This design comes from an exercise in tuning for small area on the open sky130 flow, not from production work. RTL that was checked went through simulation tests only; none was proved equivalent to the original. Some runs may be left out. An edit can pass the tests and still lose a function that they never use. Only the layout flow was run in runs 3 and 4; the RTL was not checked for function there. No activity file was given, so power comes from the tool's default toggle rates.

$ cat design/flow/design.v
module core_dp(
  input         reset,
  input  [31:0] in,
  input  [31:0] pc,
  input  [31:0] rs1,
  input  [31:0] rs2,
  input  [31:0] rdata,
  output [31:0] wd,
  output [31:1] we,
  output [31:1] pcn,
  output        isS,
  output        isL,
  output [31:0] sum
);
  wire [4:0]  op = in[6:2];
  wire [2:0]  f3 = in[14:12];
  wire        i30 = in[30];
  wire        nr = ~reset;
  wire isR     = op == 5'b01100;
  wire isI     = op == 5'b00100;
  assign isL   = op == 5'b00000;
  assign isS   = op == 5'b01000;
  wire isB     = op == 5'b11000;
  wire isLUI   = op == 5'b01101;
  wire isAUIPC = op == 5'b00101;
  wire isJAL   = op == 5'b11011;
  wire isJALR  = op == 5'b11001;
  wire isJ     = isJAL | isJALR;
  wire regWrite = isR | isI | isL | isLUI | isAUIPC | isJ;
  wire [31:0] iImm  = {{20{in[31]}}, in[31:20]};
  wire [31:0] sImm  = {{20{in[31]}}, in[31:25], in[11:7]};
  wire [31:0] uImm  = {in[31:12], 12'd0};
  wire [31:0] b = isS ? sImm : isLUI ? uImm : (isR | isB) ? rs2 : iImm;
  wire sub = isB | (isR & i30 & (f3 == 3'd0));
  wire co;
  wire [31:0] p, g;
  add_alt #(32) add (.a(rs1), .b(b ^ {32{sub}}), .ci(sub), .s(sum), .co(co), .pp(p), .gg(g));
  wire [31:0] shn;
  shifter sh (.x(rs1), .amt(b[4:0]), .left(~f3[2]), .yn(shn));
  wire [15:0] pe, po;
  genvar j;
  generate for (j = 0; j < 16; j = j + 1) begin : pz
    assign pe[j] = p[2*j];
    assign po[j] = p[2*j+1];
  end endgenerate
  wire eq  = (&pe) & ~(|po);
  wire ltu = ~co;
  wire lt  = p[31] ? rs1[31] : sum[31];
  reg  cond;
  always @* begin
    case (f3)
      3'd0: cond = eq;
      3'd1: cond = ~eq;
      3'd2: cond = lt;
      3'd3: cond = ~lt;
      3'd4: cond = ltu;
      3'd5: cond = ~ltu;
      default: cond = 1'b0;
    endcase
  end
  wire taken = isB & cond;
  wire ri    = (isR & ~(i30 & (f3 != 3'd0) & (f3 != 3'd5))) | isI;
  wire s_sum = nr & ((ri & (f3 == 3'd0)) | isLUI);
  wire s_sh  = nr & ri & (f3[1:0] == 2'b01);
  wire s_p   = nr & ri & f3[2] & ~f3[0];
  wire s_g   = nr & ri & f3[2] & f3[1];
  wire s_one = nr & ri & (f3[2:1] == 2'b01);
  wire s_rd  = nr & isL;
  wire s_pc  = nr & isJ;
  wire s_pcb = nr & isAUIPC;
  wire [31:1] pcbr;
  genvar i;
  wire s_pn  = ~s_p;
  wire s_gn  = ~s_g;
  wire s_shn = ~s_sh;
  generate for (i = 0; i < 32; i = i + 1) begin : wbs
    if (i == 0) begin : z
      wb_slice_0 u (.sum(sum[i]), .shn(shn[i]), .p(p[i]), .g(g[i]), .rd(rdata[i]), .pcv(pc[i]), .one(s_one),
                    .s_sum(s_sum), .s_shn(s_shn), .s_p(s_p), .s_g(s_g), .s_rd(s_rd), .s_pc(s_pc),
                    .y(wd[i]));
    end else if (i % 2 == 0) begin : e
      wb_slice_e u (.sum(sum[i]), .shn(shn[i]), .p(p[i]), .g(g[i]), .rd(rdata[i]), .pcv(pc[i]), .pcb(pcbr[i]),
                    .s_sum(s_sum), .s_shn(s_shn), .s_p(s_p), .s_g(s_g), .s_rd(s_rd), .s_pc(s_pc), .s_pcb(s_pcb),
                    .y(wd[i]));
    end else begin : o
      wb_slice_o u (.sum(sum[i]), .shn(shn[i]), .pn(p[i]), .gn(g[i]), .rd(rdata[i]), .pcv(pc[i]), .pcb(pcbr[i]),
                    .s_sum(s_sum), .s_shn(s_shn), .s_pn(s_pn), .s_gn(s_gn), .s_rd(s_rd), .s_pc(s_pc), .s_pcb(s_pcb),
                    .y(wd[i]));
    end
  end endgenerate
  wire [4:0] rd = in[11:7];
  generate for (i = 1; i < 32; i = i + 1) begin : wdec
    assign we[i] = reset | (regWrite & (rd == i));
  end endgenerate
  wire [31:1] sbImm = {{19{in[31]}}, in[31], in[7], in[30:25], in[11:8]};
  wire [31:1] ujImm = {{11{in[31]}}, in[31], in[19:12], in[20], in[30:21]};
  wire [31:1] auImm = {in[31:12], 11'd0};
  wire [31:1] off = isJAL ? ujImm : isAUIPC ? auImm : sbImm;
  wire pco;
  wire [31:1] pcp, pcg;
  add_alt #(31) pc_add (.a(pc[31:1]), .b(off), .ci(1'b0), .s(pcbr), .co(pco), .pp(pcp), .gg(pcg));
  wire [31:2] pc4;
  inc_rc #(30) pc_inc (.a(pc[31:2]), .s(pc4));
  wire s_br  = nr & (taken | isJAL);
  wire s_jr  = nr & isJALR;
  wire s_inc = nr & ~(taken | isJAL | isJALR);
  generate for (i = 1; i < 32; i = i + 1) begin : pcs
    pc_slice u (.br(pcbr[i]), .s_br(s_br), .jr(sum[i]), .s_jr(s_jr), .inc(i == 1 ? pc[1] : pc4[i]), .s_inc(s_inc), .y(pcn[i]));
  end endgenerate
endmodule
module c_a222oi(input a1, input a2, input b1, input b2, input c1, input c2, output y);
  assign y = ~((a1 & a2) | (b1 & b2) | (c1 & c2));
endmodule
module c_a221oi(input a1, input a2, input b1, input b2, input c1, output y);
  assign y = ~((a1 & a2) | (b1 & b2) | c1);
endmodule
module c_o211ai(input a1, input a2, input b1, input c1, output y);
  assign y = ~((a1 | a2) & b1 & c1);
endmodule
module c_o22a(input a1, input a2, input b1, input b2, output y);
  assign y = (a1 | a2) & (b1 | b2);
endmodule
module c_o2111ai(input a1, input a2, input b1, input c1, input d1, output y);
  assign y = ~((a1 | a2) & b1 & c1 & d1);
endmodule
module c_nand2(input a, input b, output y);
  assign y = ~(a & b);
endmodule
module wb_slice_e(input sum, input shn, input p, input g, input rd, input pcv, input pcb,
                  input s_sum, input s_shn, input s_p, input s_g, input s_rd, input s_pc, input s_pcb,
                  output y);
  wire n1, n2;
  c_a222oi u1 (.a1(sum), .a2(s_sum), .b1(p), .b2(s_p), .c1(g), .c2(s_g), .y(n1));
  c_a222oi u2 (.a1(rd), .a2(s_rd), .b1(pcv), .b2(s_pc), .c1(pcb), .c2(s_pcb), .y(n2));
  c_o211ai u3 (.a1(shn), .a2(s_shn), .b1(n1), .c1(n2), .y(y));
endmodule
module wb_slice_0(input sum, input shn, input p, input g, input rd, input pcv, input one,
                  input s_sum, input s_shn, input s_p, input s_g, input s_rd, input s_pc,
                  output y);
  wire n1, n2;
  c_a222oi u1 (.a1(sum), .a2(s_sum), .b1(p), .b2(s_p), .c1(g), .c2(s_g), .y(n1));
  c_a221oi u2 (.a1(rd), .a2(s_rd), .b1(pcv), .b2(s_pc), .c1(one), .y(n2));
  c_o211ai u3 (.a1(shn), .a2(s_shn), .b1(n1), .c1(n2), .y(y));
endmodule
module wb_slice_o(input sum, input shn, input pn, input gn, input rd, input pcv, input pcb,
                  input s_sum, input s_shn, input s_pn, input s_gn, input s_rd, input s_pc, input s_pcb,
                  output y);
  wire n1, n2, m;
  c_a222oi u1 (.a1(sum), .a2(s_sum), .b1(rd), .b2(s_rd), .c1(pcv), .c2(s_pc), .y(n1));
  c_nand2  u2 (.a(pcb), .b(s_pcb), .y(n2));
  c_o22a   u3 (.a1(shn), .a2(s_shn), .b1(pn), .b2(s_pn), .y(m));
  c_o2111ai u4 (.a1(gn), .a2(s_gn), .b1(n1), .c1(n2), .d1(m), .y(y));
endmodule
module pc_slice(input br, input s_br, input jr, input s_jr, input inc, input s_inc, output y);
  assign y = (br & s_br) | (jr & s_jr) | (inc & s_inc);
endmodule
module ha1(input a, input b, output s, output co);
  assign s  = a ^ b;
  assign co = a & b;
endmodule
module xn2(input a, input b, output y);
  assign y = ~(a ^ b);
endmodule
module nd2(input a, input b, output y);
  assign y = ~(a & b);
endmodule
module hn1(input a, input b, output pn, output gn);
  xn2 x (.a(a), .b(b), .y(pn));
  nd2 n (.a(a), .b(b), .y(gn));
endmodule
module cpe(input p, input g, input c, output cn);
  assign cn = ~(g | (p & c));
endmodule
module cpo(input pn, input gn, input cn, output c);
  assign c = ~((pn | cn) & gn);
endmodule
module x2(input a, input b, output y);
  assign y = a ^ b;
endmodule
module add_alt #(parameter W = 32) (input [W-1:0] a, input [W-1:0] b, input ci,
                                    output [W-1:0] s, output co, output [W-1:0] pp, output [W-1:0] gg);
  wire [W:0] c;    
  assign c[0] = ci;
  genvar i;
  generate for (i = 0; i < W; i = i + 1) begin : bit_
    if (i % 2 == 0) begin : e
      ha1 h (.a(a[i]), .b(b[i]), .s(pp[i]), .co(gg[i]));
      cpe k (.p(pp[i]), .g(gg[i]), .c(c[i]), .cn(c[i+1]));
    end else begin : o
      hn1 h (.a(a[i]), .b(b[i]), .pn(pp[i]), .gn(gg[i]));
      cpo k (.pn(pp[i]), .gn(gg[i]), .cn(c[i]), .c(c[i+1]));
    end
    x2 x (.a(pp[i]), .b(c[i]), .y(s[i]));
  end endgenerate
  assign co = c[W];
endmodule
module inc_rc #(parameter W = 30) (input [W-1:0] a, output [W-1:0] s);
  wire [W:0] c;
  assign c[0] = 1'b1;
  genvar i;
  generate for (i = 0; i < W; i = i + 1) begin : bit_
    ha1 u (.a(a[i]), .b(c[i]), .s(s[i]), .co(c[i+1]));
  end endgenerate
endmodule
module rf_aoi3(input a0, b0, a1, b1, a2, b2, output y);
  assign y = ~((a0 & b0) | (a1 & b1) | (a2 & b2));
endmodule
module rf_bit(input [31:1] s, input [31:1] d, output y);
  wire [10:0] g;
  genvar i;
  generate for (i = 0; i < 10; i = i + 1) begin : grp
    rf_aoi3 u (.a0(s[3*i+1]), .b0(d[3*i+1]), .a1(s[3*i+2]), .b1(d[3*i+2]), .a2(s[3*i+3]), .b2(d[3*i+3]), .y(g[i]));
  end endgenerate
  assign g[10] = ~(s[31] & d[31]);
  assign y = ~&g;
endmodule
module rf_read(input [4:0] sel, input [32*31-1:0] q, output [31:0] y);
  wire [31:1] s;
  genvar i, b;
  generate for (i = 1; i < 32; i = i + 1) begin : dec
    assign s[i] = sel == i;
  end endgenerate
  generate for (b = 0; b < 32; b = b + 1) begin : bits
    wire [31:1] d;
    for (i = 1; i < 32; i = i + 1) begin : col
      assign d[i] = q[32*(i-1) + b];
    end
    rf_bit u (.s(s), .d(d), .y(y[b]));
  end endgenerate
endmodule
module sh3(input x, input n, input xl, input l, input xr, input r, output y);
  assign y = ~((x & n) | (xl & l) | (xr & r));
endmodule
module shifter(input [31:0] x, input [4:0] amt, input left, output [31:0] yn);
  wire [32*6-1:0] st;
  assign st[31:0] = x;
  wire fill = ~left & x[31];
  genvar k, i;
  generate for (k = 0; k < 5; k = k + 1) begin : stage
    localparam integer D = 1 << k;
    wire n = ~amt[k];
    wire l = amt[k] & left;
    wire r = amt[k] & ~left;
    wire f = (k % 2 == 1) ? ~fill : fill;
    wire z = (k % 2 == 1) ? 1'b1 : 1'b0;
    for (i = 0; i < 32; i = i + 1) begin : b
      wire xl = (i >= D) ? st[32*k + i - D] : z;
      wire xr = (i + D <= 31) ? st[32*k + i + D] : f;
      sh3 u (.x(st[32*k + i]), .n(n), .xl(xl), .l(l), .xr(xr), .r(r), .y(st[32*(k+1) + i]));
    end
  end endgenerate
  assign yn = st[32*5 +: 32];
endmodule
module seg_a(input [3:0] v, output y);
  assign y = (~v[3]&~v[2]&~v[1]&v[0]) | (~v[3]&v[2]&~v[1]&~v[0]) | (v[3]&~v[2]&v[1]&v[0]) | (v[3]&v[2]&~v[1]&v[0]);
endmodule
module seg_b(input [3:0] v, output y);
  assign y = (v[2]&v[1]&~v[0]) | (v[3]&v[1]&v[0]) | (v[3]&v[2]&~v[0]) | (~v[3]&v[2]&~v[1]&v[0]);
endmodule
module seg_c(input [3:0] v, output y);
  assign y = (v[3]&v[2]&~v[0]) | (v[3]&v[2]&v[1]) | (~v[3]&~v[2]&v[1]&~v[0]);
endmodule
module seg_d(input [3:0] v, output y);
  assign y = (v[2]&v[1]&v[0]) | (~v[3]&~v[2]&~v[1]&v[0]) | (~v[3]&v[2]&~v[1]&~v[0]) | (v[3]&~v[2]&v[1]&~v[0]);
endmodule
module seg_e(input [3:0] v, output y);
  assign y = (~v[2]&~v[1]&v[0]) | (~v[3]&v[0]) | (~v[3]&v[2]&~v[1]);
endmodule
module seg_f(input [3:0] v, output y);
  assign y = (~v[3]&v[1]&v[0]) | (~v[3]&~v[2]&v[0]) | (~v[3]&~v[2]&v[1]) | (v[3]&v[2]&~v[1]&v[0]);
endmodule
module seg_g(input [3:0] v, output y);
  assign y = (~v[3]&~v[2]&~v[1]) | (~v[3]&v[2]&v[1]&v[0]) | (v[3]&v[2]&~v[1]&~v[0]);
endmodule
module seg7(input [3:0] v, output [6:0] y);
  seg_a sa (.v(v), .y(y[6]));
  seg_b sb (.v(v), .y(y[5]));
  seg_c sc (.v(v), .y(y[4]));
  seg_d sd (.v(v), .y(y[3]));
  seg_e se (.v(v), .y(y[2]));
  seg_f sf (.v(v), .y(y[1]));
  seg_g sg (.v(v), .y(y[0]));
endmodule
module Top(
  input         clock,
  input         reset,
  output [9:0]  imem_addr,
  input  [31:0] imem_data,
  output [9:0]  dmem_addr,
  output [31:0] dmem_wdata,
  output        dmem_we,
  output        dmem_re,
  input  [31:0] dmem_rdata,
  output led1a,led1b,led1c,led1d,led1e,led1f,led1g,
         led2a,led2b,led2c,led2d,led2e,led2f,led2g,
         led3a,led3b,led3c,led3d,led3e,led3f,led3g
);
  wire [31:0] in = imem_data;
  reg  [31:1] pc_q;
  wire [31:0] pc = {pc_q, 1'b0};
  reg  [31:0] rf [1:31];
  wire [31:0] rs1, rs2;
  wire [32*31-1:0] rf_flat;
  genvar gi;
  generate for (gi = 1; gi < 32; gi = gi + 1) begin : flat
    assign rf_flat[32*(gi-1) +: 32] = rf[gi];
  end endgenerate
  rf_read rd1 (.sel(in[19:15]), .q(rf_flat), .y(rs1));
  rf_read rd2 (.sel(in[24:20]), .q(rf_flat), .y(rs2));
  wire [31:0] wd;
  wire [31:1] pcn;
  wire [31:1] we;
  wire        isS, isL;
  wire [31:0] sum;
  core_dp dp (.reset(reset), .in(in), .pc(pc), .rs1(rs1), .rs2(rs2), .rdata(dmem_rdata),
              .wd(wd), .we(we), .pcn(pcn), .isS(isS), .isL(isL), .sum(sum));
  always @(posedge clock) pc_q <= pcn;
  genvar g;
  generate for (g = 1; g < 32; g = g + 1) begin : regs
    always @(posedge clock)
      if (we[g]) rf[g] <= wd;
  end endgenerate
  reg [11:0] bcd;
  always @(posedge clock) bcd <= reset ? 12'd0 : rf[7][11:0];
  seg7 s0 (.v(bcd[3:0]),  .y({led1a,led1b,led1c,led1d,led1e,led1f,led1g}));
  seg7 s1 (.v(bcd[7:4]),  .y({led2a,led2b,led2c,led2d,led2e,led2f,led2g}));
  seg7 s2 (.v(bcd[11:8]), .y({led3a,led3b,led3c,led3d,led3e,led3f,led3g}));
  assign imem_addr  = pc[11:2];
  assign dmem_addr  = sum[11:2];
  assign dmem_wdata = rs2;
  assign dmem_we    = isS;
  assign dmem_re    = isL;
endmodule
$ cat design/flow/flow/run.sh
#!/bin/bash
# Standard ORFS layout (standard.sh) with two knobs changed:
#  - clock tree: default buffers and clustering, but no dummy loads
#  - port buffers: the smallest buffer cell instead of the default choice
set -euo pipefail
export CTS_ARGS="-sink_clustering_enable -repair_clock_nets -dont_use_dummy_load"
export BUFFER_PORTS_ARGS="-buffer_cell sky130_fd_sc_hd__buf_1"
bash standard.sh finish > standard_flow.log 2>&1
$ cat design/flow/standard.sh
#!/bin/bash
# synth_recipe.tcl (not shown) runs the flow's synth.tcl, then flattens the netlist and writes it again
# the make line also repeats each setting of config.mk as NAME=value (left out here)
make -C /OpenROAD-flow-scripts/flow DESIGN_CONFIG=/design/flow/config.mk WORK_HOME=/design/flow/orfs CLKGATE_MAP_FILE= SYNTH_SCRIPT=/design/flow/synth_recipe.tcl "${@:-finish}"
$ cat design/flow/config.mk
export PLATFORM = sky130hd
export DESIGN_NAME = Top
export DESIGN_NICKNAME = Top
export VERILOG_FILES = /design/flow/design.v
export SDC_FILE = /design/flow/constraint.sdc
export NUM_CORES = 4
export LEC_CHECK = 0
export CAP_MARGIN = 20
export CORE_MARGIN = 2
export CORE_UTILIZATION = 35
export PLACE_DENSITY = 0.5
export SLEW_MARGIN = 20
export SYNTH_HIERARCHICAL = 1
$ cat design/flow/constraint.sdc
create_clock -name core_clock -period 14.0 [get_ports {clock}]
set_input_delay 2.8000 -clock core_clock [delete_from_list [all_inputs] [get_ports {clock}]]
set_output_delay 2.8000 -clock core_clock [all_outputs]
set_load 0.01 [all_outputs]
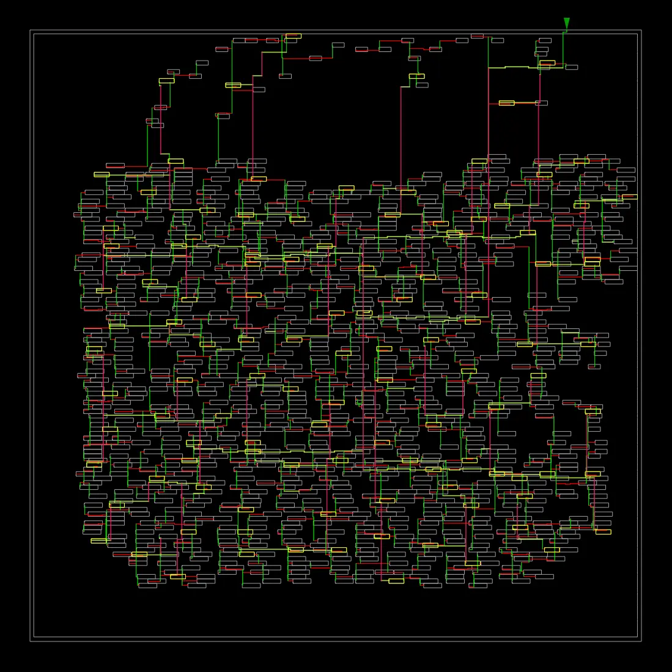
*Clock wiring as the flow saved it, run 1*
Power Clock: 0.00252 W
clock skew: 0.07785 ns
CLK BUF: 113

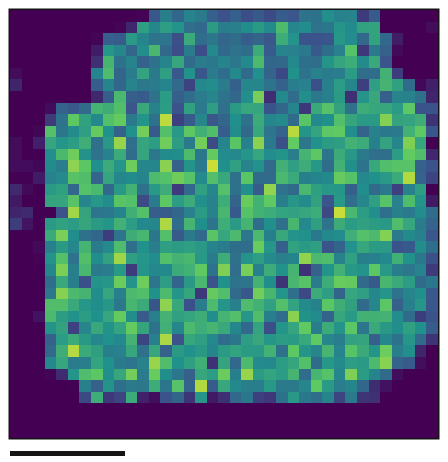
*Cell density map, run 1*
Scale bar: 100 um. 37 x 37 tiles, from dark purple (low) to yellow (high), 0 to 100% covered.
The fullest tile reaches 92%. 4.5% of the tiles are over 75% full. 21% of the tiles are nearly empty. The mean over all tiles is 38%. The emptiest ninth of the die: top left.

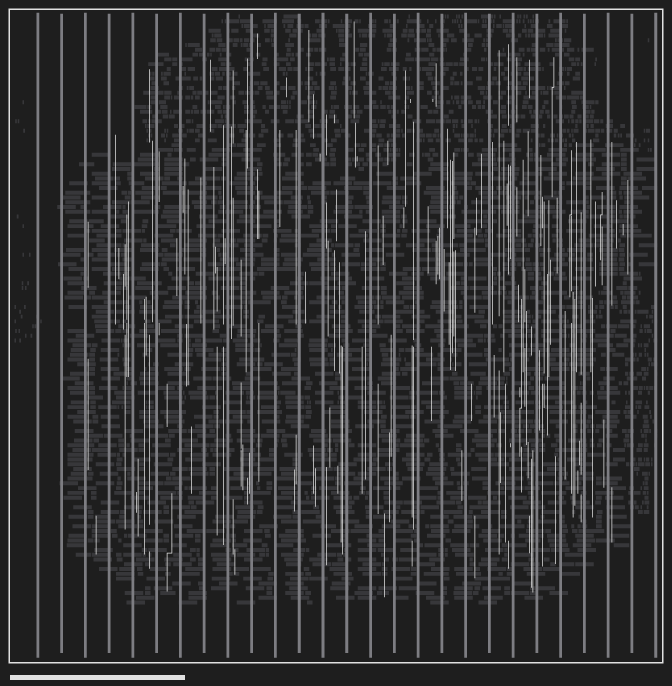
*Met4 routing, run 1*
Scale bar: 100 um. Supply wires on this layer in grey. Cells faint in the background.
The layer holds 4.9% of the routed length. The wires run mostly vertical.

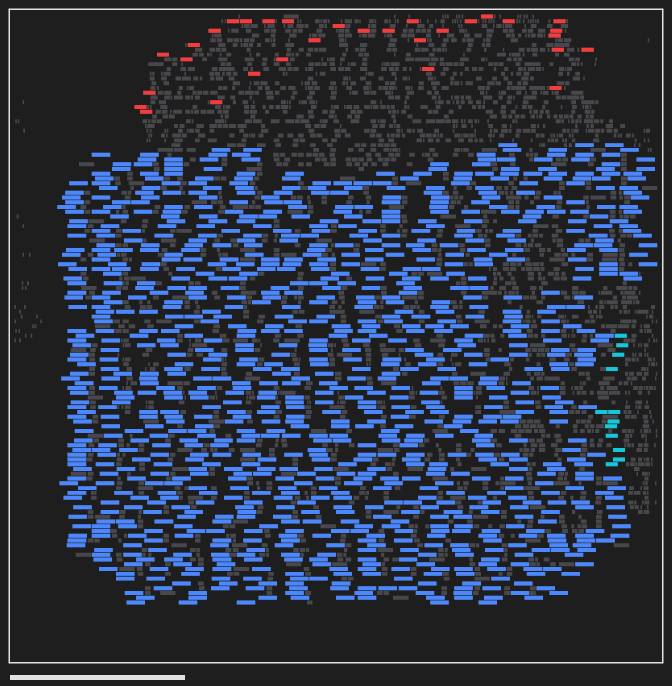
*Register map, names as in the netlist, run 1*
Scale bar: 100 um.
rf: shown in blue, flops 992. bcd: shown in cyan, flops 12. pc_q: shown in red, flops 31, where a band across the top.

run 1: critical path, delay by kind of cell:
family / cells / cell delay, ns
AOI/OAI and AO/OA: 37 / 7.05
xor gates and xnor gates: 1 / 0.20
adders and majority gates: 1 / 0.42
buffers and inverters: 5 / 1.45
muxes: 2 / 0.53
and+or+nand+nor: 3 / 1.06
run 1: metal layers:
layer	GRT usage [%]	share of wire [%]
met5	0	0.014
met4	12.16	4.9
met3	5.225	13
met2	41.46	44
met1	39.11	39
run 1: metrics by stage:
stage / utilization, % / hold WS, ns / cells / worst slack [ns]
finish: 40.82 / 0.5426 / 5236 / 0.9977
global route: 40.82 / 0.5573 / 5236 / 0.4088
CTS: 40.82 / 0.5408 / 5235 / 1.280
detailed placement: 38.72 / 0.5233 / 5122 / 0.5733
global placement: 38.72 / 0.5256 / 5122 / 0.6255
floorplan: - / 0.4810 / 3054 / 0.6176
run 1: power by group through the flow:
stage	combinational [W]	sequential (W)	clock, W
after floorplan	0.000548	0.00372	0
after global placement	0.000995	0.00374	0
after detailed placement	0.000998	0.00375	0
after CTS	0.00100	0.00368	0.00256
after global routing	0.00106	0.00370	0.00266
final	0.00103	0.00369	0.00252
run 1: registers in the layout, summed over array words and instances (netlist names):
| name | flops |
|---|---|
| bcd | 12 |
| pc_q | 31 |
| rf | 992 |
run 1: area by class of cell:
cell class	count	area, um2
antenna	1	2.502
clock buffer	113	2828
fill	12340	79870
inverter	54	202.7
multi-input combinational	1918	17160
sequential	1035	30650
tap	1781	2228
timing repair buffer	334	2016
run 1: cell usage in the layout, fill, tap and decap left out, types with 8 or more instances in the layout:
master / count
a222oi_1: 878
nand2b_1: 15
nor2_2: 11
nor2_1: 22
and2_1: 8
a21oi_2: 31
nor2b_2: 13
nand2_1: 148
inv_1: 54
buf_1: 137
buf_4: 194
o21ai_1: 32
edfxtp_1: 992
ha_1: 62
o211ai_2: 15
xnor2_1: 62
conb_1: 35
nand3_1: 9
a2111o_1: 64
nor2_4: 53
a21o_1: 15
a21o_2: 8
a221oi_2: 20
nand3b_1: 8
nor2b_1: 14
o21bai_4: 16
xor2_1: 71
o2111ai_2: 14
clkbuf_16: 113
o22a_1: 16
a21oi_1: 8
dfxtp_1: 43
nand4_1: 137
run 1: worst max path at each step:
stage / to / slack [ns] / start / cells past startpoint
finish: pc_q[16] / 1.0 / imem_data[16] / 49
CTS: pc_q[29] / 1.28 / imem_data[16] / 49
detailed placement: pc_q[16] / 0.57 / imem_data[21] / 53
floorplan: pc_q[10] / 0.62 / imem_data[24] / 49
global route: pc_q[31] / 0.41 / imem_data[23] / 53
global placement: pc_q[16] / 0.63 / imem_data[21] / 53
==> flow_summary_export.csv, run 1 <==
group,metric,value,unit
status,status,"timing/DRC/antenna clean",
setup_path,reg2reg_from,"rf[13][0]",
synth,syn_area,0.04747,mm2
final_layout,fin_area,0.05509,mm2
floorplanning,initial_utilization,35.17,%
hold_path,min_to,"pc_q[1]",
clocking,clk_pin_slew,0.05,ns
global_routing,grt_max_degree,53,
detailed_routing,post_drt_wl_per_cell,38.27,um
clocking,cts_buffer_depth,3,
synth,post_synth.cell_area_avg,15.70,um2
pwr,p_leak,18.91,nW
floorplanning,die_w,372.3,um
detailed_routing,first_iter_violations,10650,
sta,hold_viol,0,
floorplanning,core_area,0.1350,mm2
global_routing,grt_pass1_vias,34660,
clocking,cts_max_level,3,
global_routing,gr-usage-all-layers,27.72,%
setup_path,reg2reg_setup_slack,3.89,ns
floorplanning,pin_count,141,
clocking,clock-root-buffer,"clkbuf_16",
clocking,clock_latency,0.72,ns
setup_path,critPathArrivalTime,13.59,ns
global_routing,grt_pass1_wl,271500,um
global_routing,antenna_found_initial,12,
clocking,cts_made_buffers,113,
pwr,power,0.007242,W
sta,rsz0062_at_grt,"false",
setup_path,slowest_delay,0.83,ns
place,finalWeightedCongestion,0.9409,
floorplanning,dieArea,0.1386,mm2
final_layout,final_nets,3584,
sta,fin_crit,13.00,ns
sta,setup-tns-final,0,ns
clocking,cts_hold_buffers,0,
hold_path,worstHoldStart,"pc_q[1]",
setup_path,crit_type,"primary input to register",
detailed_routing,routed_wl,200400,um
final_layout,drive_above_1_share,15.40,%
sta,min_period_over_period,92.87,%
sta,clock.fmax,76.91,MHz
setup_path,r2r_end,"pc_q[16]",
sta,slew-limit-headroom,22.30,%
detailed_routing,post_drt_via_cell_ratio,7.323,
setup_path,reg2regPathDepth,50,
pwr,p_per_area,131.5,mW/mm2
detailed_routing,antenna_left,0,
detailed_routing,vias,38340,
setup_path,cp.required,14.59,ns
setup_path,cp-end-kind,"register",
job,cap_violations,0,
pwr,swShare,27.11,%
final_layout,area_delta_synth_final,16.05,%
setup_path,cp_slowest_cell,"buf_1",
detailed_routing,drc_errors,0,
detailed_routing,firstDrtPassIters,25,
clocking,clock-sinks,1035,
global_routing,grt_overflow,0,
place,placed_area,0.05226,mm2
clocking,post-cts-setup-buffer-count,0,
setup_path,path_common_cell,"a21oi_2",
clocking,cts_resized,0,
pwr,combPwrFrac,14.2,%
clocking,cts_tree,"built",
sta,slew_violations,0,
setup_path,cp_max_fo,31,
pwr,p_clk_share,34.9,%
floorplanning,die_h,372.3,um
pwr,internal_power,0.005278,W
place,portBuffers,138,
pwr,switching_power,0.001964,W
setup_path,start_kind,"primary input",
floorplanning,rows,135,
pwr,seq_power_share,50.9,%
synth,yosysWarnings,9,
## Run 2: what changed since run 1
==> design/flow/run.sh (new file) <==
#!/bin/bash
# synth_recipe.tcl (not shown) runs the flow's synth.tcl, then flattens the netlist and writes it again
# the make line also repeats each setting of config.mk as NAME=value (left out here)
make -C /OpenROAD-flow-scripts/flow DESIGN_CONFIG=/design/flow/config.mk WORK_HOME=/design/flow/orfs CLKGATE_MAP_FILE= SYNTH_SCRIPT=/design/flow/synth_recipe.tcl finish
removed: design/flow/flow/run.sh
removed: design/flow/standard.sh
==> run 2 against run 1 <==
Still clean. Sequential share of layout area shrank 1.7 points. Clock power grew 12%. Cell count grew 2.4%. Count of clock-buffer cells in the layout grew 22. Hold slack gained 0.0011 ns. Total power grew 5.6%. Critical path depth shrank 1. Combinational power grew 9.7%. Register-to-register slack lost 0.14 ns. Setup slack lost 0.35 ns. Critical endpoint is now pc_q[18]. Largest power group unchanged.
==> flow_summary_export.csv, run 2 <==
group,metric,value,unit
detailed_routing,firstDrtPassIters,23,
global_routing,grt_pass1_wl,283600,um
floorplanning,initial_utilization,35.17,%
clocking,post-cts-setup-buffer-count,0,
floorplanning,rows,135,
sta,layout_setup_ws,0.6504,ns
clocking,cts_hold_buffers,0,
detailed_routing,antenna_left,0,
pwr,power,0.007649,W
pwr,seq_power_share,48.3,%
floorplanning,pin_count,141,
detailed_routing,first_iter_violations,10320,
pwr,p_per_area,134.5,mW/mm2
final_layout,drive_above_1_share,16.98,%
floorplanning,die_h,372.3,um
floorplanning,die_w,372.3,um
sta,clock.fmax,74.91,MHz
clocking,clk_pin_slew,0.06,ns
floorplanning,dieArea,0.1386,mm2
global_routing,grt_pass1_vias,36510,
hold_path,worstHoldStart,"pc_q[1]",
status,status,"timing/DRC/antenna clean",
pwr,p_leak,19.76,nW
synth,yosysWarnings,9,
sta,hold_viol,0,
final_layout,final_nets,3621,
clocking,cts_buffer_depth,3,
global_routing,grt_max_degree,53,
clocking,clock-sinks,1035,
setup_path,reg2reg_setup_slack,3.75,ns
clocking,cts_tree,"built",
sta,rsz0062_at_grt,"false",
clocking,cts_max_level,3,
detailed_routing,post_drt_via_cell_ratio,7.230,
pwr,p_clk_share,36.9,%
final_layout,final_core_util,42.14,%
final_layout,final_cell_mix,"992 x edfxtp_1, 878 x a222oi_1, 225 x buf_4",
final_layout,largest_reg_flops,992,
clocking,clock-root-buffer,"clkbuf_16",
detailed_routing,drc_errors,0,
place,finalWeightedCongestion,0.9545,
pwr,combPwrFrac,14.8,%
setup_path,start_kind,"primary input",
final_layout,regMostFlops,"rf",
setup_path,cp_slowest_cell,"clkdlybuf4s50_1",
final_layout,area_delta_synth_final,19.82,%
setup_path,path_common_cell,"a21oi_2",
setup_path,slowest_delay,0.80,ns
pwr,internal_power,0.005539,W
final_layout,instances_no_fill,5364,
synth,post_synth.cell_area_avg,15.70,um2
sta,fin_skew,0.05156,ns
## run 2: through the flow
stage / cell area, um2 / hold WS [ns]
2_1_floorplan: 47580 / 0.4810
3_3_place_gp: 53280 / 0.5142
3_5_place_dp: 53310 / 0.5249
4_1_cts: 56780 / 0.5399
5_1_grt: 56870 / 0.5683
6_report: 56880 / 0.5436
## run 2: worst max-delay path by stage
stage | start | to | slack (ns) | cells after the start
6_report | imem_data[19] | pc_q[18] | 0.65 | 48
5_1_grt | imem_data[18] | pc_q[9] | 0.18 | 49
4_1_cts | imem_data[20] | pc_q[18] | 0.98 | 52
3_5_place_dp | imem_data[20] | pc_q[18] | 0.26 | 52
3_3_place_gp | imem_data[22] | pc_q[17] | 0.34 | 52
2_1_floorplan | imem_data[24] | pc_q[10] | 0.62 | 49
## run 2: final cells by class
class	instances	area, um2
clock buffers	135	2910
well taps	1781	2228
diodes	2	5.005
repair buffers	372	3203
inverters	54	202.7
clock inverters	67	556.8
flip-flops and latches	1035	30650
fillers	12120	78080
multi-input cells	1918	17120
## run 2: power groups by stage
stage / clock network, W / logic (W) / registers (W)
6_report: 0.00283 / 0.00113 / 0.00369
3_5_place_dp: 0 / 0.00109 / 0.00375
3_3_place_gp: 0 / 0.00108 / 0.00374
4_1_cts: 0.00286 / 0.00110 / 0.00369
5_1_grt: 0.00298 / 0.00117 / 0.00371
2_1_floorplan: 0 / 0.000548 / 0.00372
## run 2: metal layers
metal	part of all wire [%]	track usage, %	wire [um]
met1	38	38.63	78780
met2	45	44.89	93250
met3	12	6.412	25770
met4	5.3	13.70	10990
met5	0.0048	0	10
## run 2: critical path, delay by kind of cell
kind                     cells  cell delay [ns]
AND/OR/NAND/NOR              3             1.18
adder cells (fa/ha/maj)      1             0.42
XOR/XNOR                     1             0.20
multiplexers                 2             0.65
buffers and inverters        4             1.27
AO/OA/AOI/OAI               37             7.34
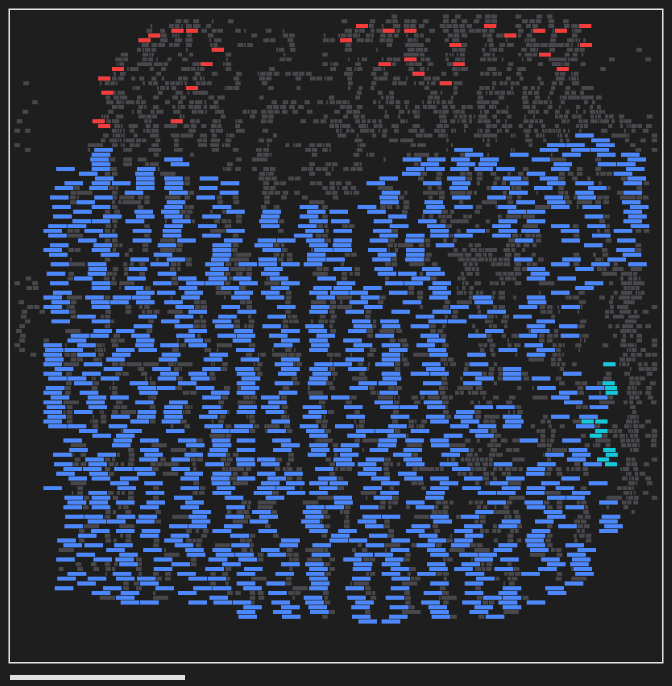
*Register map, names as in the netlist, run 2*
Scale bar: 100 um.
rf: shown in blue, flops 992. pc_q: shown in red, flops 31, where a band across the top. bcd: shown in cyan, flops 12.

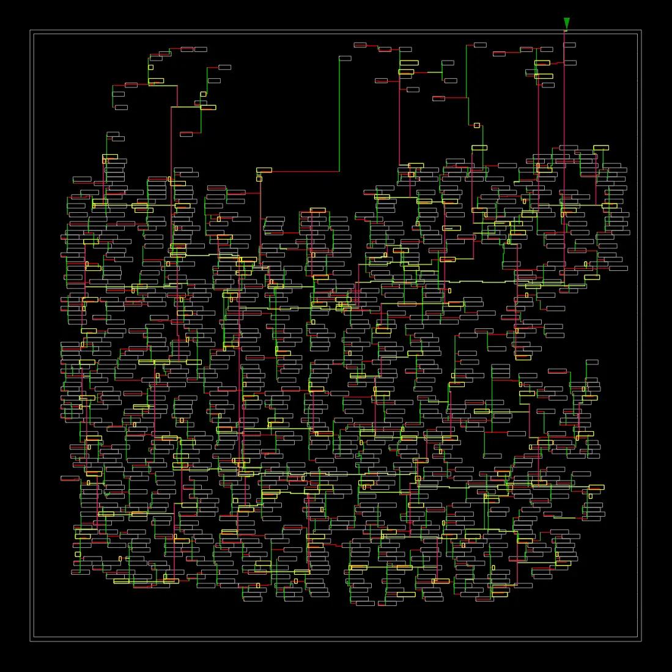
*Clock wiring as the flow saved it, run 2*
CLK BUF: 135
CTS Buf Count: 112

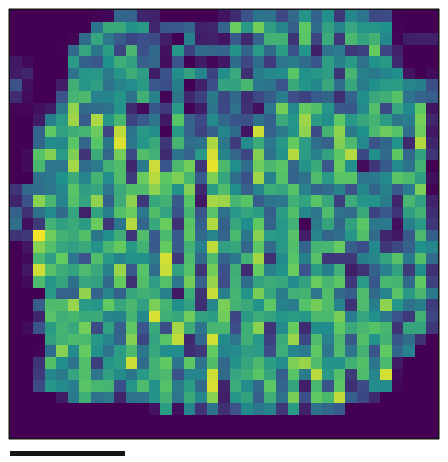
*Cell density map, run 2*
Scale bar: 100 um. 37 x 37 tiles, from dark purple (low) to yellow (high), 0 to 100% covered.
The densest ninth of the die: middle. 8.4% of the tiles are over 75% full. The mean over all tiles is 39%.

--- run 3 (changed files replaced; the others as in run 2) ---
==> design/flow/design.v <==
module core_dp(
  input         reset,
  input  [31:0] in,
  input  [31:0] pc,
  input  [31:0] rs1,
  input  [31:0] rs2,
  input  [31:0] rdata,
  output [31:0] wd,
  output [31:1] we,
  output [31:1] pcn,
  output        isS,
  output        isL,
  output [31:0] sum
);
  wire [4:0]  op = in[6:2];
  wire [2:0]  f3 = in[14:12];
  wire        i30 = in[30];
  wire isR     = op == 5'b01100;
  wire isI     = op == 5'b00100;
  assign isL   = op == 5'b00000;
  assign isS   = op == 5'b01000;
  wire isB     = op == 5'b11000;
  wire isLUI   = op == 5'b01101;
  wire isAUIPC = op == 5'b00101;
  wire isJAL   = op == 5'b11011;
  wire isJALR  = op == 5'b11001;
  wire isU     = isLUI | isAUIPC;
  wire isJ     = isJAL | isJALR;
  wire regWrite = isR | isI | isL | isU | isJ;
  wire [31:0] iImm  = {{20{in[31]}}, in[31:20]};
  wire [31:0] sImm  = {{20{in[31]}}, in[31:25], in[11:7]};
  wire [31:0] uImm  = {in[31:12], 12'd0};
  wire [31:0] sbImm = {{19{in[31]}}, in[31], in[7], in[30:25], in[11:8], 1'b0};
  wire [31:0] ujImm = {{11{in[31]}}, in[31], in[19:12], in[20], in[30:21], 1'b0};
  wire [31:0] a = isAUIPC ? pc : rs1;
  wire [31:0] b = isS ? sImm : isU ? uImm : (isR | isB) ? rs2 : iImm;
  wire sub = isB | (isR & i30 & (f3 == 3'd0));
  wire co;
  add_rc #(32) alu_add (.a(a), .b(b ^ {32{sub}}), .ci(sub), .s(sum), .co(co));
  wire [31:0] sr;
  shifter sh (.x(rs1), .sh(b[4:0]), .left(~f3[2]), .y(sr));
  wire [31:0] srev;
  genvar i;
  generate for (i = 0; i < 32; i = i + 1) begin : rv
    assign srev[i] = sr[31-i];
  end endgenerate
  wire eq  = ~|sum;
  wire ltu = ~co;
  wire lt  = (rs1[31] ^ rs2[31]) ? rs1[31] : sum[31];
  reg  cond;
  always @* begin
    case (f3)
      3'd0: cond = eq;
      3'd1: cond = ~eq;
      3'd2: cond = lt;
      3'd3: cond = ~lt;
      3'd4: cond = ltu;
      3'd5: cond = ~ltu;
      default: cond = 1'b0;
    endcase
  end
  wire taken = isB & cond;
  reg [31:0] alu;
  always @* begin
    if (isR & i30 & (f3 != 3'd0) & (f3 != 3'd5)) alu = 32'd0;
    else if (isR | isI) begin
      case (f3)
        3'd0: alu = sum;
        3'd1: alu = srev;
        3'd2, 3'd3: alu = 32'd1;
        3'd4: alu = rs1 ^ b;
        3'd5: alu = sr;
        3'd6: alu = rs1 | b;
        default: alu = rs1 & b;
      endcase
    end else alu = sum;
  end
  assign wd = reset ? 32'd0 : isL ? rdata : isJ ? pc : alu;
  wire [4:0] rd = in[11:7];
  generate for (i = 1; i < 32; i = i + 1) begin : wdec
    assign we[i] = reset | (regWrite & (rd == i));
  end endgenerate
  pc_next pcu (.pc(pc[31:1]), .in(in), .sel_br(taken | isJAL), .isJAL(isJAL), .isJALR(isJALR), .sum(sum[31:1]), .pcn(pcn));
endmodule
module fa1(input a, input b, input c, output s, output co);
  assign s  = a ^ b ^ c;
  assign co = (a & b) | (c & (a ^ b));
endmodule
module ha1(input a, input b, output s, output co);
  assign s  = a ^ b;
  assign co = a & b;
endmodule
module add_rc #(parameter W = 32) (input [W-1:0] a, input [W-1:0] b, input ci, output [W-1:0] s, output co);
  wire [W:0] c;
  assign c[0] = ci;
  genvar i;
  generate for (i = 0; i < W; i = i + 1) begin : bit_
    fa1 u (.a(a[i]), .b(b[i]), .c(c[i]), .s(s[i]), .co(c[i+1]));
  end endgenerate
  assign co = c[W];
endmodule
module inc_rc #(parameter W = 30) (input [W-1:0] a, output [W-1:0] s);
  wire [W:0] c;
  assign c[0] = 1'b1;
  genvar i;
  generate for (i = 0; i < W; i = i + 1) begin : bit_
    ha1 u (.a(a[i]), .b(c[i]), .s(s[i]), .co(c[i+1]));
  end endgenerate
endmodule
module rf_aoi3(input a0, b0, a1, b1, a2, b2, output y);
  assign y = ~((a0 & b0) | (a1 & b1) | (a2 & b2));
endmodule
module rf_bit(input [31:1] s, input [31:1] d, output y);
  wire [10:0] g;
  genvar i;
  generate for (i = 0; i < 10; i = i + 1) begin : grp
    rf_aoi3 u (.a0(s[3*i+1]), .b0(d[3*i+1]), .a1(s[3*i+2]), .b1(d[3*i+2]), .a2(s[3*i+3]), .b2(d[3*i+3]), .y(g[i]));
  end endgenerate
  assign g[10] = ~(s[31] & d[31]);
  assign y = ~&g;
endmodule
module rf_read(input [4:0] sel, input [32*31-1:0] q, output [31:0] y);
  wire [31:1] s;
  genvar i, b;
  generate for (i = 1; i < 32; i = i + 1) begin : dec
    assign s[i] = sel == i;
  end endgenerate
  generate for (b = 0; b < 32; b = b + 1) begin : bits
    wire [31:1] d;
    for (i = 1; i < 32; i = i + 1) begin : col
      assign d[i] = q[32*(i-1) + b];
    end
    rf_bit u (.s(s), .d(d), .y(y[b]));
  end endgenerate
endmodule
module shifter(input [31:0] x, input [4:0] sh, input left, output [31:0] y);
  wire [31:0] xr;
  genvar i;
  generate for (i = 0; i < 32; i = i + 1) begin : rv
    assign xr[i] = left ? x[31-i] : x[i];
  end endgenerate
  wire fill = ~left & x[31];
  wire [63:0] ext = {{32{fill}}, xr};
  wire [63:0] s = ext >> sh;
  assign y = s[31:0];
endmodule
module pc_next(input [31:1] pc, input [31:0] in, input sel_br, input isJAL, input isJALR, input [31:1] sum, output [31:1] pcn);
  wire [31:1] sbImm = {{19{in[31]}}, in[31], in[7], in[30:25], in[11:8]};
  wire [31:1] ujImm = {{11{in[31]}}, in[31], in[19:12], in[20], in[30:21]};
  wire [31:1] off = isJAL ? ujImm : sbImm;
  wire [31:1] pcbr;
  wire co;
  add_rc #(31) pc_add (.a(pc), .b(off), .ci(1'b0), .s(pcbr), .co(co));
  wire [31:2] pc4;
  inc_rc #(30) pc_inc (.a(pc[31:2]), .s(pc4));
  assign pcn = sel_br ? pcbr : isJALR ? sum : {pc4, pc[1]};
endmodule
module seg7(input [3:0] v, output reg [6:0] y);
  always @* begin
    case (v)
      4'h0: y = 7'b0000001; 4'h1: y = 7'b1001111;
      4'h2: y = 7'b0010010; 4'h3: y = 7'b0000110;
      4'h4: y = 7'b1001100; 4'h5: y = 7'b0100100;
      4'h6: y = 7'b0100000; 4'h7: y = 7'b0001111;
      4'h8: y = 7'b0000000; 4'h9: y = 7'b0000100;
      4'ha: y = 7'b0001000; 4'hb: y = 7'b1100000;
      4'hc: y = 7'b0110001; 4'hd: y = 7'b1000010;
      4'he: y = 7'b0110000; default: y = 7'b0111000;
    endcase
  end
endmodule
module Top(
  input         clock,
  input         reset,
  output [9:0]  imem_addr,
  input  [31:0] imem_data,
  output [9:0]  dmem_addr,
  output [31:0] dmem_wdata,
  output        dmem_we,
  output        dmem_re,
  input  [31:0] dmem_rdata,
  output led1a,led1b,led1c,led1d,led1e,led1f,led1g,
         led2a,led2b,led2c,led2d,led2e,led2f,led2g,
         led3a,led3b,led3c,led3d,led3e,led3f,led3g
);
  wire [31:0] in = imem_data;
  reg  [31:1] pc_q;
  wire [31:0] pc = {pc_q, 1'b0};
  reg  [31:0] rf [1:31];
  wire [31:0] rs1, rs2;
  wire [32*31-1:0] rf_flat;
  genvar gi;
  generate for (gi = 1; gi < 32; gi = gi + 1) begin : flat
    assign rf_flat[32*(gi-1) +: 32] = rf[gi];
  end endgenerate
  rf_read rd1 (.sel(in[19:15]), .q(rf_flat), .y(rs1));
  rf_read rd2 (.sel(in[24:20]), .q(rf_flat), .y(rs2));
  wire [31:0] wd;
  wire [31:1] pcn;
  wire [31:1] we;
  wire        isS, isL;
  wire [31:0] sum;
  core_dp dp (.reset(reset), .in(in), .pc(pc), .rs1(rs1), .rs2(rs2), .rdata(dmem_rdata),
              .wd(wd), .we(we), .pcn(pcn), .isS(isS), .isL(isL), .sum(sum));
  always @(posedge clock) begin
    if (reset) pc_q <= 31'd0;
    else pc_q <= pcn;
  end
  genvar g;
  generate for (g = 1; g < 32; g = g + 1) begin : regs
    always @(posedge clock)
      if (we[g]) rf[g] <= wd;
  end endgenerate
  reg [11:0] bcd;
  always @(posedge clock) bcd <= reset ? 12'd0 : rf[7][11:0];
  seg7 s0 (.v(bcd[3:0]),  .y({led1a,led1b,led1c,led1d,led1e,led1f,led1g}));
  seg7 s1 (.v(bcd[7:4]),  .y({led2a,led2b,led2c,led2d,led2e,led2f,led2g}));
  seg7 s2 (.v(bcd[11:8]), .y({led3a,led3b,led3c,led3d,led3e,led3f,led3g}));
  assign imem_addr  = pc[11:2];
  assign dmem_addr  = sum[11:2];
  assign dmem_wdata = rs2;
  assign dmem_we    = isS;
  assign dmem_re    = isL;
endmodule
==> design/flow/config.mk <==
export PLATFORM = sky130hd
export DESIGN_NAME = Top
export DESIGN_NICKNAME = Top
export VERILOG_FILES = /design/flow/design.v
export SDC_FILE = /design/flow/constraint.sdc
export NUM_CORES = 4
export LEC_CHECK = 0
export CAP_MARGIN = 20
export CORE_MARGIN = 2
export CORE_UTILIZATION = 30
export PLACE_DENSITY = 0.45
export SLEW_MARGIN = 20
export SYNTH_HIERARCHICAL = 1
==> run 3 against run 2 <==
Now fails the layout checks on setup timing. Register-to-register slack worse by 5.3 ns. Die area up 25%. Global-route usage down 2.3 points. Combinational power up 140%. Routed wire length up 15%. Total power up 35%. Sequential cell count unchanged. Critical path depth up 7. Setup slack worse by 4.5 ns. Critical endpoint is now pc_q[11]. Largest power group unchanged.
==> flow_summary_export.csv, run 3 <==
group,metric,value,unit
sta,hold_viol,0,
detailed_routing,antenna_left,0,
synth,syn_area,0.05109,mm2
floorplanning,pin_count,141,
setup_path,start_kind,"primary input",
final_layout,mostFrequentLayoutCell,"edfxtp_1",
synth,ys_async_sr_fraction,0,%
global_routing,grt_overflow,0,
global_routing,gr-usage-all-layers,26.70,%
synth,syn_inst,3457,
setup_path,cp_max_fo,8,
setup_path,reg2regPathDepth,50,
place,placed_area,0.05992,mm2
place,finalWeightedCongestion,0.9722,
setup_path,crit_type,"primary input to register",
clocking,clock_latency,0.77,ns
final_layout,final_nets,4358,
final_layout,area_delta_synth_final,26.11,%
pwr,p_leak,23.04,nW
status,failed_checks,"setup timing",
final_layout,regMostFlops,"rf",
setup_path,cp-end-kind,"register",
synth,yosysMostFrequentCell,"edfxtp_1",
clocking,cts_made_buffers,111,
clocking,cts_tree,"built",
detailed_routing,firstDrtPassIters,10,
global_routing,grt_pass1_vias,40090,
detailed_routing,post_drt_wl_per_cell,37.40,um
place,dp.cells,6188,
setup_path,critPathArrivalTime,18.44,ns
global_routing,grt_pass1_wl,326100,um
sta,clock.fmax,56.07,MHz
setup_path,cp_slowest_cell,"fa_2",
clocking,clk_pin_slew,0.06,ns
detailed_routing,vias,41670,
setup_path,r2r_end,"pc_q[11]",
sta,slew_violations,0,
sta,setup_viol,341,
global_routing,antenna_found_initial,23,
setup_path,reg2reg_setup_slack,-1.59,ns
synth,post_synth.cell_area_avg,14.78,um2
final_layout,final_cell_mix,"992 x edfxtp_1, 646 x a222oi_1, 487 x buf_4",
sta,layout_setup_ws,-3.834,ns
final_layout,largest_reg_flops,992,
sta,rsz0062_at_grt,"true",
setup_path,cpLargestDelayFamily,"adder cells",
setup_path,cp.required,14.61,ns
job,cap_violations,0,
pwr,vdd_drop_max,0.0001154,V
hold_path,min_to,"bcd[7]",
detailed_routing,first_iter_violations,8655,
final_layout,fillers,16020,
floorplanning,core_area,0.1693,mm2
setup_path,reg2reg_from,"rf[27][0]",
floorplanning,rows,151,
floorplanning,initial_utilization,30.18,%
clocking,cts_max_level,3,
final_layout,drive_above_1_share,25.75,%
sta,slew-limit-headroom,21.08,%
synth,synth_top_cell_by_area,"edfxtp_1",
hold_path,worstHoldStart,"rf[7][7]",
sta,fin_crit,17.83,ns
floorplanning,die_w,416.7,um
status,status,"complete, but fails checks",
hold_path,hold_path_class,"register to register",
pwr,p_per_area,160.8,mW/mm2
place,dp_hpwl,161400,um
detailed_routing,routed_wl,240600,um
final_layout,fin_area,0.06443,mm2
clocking,clock-sinks,1035,
synth,netlist.area_leader.share,58.30,%
sta,min_period_over_period,127.4,%
global_routing,grt_max_degree,64,
floorplanning,die_h,416.7,um
clocking,clock-root-buffer,"clkbuf_16",
synth,yosysWarnings,10,
floorplanning,dieArea,0.1736,mm2
setup_path,crit_buf_inv,6,
setup_path,path_common_cell,"fa_2",
sta,fin_skew,0.05239,ns
final_layout,top_regs,"rf x992, pc_q x31, bcd x12",
final_layout,instances_no_fill,6435,
detailed_routing,drc_errors,0,
synth,synth_flop_cell,"edfxtp_1",
clocking,cts_hold_buffers,0,
place,portBuffers,138,
setup_path,slowest_delay,0.57,ns
detailed_routing,post_drt_via_cell_ratio,6.476,
clocking,cts_buffer_depth,3,
synth,synth_seq_area_share,59.99,%
-- run 3: where the power goes --
part / switching [W] / internal [W] / total [W]
clock: 0.00129 / 0.00165 / 0.00294
combinational: 0.00169 / 0.00105 / 0.00274
sequential: 0.000355 / 0.00433 / 0.00468
total: 0.00333 / 0.00703 / 0.0104
-- run 3: what timing repair did --
item / 4_1_cts / 5_1_grt
pin swaps: 19 / 16
buffers inserted: 21 / 6
gates cloned: 10 / 7
resized for setup: 77 / 52
setup endpoints to repair: 403 / 403
-- run 3: worst max path at each step --
stage	from	endpoint	slack [ns]	cells after the start
finish	imem_data[21]	pc_q[11]	-3.83	55
detailed placement	imem_data[20]	pc_q[30]	-4.95	54
global route	imem_data[21]	pc_q[5]	-4.11	55
global placement	imem_data[20]	pc_q[4]	-4.91	54
CTS	imem_data[21]	pc_q[1]	-3.81	55
floorplan	imem_data[20]	pc_q[12]	-3.50	52
-- run 3: logic make-up after synthesis --
logic type / Yosys count / share of synthesized area, %
buf+inv: 222 / 2.214
flops: 1035 / 59.99
other cells: 3 / 0.02204
fa+ha+maj: 179 / 5.280
xor+xnor: 35 / 0.6000
compound gates: 1115 / 19.72
mux: 200 / 5.640
simple gates: 668 / 6.536
-- run 3: worst reg2reg max path, delay by kind of cell, from the launching register on --
| kind | cells | cell delay (ns) |
|---|---|---|
| buffers and inverters | 3 | 0.37 |
| DFF | 1 | 0.42 |
| xor gates and xnor gates | 2 | 0.29 |
| adders and majority gates | 34 | 12.20 |
| and+or+nand+nor | 4 | 0.45 |
| AOI/OAI and AO/OA | 7 | 1.74 |
-- run 3: stage by stage --
step | TNS (ns) | worst slack [ns] | power (W) | hold slack, ns | utilization [%]
6_report | -718.75 | -3.834 | 0.01036 | 0.5333 | 38.06
5_1_grt | -796.62 | -4.111 | 0.01069 | 0.5663 | 38.06
4_1_cts | -687.94 | -3.810 | 0.01031 | 0.5347 | 37.88
3_5_place_dp | -1166.07 | -4.953 | 0.007254 | 0.5415 | 35.40
3_3_place_gp | -1156.03 | -4.912 | 0.007247 | 0.5254 | 35.39
2_1_floorplan | -626.21 | -3.505 | 0.005793 | 0.4774 | -
-- run 3: cell type report --
cell class,count,area [um2],share of cell area (%)
flip-flops and latches,1035,30650,47.57
multi-input cells,2201,20690,32.11
repair buffers,695,6436,9.989
clock buffers,139,2935,4.556
well taps,2218,2775,4.307
clock inverters,65,648.1,1.006
inverters,75,282.8,0.4389
diodes,7,17.52,0.02719
-- run 3: layer usage --
layer / global-route usage, % / wire [um]
met5: 0 / 99
met3: 6.559 / 27920
met1: 36.43 / 97030
met4: 10.33 / 9462
met2: 40.84 / 106100
-- run 3: per-module statistics from Yosys, one instance, submodules excluded, a selection --
module	times used	area, um2
Top	1	31020
shifter	1	2794
pc_next	1	835.8
rf_read	2	217.7
fa1	63	20.02
rf_aoi3	640	10.01
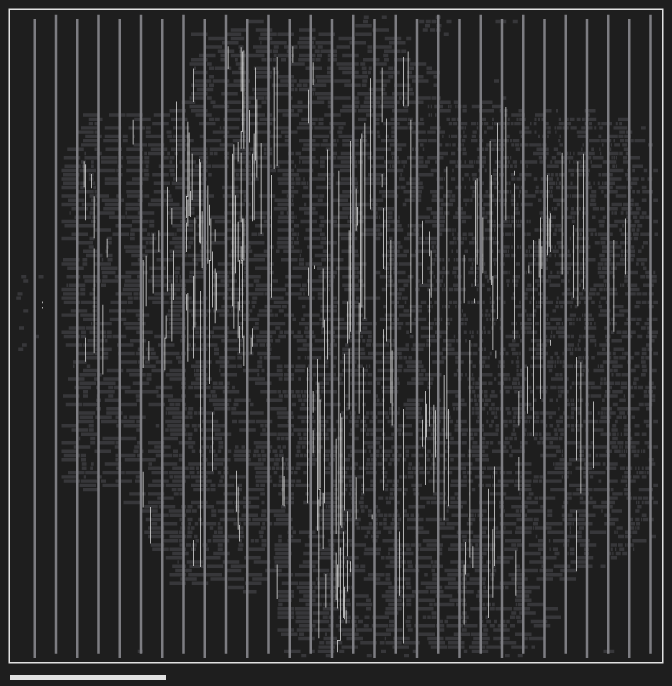
*Met4 routing, run 3*
Scale bar: 100 um. Supply wires on this layer in grey. Cells faint in the background.
The longest straight run is 266 um. The wires run mostly vertical. The layer holds 3.9% of the routed length.

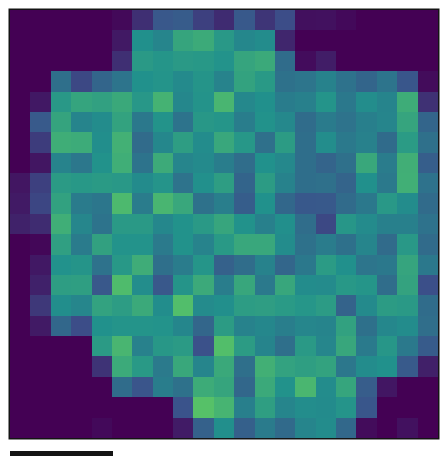
*Cell density map, run 3*
Scale bar: 100 um. 21 x 21 tiles, from dark purple (low) to yellow (high), 0 to 100% covered.
The emptiest ninth of the die: bottom left. 18% of the tiles are nearly empty. The mean over all tiles is 36%. The fullest tile reaches 72%.

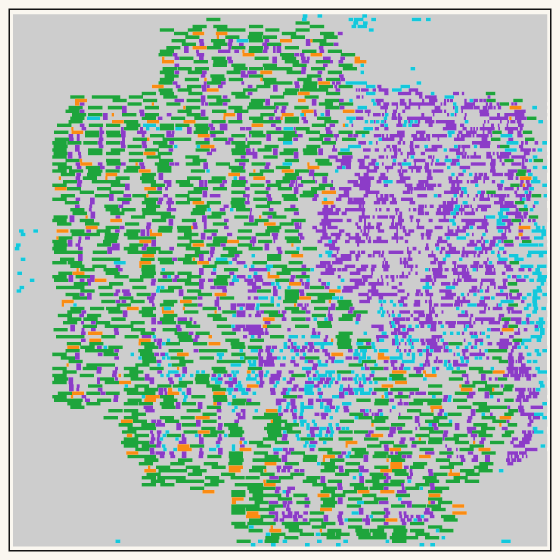
*Placed cells, one colour a class, run 3*
Fill, decap, tap and diode cells in grey.
remaining buffers and delay cells: shown in cyan, cells 695, share of their area 10%. remaining logic cells: shown in purple, cells 2276, share of their area 34%. sequential cells: shown in green, cells 1035, share of their area 50%. clock drivers and dummy loads: shown in orange, cells 204, share of their area 5.8%.

==> run 4: too many edits to list; what changed since run 3 <==
design/flow/design.v: 224 -> 1631 lines; modules unchanged: 0
  TypeDecode: new, 96 lines
  ControlDecode: new, 126 lines
  Control: new, 96 lines
  ImmGen: new, 87 lines
  ALU: new, 142 lines
  ALUcontrol: new, 54 lines
  Regfile: new, 654 lines
  Jalr: new, 19 lines
  PC: new, 16 lines
  segment7: new, 49 lines
  segmentTop: new, 51 lines
  Top: edited, 53 -> 241 lines
  removed: core_dp, fa1, ha1, add_rc, inc_rc, rf_aoi3, rf_bit, rf_read, shifter, pc_next, seg7
==> module ControlDecode as of run 4 <==
module ControlDecode(
  input        io_rtype,
  input        io_itype,
  input        io_load,
  input        io_stype,
  input        io_sbtype,
  input        io_lui,
  input        io_auipc,
  input        io_ujtype,
  input        io_jalr,
  output       io_regWrite,
  output       io_memtoReg,
  output       io_memRead,
  output       io_memWrite,
  output       io_branch,
  output [1:0] io_oprndAsel,
  output       io_oprndBsel,
  output [1:0] io_immSel,
  output [1:0] io_nextPCsel,
  output [2:0] io_aluOP
);
  wire [1:0] _GEN_1;  
  wire [1:0] _GEN_2;  
  wire  _GEN_3;  
  wire [1:0] _GEN_4;  
  wire [1:0] _GEN_5;  
  wire [1:0] _GEN_6;  
  wire  _GEN_7;  
  wire [1:0] _GEN_8;  
  wire [1:0] _GEN_10;  
  wire [2:0] _GEN_11;  
  wire [1:0] _GEN_12;  
  wire  _GEN_13;  
  wire  _GEN_14;  
  wire [1:0] _GEN_15;  
  wire [2:0] _GEN_16;  
  wire [1:0] _GEN_17;  
  wire [1:0] _GEN_18;  
  wire [1:0] _GEN_20;  
  wire [2:0] _GEN_21;  
  wire  _GEN_22;  
  wire  _GEN_23;  
  wire [1:0] _GEN_24;  
  wire [1:0] _GEN_25;  
  wire  _GEN_27;  
  wire [1:0] _GEN_28;  
  wire [2:0] _GEN_29;  
  wire  _GEN_30;  
  wire [1:0] _GEN_31;  
  wire  _GEN_32;  
  wire [1:0] _GEN_33;  
  wire  _GEN_34;  
  wire  _GEN_36;  
  wire [2:0] _GEN_37;  
  wire  _GEN_38;  
  wire [1:0] _GEN_39;  
  wire  _GEN_40;  
  wire [1:0] _GEN_41;  
  wire [1:0] _GEN_42;  
  wire  _GEN_43;  
  wire  _GEN_44;  
  wire [2:0] _GEN_45;  
  wire  _GEN_46;  
  wire  _GEN_47;  
  wire [1:0] _GEN_48;  
  wire  _GEN_49;  
  wire [1:0] _GEN_50;  
  wire [1:0] _GEN_51;  
  assign _GEN_1 = io_jalr ? 2'h2 : 2'h0;  
  assign _GEN_2 = io_jalr ? 2'h3 : 2'h0;  
  assign _GEN_3 = io_ujtype | io_jalr;  
  assign _GEN_4 = io_ujtype ? 2'h2 : _GEN_1;  
  assign _GEN_5 = io_ujtype ? 2'h2 : _GEN_2;  
  assign _GEN_6 = io_ujtype ? 2'h3 : _GEN_2;  
  assign _GEN_7 = io_auipc | _GEN_3;  
  assign _GEN_8 = io_auipc ? 2'h1 : _GEN_4;  
  assign _GEN_10 = io_auipc ? 2'h2 : 2'h0;  
  assign _GEN_11 = io_auipc ? 3'h4 : {{1'd0}, _GEN_6};  
  assign _GEN_12 = io_auipc ? 2'h0 : _GEN_5;  
  assign _GEN_13 = io_lui | _GEN_7;  
  assign _GEN_14 = io_lui | io_auipc;  
  assign _GEN_15 = io_lui ? 2'h2 : _GEN_10;  
  assign _GEN_16 = io_lui ? 3'h4 : _GEN_11;  
  assign _GEN_17 = io_lui ? 2'h0 : _GEN_8;  
  assign _GEN_18 = io_lui ? 2'h0 : _GEN_12;  
  assign _GEN_20 = io_sbtype ? 2'h1 : _GEN_18;  
  assign _GEN_21 = io_sbtype ? 3'h2 : _GEN_16;  
  assign _GEN_22 = io_sbtype ? 1'h0 : _GEN_13;  
  assign _GEN_23 = io_sbtype ? 1'h0 : _GEN_14;  
  assign _GEN_24 = io_sbtype ? 2'h0 : _GEN_15;  
  assign _GEN_25 = io_sbtype ? 2'h0 : _GEN_17;  
  assign _GEN_27 = io_stype | _GEN_23;  
  assign _GEN_28 = io_stype ? 2'h1 : _GEN_24;  
  assign _GEN_29 = io_stype ? 3'h4 : _GEN_21;  
  assign _GEN_30 = io_stype ? 1'h0 : io_sbtype;  
  assign _GEN_31 = io_stype ? 2'h0 : _GEN_20;  
  assign _GEN_32 = io_stype ? 1'h0 : _GEN_22;  
  assign _GEN_33 = io_stype ? 2'h0 : _GEN_25;  
  assign _GEN_34 = io_load | _GEN_32;  
  assign _GEN_36 = io_load | _GEN_27;  
  assign _GEN_37 = io_load ? 3'h4 : _GEN_29;  
  assign _GEN_38 = io_load ? 1'h0 : io_stype;  
  assign _GEN_39 = io_load ? 2'h0 : _GEN_28;  
  assign _GEN_40 = io_load ? 1'h0 : _GEN_30;  
  assign _GEN_41 = io_load ? 2'h0 : _GEN_31;  
  assign _GEN_42 = io_load ? 2'h0 : _GEN_33;  
  assign _GEN_43 = io_itype | _GEN_34;  
  assign _GEN_44 = io_itype | _GEN_36;  
  assign _GEN_45 = io_itype ? 3'h1 : _GEN_37;  
  assign _GEN_46 = io_itype ? 1'h0 : io_load;  
  assign _GEN_47 = io_itype ? 1'h0 : _GEN_38;  
  assign _GEN_48 = io_itype ? 2'h0 : _GEN_39;  
  assign _GEN_49 = io_itype ? 1'h0 : _GEN_40;  
  assign _GEN_50 = io_itype ? 2'h0 : _GEN_41;  
  assign _GEN_51 = io_itype ? 2'h0 : _GEN_42;  
  assign io_regWrite = io_rtype | _GEN_43;  
  assign io_memtoReg = io_rtype ? 1'h0 : _GEN_46;  
  assign io_memRead = io_rtype ? 1'h0 : _GEN_46;  
  assign io_memWrite = io_rtype ? 1'h0 : _GEN_47;  
  assign io_branch = io_rtype ? 1'h0 : _GEN_49;  
  assign io_oprndAsel = io_rtype ? 2'h0 : _GEN_51;  
  assign io_oprndBsel = io_rtype ? 1'h0 : _GEN_44;  
  assign io_immSel = io_rtype ? 2'h0 : _GEN_48;  
  assign io_nextPCsel = io_rtype ? 2'h0 : _GEN_50;  
  assign io_aluOP = io_rtype ? 3'h0 : _GEN_45;  
endmodule
==> module segmentTop as of run 4 <==
module segmentTop(
    input clock,
    input reset,
    input [31:0] fibo,
    output led1a,led1b,led1c,led1d,led1e,led1f,led1g,
           led2a,led2b,led2c,led2d,led2e,led2f,led2g,
           led3a,led3b,led3c,led3d,led3e,led3f,led3g
    );
    wire [3:0]bcd0;
    wire [3:0]bcd1;
    wire [3:0]bcd2;
    segment7 seg0(
        .clock(clock),
        .reset(reset),
        .fibonacci(bcd0),
        .leda(led1a),
        .ledb(led1b),
        .ledc(led1c),
        .ledd(led1d),
        .lede(led1e),
        .ledf(led1f),
        .ledg(led1g)
     );
     segment7 seg1(
        .clock(clock),
        .reset(reset),
        .fibonacci(bcd1),
        .leda(led2a),
        .ledb(led2b),
        .ledc(led2c),
        .ledd(led2d),
        .lede(led2e),
        .ledf(led2f),
        .ledg(led2g)    
      );
     segment7 seg2(
        .clock(clock),
        .reset(reset),
        .fibonacci(bcd2),
        .leda(led3a),
        .ledb(led3b),
        .ledc(led3c),
        .ledd(led3d),
        .lede(led3e),
        .ledf(led3f),
        .ledg(led3g)   
      );
     assign bcd0 = fibo[3:0];
     assign bcd1 = fibo[7:4];
     assign bcd2 = fibo[11:8];
endmodule
==> module Control as of run 4 <==
module Control(
  input   [4:0] io_opcode,
  output       io_regWrite,
  output       io_memtoReg,
  output       io_memRead,
  output       io_memWrite,
  output       io_branch,
  output [1:0] io_oprndAsel,
  output       io_oprndBsel,
  output [1:0] io_immSel,
  output [1:0] io_nextPCsel,
  output [2:0] io_aluOP
);
  wire [4:0] typeDecode_io_opcode;  
  wire  typeDecode_io_rtype;  
  wire  typeDecode_io_itype;  
  wire  typeDecode_io_load;  
  wire  typeDecode_io_stype;  
  wire  typeDecode_io_sbtype;  
  wire  typeDecode_io_lui;  
  wire  typeDecode_io_auipc;  
  wire  typeDecode_io_ujtype;  
  wire  typeDecode_io_jalr;  
  wire  controlDecode_io_rtype;  
  wire  controlDecode_io_itype;  
  wire  controlDecode_io_load;  
  wire  controlDecode_io_stype;  
  wire  controlDecode_io_sbtype;  
  wire  controlDecode_io_lui;  
  wire  controlDecode_io_auipc;  
  wire  controlDecode_io_ujtype;  
  wire  controlDecode_io_jalr;  
  wire  controlDecode_io_regWrite;  
  wire  controlDecode_io_memtoReg;  
  wire  controlDecode_io_memRead;  
  wire  controlDecode_io_memWrite;  
  wire  controlDecode_io_branch;  
  wire [1:0] controlDecode_io_oprndAsel;  
  wire  controlDecode_io_oprndBsel;  
  wire [1:0] controlDecode_io_immSel;  
  wire [1:0] controlDecode_io_nextPCsel;  
  wire [2:0] controlDecode_io_aluOP;  
  TypeDecode typeDecode (  
    .io_opcode(typeDecode_io_opcode),
    .io_rtype(typeDecode_io_rtype),
    .io_itype(typeDecode_io_itype),
    .io_load(typeDecode_io_load),
    .io_stype(typeDecode_io_stype),
    .io_sbtype(typeDecode_io_sbtype),
    .io_lui(typeDecode_io_lui),
    .io_auipc(typeDecode_io_auipc),
    .io_ujtype(typeDecode_io_ujtype),
    .io_jalr(typeDecode_io_jalr)
  );
  ControlDecode controlDecode (  
    .io_rtype(controlDecode_io_rtype),
    .io_itype(controlDecode_io_itype),
    .io_load(controlDecode_io_load),
    .io_stype(controlDecode_io_stype),
    .io_sbtype(controlDecode_io_sbtype),
    .io_lui(controlDecode_io_lui),
    .io_auipc(controlDecode_io_auipc),
    .io_ujtype(controlDecode_io_ujtype),
    .io_jalr(controlDecode_io_jalr),
    .io_regWrite(controlDecode_io_regWrite),
    .io_memtoReg(controlDecode_io_memtoReg),
    .io_memRead(controlDecode_io_memRead),
    .io_memWrite(controlDecode_io_memWrite),
    .io_branch(controlDecode_io_branch),
    .io_oprndAsel(controlDecode_io_oprndAsel),
    .io_oprndBsel(controlDecode_io_oprndBsel),
    .io_immSel(controlDecode_io_immSel),
    .io_nextPCsel(controlDecode_io_nextPCsel),
    .io_aluOP(controlDecode_io_aluOP)
  );
  assign io_regWrite = controlDecode_io_regWrite;  
  assign io_memtoReg = controlDecode_io_memtoReg;  
  assign io_memRead = controlDecode_io_memRead;  
  assign io_memWrite = controlDecode_io_memWrite;  
  assign io_branch = controlDecode_io_branch;  
  assign io_oprndAsel = controlDecode_io_oprndAsel;  
  assign io_oprndBsel = controlDecode_io_oprndBsel;  
  assign io_immSel = controlDecode_io_immSel;  
  assign io_nextPCsel = controlDecode_io_nextPCsel;  
  assign io_aluOP = controlDecode_io_aluOP;  
  assign typeDecode_io_opcode = io_opcode;  
  assign controlDecode_io_rtype = typeDecode_io_rtype;  
  assign controlDecode_io_itype = typeDecode_io_itype;  
  assign controlDecode_io_load = typeDecode_io_load;  
  assign controlDecode_io_stype = typeDecode_io_stype;  
  assign controlDecode_io_sbtype = typeDecode_io_sbtype;  
  assign controlDecode_io_lui = typeDecode_io_lui;  
  assign controlDecode_io_auipc = typeDecode_io_auipc;  
  assign controlDecode_io_ujtype = typeDecode_io_ujtype;  
  assign controlDecode_io_jalr = typeDecode_io_jalr;  
endmodule
==> module ImmGen as of run 4 <==
module ImmGen(
  input  [31:0] io_pc,
  input  [31:0] io_instruction,
  output [31:0] io_iImm_out,
  output [31:0] io_uImm_out,
  output [31:0] io_sImm_out,
  output [31:0] io_sbImm_out,
  output [31:0] io_ujImm_out
);
  wire [11:0] _T;  
  wire [11:0] i_imm;  
  wire [19:0] _T_1;  
  wire [19:0] u_imm;  
  wire [6:0] _T_2;  
  wire [4:0] _T_3;  
  wire [11:0] s_imm;  
  wire  _T_4;  
  wire  _T_5;  
  wire [5:0] _T_6;  
  wire [3:0] _T_7;  
  wire [12:0] sb_imm;  
  wire [7:0] _T_12;  
  wire  _T_13;  
  wire [9:0] _T_14;  
  wire [20:0] uj_imm;  
  wire  _T_18;  
  wire [19:0] _T_20;  
  wire [11:0] _T_21;  
  wire [31:0] _T_22;  
  wire  _T_24;  
  wire [11:0] _T_26;  
  wire [19:0] _T_27;  
  wire [31:0] _T_28;  
  wire [43:0] _GEN_0;  
  wire [46:0] _T_29;  
  wire [46:0] _T_30;  
  wire  _T_31;  
  wire [19:0] _T_33;  
  wire  _T_35;  
  wire [18:0] _T_37;  
  wire [31:0] _T_38;  
  wire  _T_41;  
  wire [10:0] _T_43;  
  wire [31:0] _T_44;  
  wire [31:0] _GEN_1;  
  assign _T = io_instruction[31:20];  
  assign i_imm = $signed(_T);  
  assign _T_1 = io_instruction[31:12];  
  assign u_imm = $signed(_T_1);  
  assign _T_2 = io_instruction[31:25];  
  assign _T_3 = io_instruction[11:7];  
  assign s_imm = {_T_2,_T_3};  
  assign _T_4 = io_instruction[31];  
  assign _T_5 = io_instruction[7];  
  assign _T_6 = io_instruction[30:25];  
  assign _T_7 = io_instruction[11:8];  
  assign sb_imm = {_T_4,_T_5,_T_6,_T_7,1'h0};  
  assign _T_12 = io_instruction[19:12];  
  assign _T_13 = io_instruction[20];  
  assign _T_14 = io_instruction[30:21];  
  assign uj_imm = {_T_4,_T_12,_T_13,_T_14,1'h0};  
  assign _T_18 = i_imm[11];  
  assign _T_20 = _T_18 ? 20'hfffff : 20'h0;  
  assign _T_21 = $unsigned(i_imm);  
  assign _T_22 = {_T_20,_T_21};  
  assign _T_24 = u_imm[19];  
  assign _T_26 = _T_24 ? 12'hfff : 12'h0;  
  assign _T_27 = $unsigned(u_imm);  
  assign _T_28 = {_T_26,_T_27};  
  assign _GEN_0 = {_T_28, 12'h0};  
  assign _T_29 = {{3'd0}, _GEN_0};  
  assign _T_30 = $signed(_T_29);  
  assign _T_31 = s_imm[11];  
  assign _T_33 = _T_31 ? 20'hfffff : 20'h0;  
  assign _T_35 = sb_imm[12];  
  assign _T_37 = _T_35 ? 19'h7ffff : 19'h0;  
  assign _T_38 = {_T_37,_T_4,_T_5,_T_6,_T_7,1'h0};  
  assign _T_41 = uj_imm[20];  
  assign _T_43 = _T_41 ? 11'h7ff : 11'h0;  
  assign _T_44 = {_T_43,_T_4,_T_12,_T_13,_T_14,1'h0};  
  assign io_iImm_out = $signed(_T_22);  
  assign _GEN_1 = _T_30[31:0];  
  assign io_uImm_out = $signed(_GEN_1);  
  assign io_sImm_out = {_T_33,s_imm};  
  assign io_sbImm_out = io_pc + _T_38;  
  assign io_ujImm_out = io_pc + _T_44;  
endmodule
==> module PC as of run 4 <==
module PC(
  input         clock,
  input         reset,
  input  [31:0] io_in,
  output [31:0] io_out
);
  reg [31:0] reg_;  
  assign io_out = reg_;  
  always @(posedge clock) begin
    if (reset) begin
      reg_ <= 32'h0;
    end else begin
      reg_ <= io_in;
    end
  end
endmodule
==> module ALUcontrol as of run 4 <==
module ALUcontrol(
  input  [2:0] io_aluOP,
  input  [2:0] io_fun_3,
  input        io_fun_7,
  output [4:0] io_aluControl
);
  wire  _T;  
  wire  _T_1;  
  wire  _T_2;  
  wire [3:0] _T_3;  
  wire  _T_6;  
  wire [3:0] _T_7;  
  wire  _T_8;  
  wire  _T_9;  
  wire  _T_10;  
  wire  _T_12;  
  wire  _T_18;  
  wire  _T_21;  
  wire  _T_22;  
  wire  _T_26;  
  wire [4:0] _T_27;  
  wire  _T_28;  
  wire [4:0] _GEN_0;  
  wire [4:0] _GEN_1;  
  wire [4:0] _GEN_2;  
  wire [4:0] _GEN_3;  
  wire [4:0] _GEN_4;  
  wire [4:0] _GEN_5;  
  wire [4:0] _GEN_6;  
  assign _T = io_aluOP == 3'h0;  
  assign _T_1 = io_fun_7 == 1'h0;  
  assign _T_2 = _T & _T_1;  
  assign _T_3 = {1'h0,io_fun_3};  
  assign _T_6 = _T & io_fun_7;  
  assign _T_7 = {1'h1,io_fun_3};  
  assign _T_8 = io_aluOP == 3'h1;  
  assign _T_9 = io_fun_3 == 3'h5;  
  assign _T_10 = _T_8 & _T_9;  
  assign _T_12 = _T_10 & _T_1;  
  assign _T_18 = _T_10 & io_fun_7;  
  assign _T_21 = io_fun_3 == 3'h1;  
  assign _T_22 = _T_8 & _T_21;  
  assign _T_26 = io_aluOP == 3'h2;  
  assign _T_27 = {2'h2,io_fun_3};  
  assign _T_28 = io_aluOP == 3'h3;  
  assign _GEN_0 = _T_28 ? 5'h1f : 5'h0;  
  assign _GEN_1 = _T_26 ? _T_27 : _GEN_0;  
  assign _GEN_2 = _T_8 ? {{1'd0}, _T_3} : _GEN_1;  
  assign _GEN_3 = _T_22 ? {{1'd0}, _T_3} : _GEN_2;  
  assign _GEN_4 = _T_18 ? {{1'd0}, _T_7} : _GEN_3;  
  assign _GEN_5 = _T_12 ? {{1'd0}, _T_3} : _GEN_4;  
  assign _GEN_6 = _T_6 ? {{1'd0}, _T_7} : _GEN_5;  
  assign io_aluControl = _T_2 ? {{1'd0}, _T_3} : _GEN_6;  
endmodule
==> module segment7 as of run 4 <==
module segment7(
     clock,
     reset,
     fibonacci,
     leda,ledb,ledc,ledd,lede,ledf,ledg
    );
     input clock;
     input reset;
     input [3:0] fibonacci;
     output leda;
     output ledb;
     output ledc;
     output ledd;
     output lede;
     output ledf;
     output ledg;
     reg [6:0] seg_data;
     reg [3:0] bcd;
     always@(posedge clock )begin
       bcd <= fibonacci;
       if (reset==1)    bcd<=4'b0000;
     end
    always @(bcd)
     case (bcd)
     4'b0000:seg_data=7'b0000001;  
     4'b0001:seg_data=7'b1001111;  
     4'b0010:seg_data=7'b0010010;  
     4'b0011:seg_data=7'b0000110;  
     4'b0100:seg_data=7'b1001100;  
     4'b0101:seg_data=7'b0100100;  
     4'b0110:seg_data=7'b0100000;  
     4'b0111:seg_data=7'b0001111;  
     4'b1000:seg_data=7'b0000000;  
     4'b1001:seg_data=7'b0000100;  
     4'b1010:seg_data=7'b0001000;
     4'b1011:seg_data=7'b1100000;
     4'b1100:seg_data=7'b0110001;
     4'b1101:seg_data=7'b1000010;
     4'b1110:seg_data=7'b0110000;
     4'b1111:seg_data=7'b0111000;
     endcase
     assign leda=seg_data[6];
     assign ledb=seg_data[5];
     assign ledc=seg_data[4];
     assign ledd=seg_data[3];
     assign lede=seg_data[2];
     assign ledf=seg_data[1];
     assign ledg=seg_data[0];
endmodule
--- a/design/flow/config.mk
+++ b/design/flow/config.mk
@@ -11,3 +11,2 @@
 export PLACE_DENSITY = 0.45
 export SLEW_MARGIN = 20
-export SYNTH_HIERARCHICAL = 1
==> run 4 against run 3 <==
Now clean on timing, DRC and antenna. Total power shrank 14%. Register-to-register slack better by 6.9 ns. Routed wire length grew 100%. Die area up 33%. Clock power is 21% higher. Clock skew up 0.0036 ns. Non-clock buffer count increased by 19.
==> flow_summary_export.csv, run 4 <==
group,metric,value,unit
status,status,"timing/DRC/antenna clean",
detailed_routing,firstDrtPassIters,10,
synth,synth_seq_area_share,30.78,%
sta,setup-tns-final,0,ns
pwr,p_leak,28.66,nW
final_layout,instances_no_fill,12240,
pwr,power,0.008901,W
synth,syn_area,0.06789,mm2
sta,tightestPinTransition,1.318,ns
floorplanning,dieArea,0.2301,mm2
synth,synth_top_cell_by_area,"dfxtp_1",
global_routing,grt-busiest-layer,"met2",
sta,clock.fmax,73.40,MHz
synth,yosysWarnings,3,
clocking,cts_max_level,4,
synth,yosysMostFrequentCell,"dfxtp_1",
global_routing,grt_pass1_wl,651800,um
synth,ys_types,118,
clocking,post-cts-setup-buffer-count,0,
clocking,cts_resized,0,
global_routing,antenna_found_initial,55,
synth,ys_async_sr_fraction,0,%
setup_path,critPathArrivalTime,10.82,ns
global_routing,use_met1,54.21,%
detailed_routing,routed_wl,492400,um
pwr,vdd_drop_max,0.0001048,V
detailed_routing,vias,83910,
setup_path,crit_type,"primary input to output pin",
synth,syn_inst,9160,
setup_path,cp.required,11.20,ns
pwr,p_per_area,113.0,mW/mm2
setup_path,cp-end-kind,"output pin",
sta,rsz0062_at_grt,"false",
setup_path,crit_path_end,"dmem_addr[9]",
final_layout,drive_above_1_share,11.75,%
place,dp_hpwl,359600,um
sta,slew-limit-headroom,11.95,%
synth,ys_seq_elements,1044,
synth,synth_edf_count,0,
hold_path,hold_path_class,"register to register",
global_routing,use_met3,16.95,%
setup_path,cp-startpoint,"imem_data[22]",
global_routing,grt_pass1_vias,74640,
clocking,clk_pin_slew,0.06,ns
place,dp.cells,11980,
clocking,clock-root-buffer,"clkbuf_16",
global_routing,grtUsageMet2,54.56,%
place,portBuffers,138,
sta,min_period_over_period,97.31,%
setup_path,cp_max_fo,17,
clocking,cts_buffer_depth,3,
synth,synth_flop_cell,"dfxtp_1",
final_layout,final_nets,9383,
global_routing,grt_overflow,0,
detailed_routing,antenna_left,0,
setup_path,reg2reg_from,"regfile.register_7[20]",
final_layout,final_cell_mix,"1044 x dfxtp_1, 956 x o21ai_0, 869 x nand3_1",
synth,synth_common_cells,"1044 x dfxtp_1, 960 x o21ai_0, 869 x nand3_1, 842 x nand2_1, 796 x a21oi_1",
floorplanning,pin_count,141,
final_layout,mostFrequentLayoutCell,"dfxtp_1",
detailed_routing,drc_errors,0,
synth,post_synth.cell_area_avg,7.412,um2
synth,netlist.area_leader.share,30.78,%
floorplanning,core_area,0.2249,mm2
floorplanning,initial_utilization,30.19,%
setup_path,start_kind,"primary input",
floorplanning,rows,174,
detailed_routing,post_drt_via_cell_ratio,6.857,
global_routing,grt_max_degree,211,
sta,hold_ws,0.4717,ns
final_layout,fillers,23920,
floorplanning,die_w,479.7,um
setup_path,reg2regPathDepth,27,
setup_path,reg2reg_setup_slack,5.35,ns
sta,setup_viol,0,
synth,ys_top_cells_by_area,"dfxtp_1 31%, o21ai_0 7.1%, nand3_1 6.4%",
setup_path,r2r_end,"pc.reg_[9]",
floorplanning,die_h,479.7,um
job,cap_violations,0,
final_layout,area_delta_synth_final,16.01,%
global_routing,gr-usage-all-layers,40.63,%
sta,hold_viol,0,
clocking,cts_tree,"built",
detailed_routing,first_iter_violations,16680,
clocking,clock_latency,0.83,ns
clocking,cts_hold_buffers,0,
sta,fin_crit,13.62,ns
place,finalWeightedCongestion,1.098,
sta,slew_violations,0,
detailed_routing,post_drt_wl_per_cell,40.24,um
## run 4: cell count changes after synthesis, sizes merged, moves of 625 or more
cell / change
a21oi: +745
dfxtp: +1001
edfxtp: -992
nand2: +625
nand3: +859
o21ai: +896
## run 4: cells by family (layout without fill, tap and decap cells)
group,count (synthesis),in the layout,share of synthesized area [%]
and+or+nand+nor,3134,3134,22.20
DFF,1044,1044,30.78
other,0,22,0
AOI/OAI and AO/OA,3424,3424,32.18
xor gates and xnor gates,132,132,1.703
muxes,184,184,2.834
buffers and inverters,1048,1110,6.662
adders and majority gates,194,194,3.630
## run 4: worst min path at each step
| stage | startpoint | to | slack, ns | depth (start not counted) |
|---|---|---|---|---|
| floorplan | regfile.register_6[18] | regfile.register_6[18] | 0.44 | 2 |
| global placement | regfile.register_18[9] | regfile.register_18[9] | 0.45 | 2 |
| detailed placement | regfile.register_29[1] | regfile.register_29[1] | 0.46 | 2 |
| CTS | regfile.register_29[1] | regfile.register_29[1] | 0.46 | 2 |
| global route | regfile.register_31[29] | regfile.register_31[29] | 0.49 | 2 |
| finish | regfile.register_29[1] | regfile.register_29[1] | 0.47 | 2 |
## run 4: through the flow
step	util [%]	worst slack, ns	area, um2
2_1_floorplan	-	3.635	67890
3_3_place_gp	33.02	0.7507	74260
3_5_place_dp	33.03	0.8186	74270
4_1_cts	34.98	0.7890	78660
5_1_grt	35.00	0.4518	78710
6_report	35.02	0.3763	78760
## run 4: cell type report
| cell class | count | area [um2] | share of cell area, % |
|---|---|---|---|
| clock inverter | 53 | 604.3 | 0.7673 |
| tap | 2992 | 3744 | 4.753 |
| antenna | 22 | 55.05 | 0.06990 |
| multi-input combinational | 7068 | 43210 | 54.86 |
| timing repair buffer | 714 | 5842 | 7.417 |
| sequential | 1044 | 20900 | 26.54 |
| clock buffer | 180 | 3786 | 4.807 |
| inverter | 163 | 621.8 | 0.7895 |
## run 4: per-layer routing
| metal | share of wire (%) | wire (um) |
|---|---|---|
| met1 | 40 | 196000 |
| met5 | 0.064 | 313 |
| met3 | 15 | 76250 |
| met4 | 6.9 | 34040 |
| met2 | 38 | 185800 |
## run 4: where the power goes
group	total (W)	switching, W	leakage, nW	internal, W
combinational	0.00232	0.00170	18.1	0.000614
clock	0.00357	0.00155	2.16	0.00202
sequential	0.00301	0.0000227	8.41	0.00299
## run 4: critical path, cell delays in order
cell and delay, ns:
buf_2 0.64, buf_4 0.38, nor2_1 0.08, nand2_1 0.17, nand2_1 0.61, a21oi_1 0.34
nand4_1 0.20, nor2_1 0.48, nor2_1 0.09, o21ai_0 0.26, a21oi_1 0.15, nor2_1 0.11
nor4_1 0.09, a221o_1 0.51, a22oi_1 0.38, inv_1 0.08, ha_1 0.26, nor3_1 0.34
nand2_1 0.14, o31ai_1 0.46, buf_4 0.20, o41ai_1 0.07, buf_4 0.19, xnor2_1 0.13
nor2_1 0.07, o2bb2ai_1 0.80, clkdlybuf4s50_1 0.70
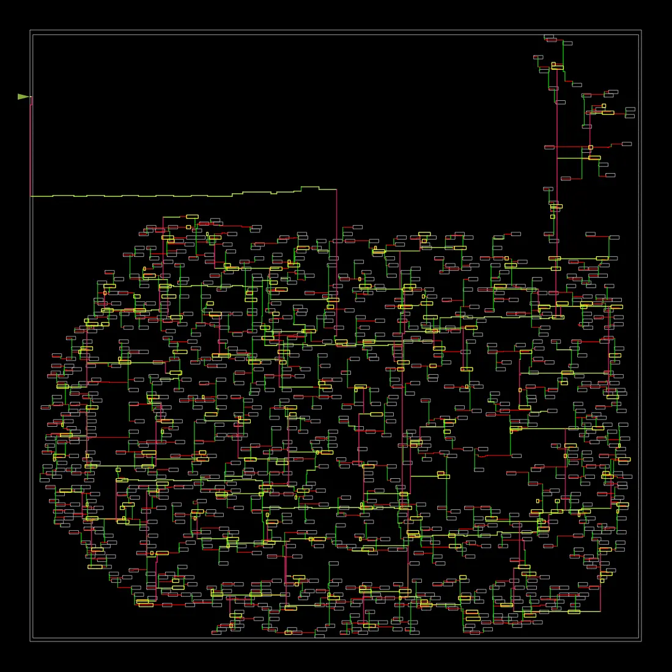
*Clock wiring as the flow saved it, run 4*
clock skew: 0.05603 ns
CTS Buf Count: 132
CLK BUF: 180
CTS sink cnt: 1044
Seq Cell Count: 1044

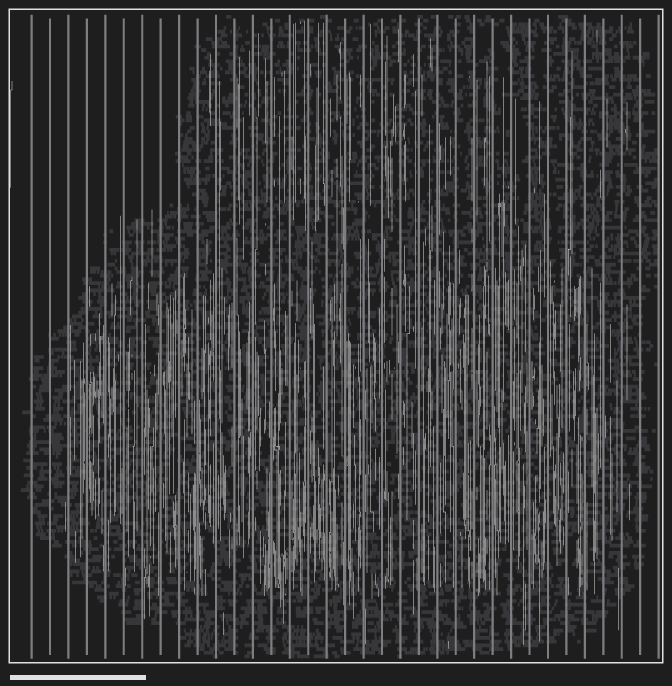
*Met4 routing, run 4*
Scale bar: 100 um. Supply wires on this layer in grey. Cells faint in the background.
The longest straight run is 250 um. 487 nets have wire on it.

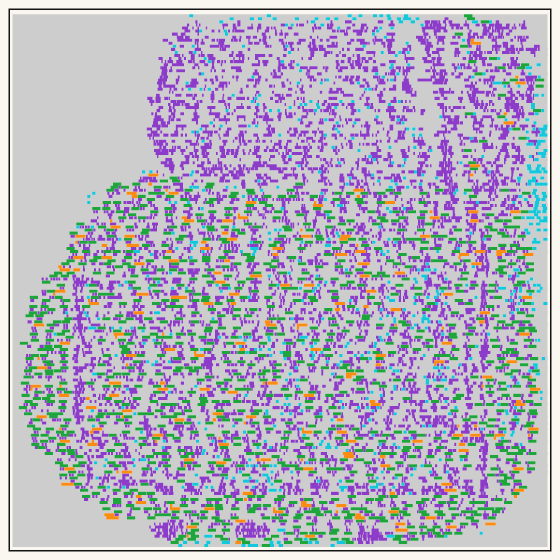
*Placed cells, one colour a class, run 4*
Fill, decap, tap and diode cells in grey.
remaining logic cells: shown in purple, cells 7231, share of their area 58%. sequential cells: shown in green, cells 1044, share of their area 28%. clock drivers and dummy loads: shown in orange, cells 233, share of their area 5.9%. remaining buffers and delay cells: shown in cyan, cells 714, share of their area 7.8%.

[port drivers added, routing unchanged]
The flow's constraints put no driver on any port. The routed layouts listed below were extracted and timed again, unchanged, in two steps. Step 1, drivers: a clkbuf_16 drives clock and a buf_2 each remaining input, both assumed. Step 2, shift: input delay + t, output delay - t, t = (earliest + latest rising clock arrival at the registers) / 2. This alone moves slack from input paths to output paths. a / b / c = ideal / step 1 / step 2; a / b = the first two.
run	shift t [ns]	setup slack, ns	latest minus earliest clock arrival (ns)	worst register clock-pin slew, ns	pins driven straight from the clock port
run 1	0.753	0.998 / 1.042 / 0.289	0.078 / 0.078	0.06 / 0.06	1
run 2	0.778	0.650 / 0.701 / -0.077	0.051 / 0.052	0.07 / 0.07	1
run 3	0.834	-3.834 / -3.850 / -4.684	0.053 / 0.053	0.07 / 0.07	1
run 4	0.896	0.376 / 0.343 / 0.343	0.056 / 0.056	0.07 / 0.07	1
With both steps, setup timing fails in run 2, where it was met with ideal ports. For run 3, which loses most, drivers alone change the setup slack by -0.016 ns; drivers and shift together by -0.850 ns.
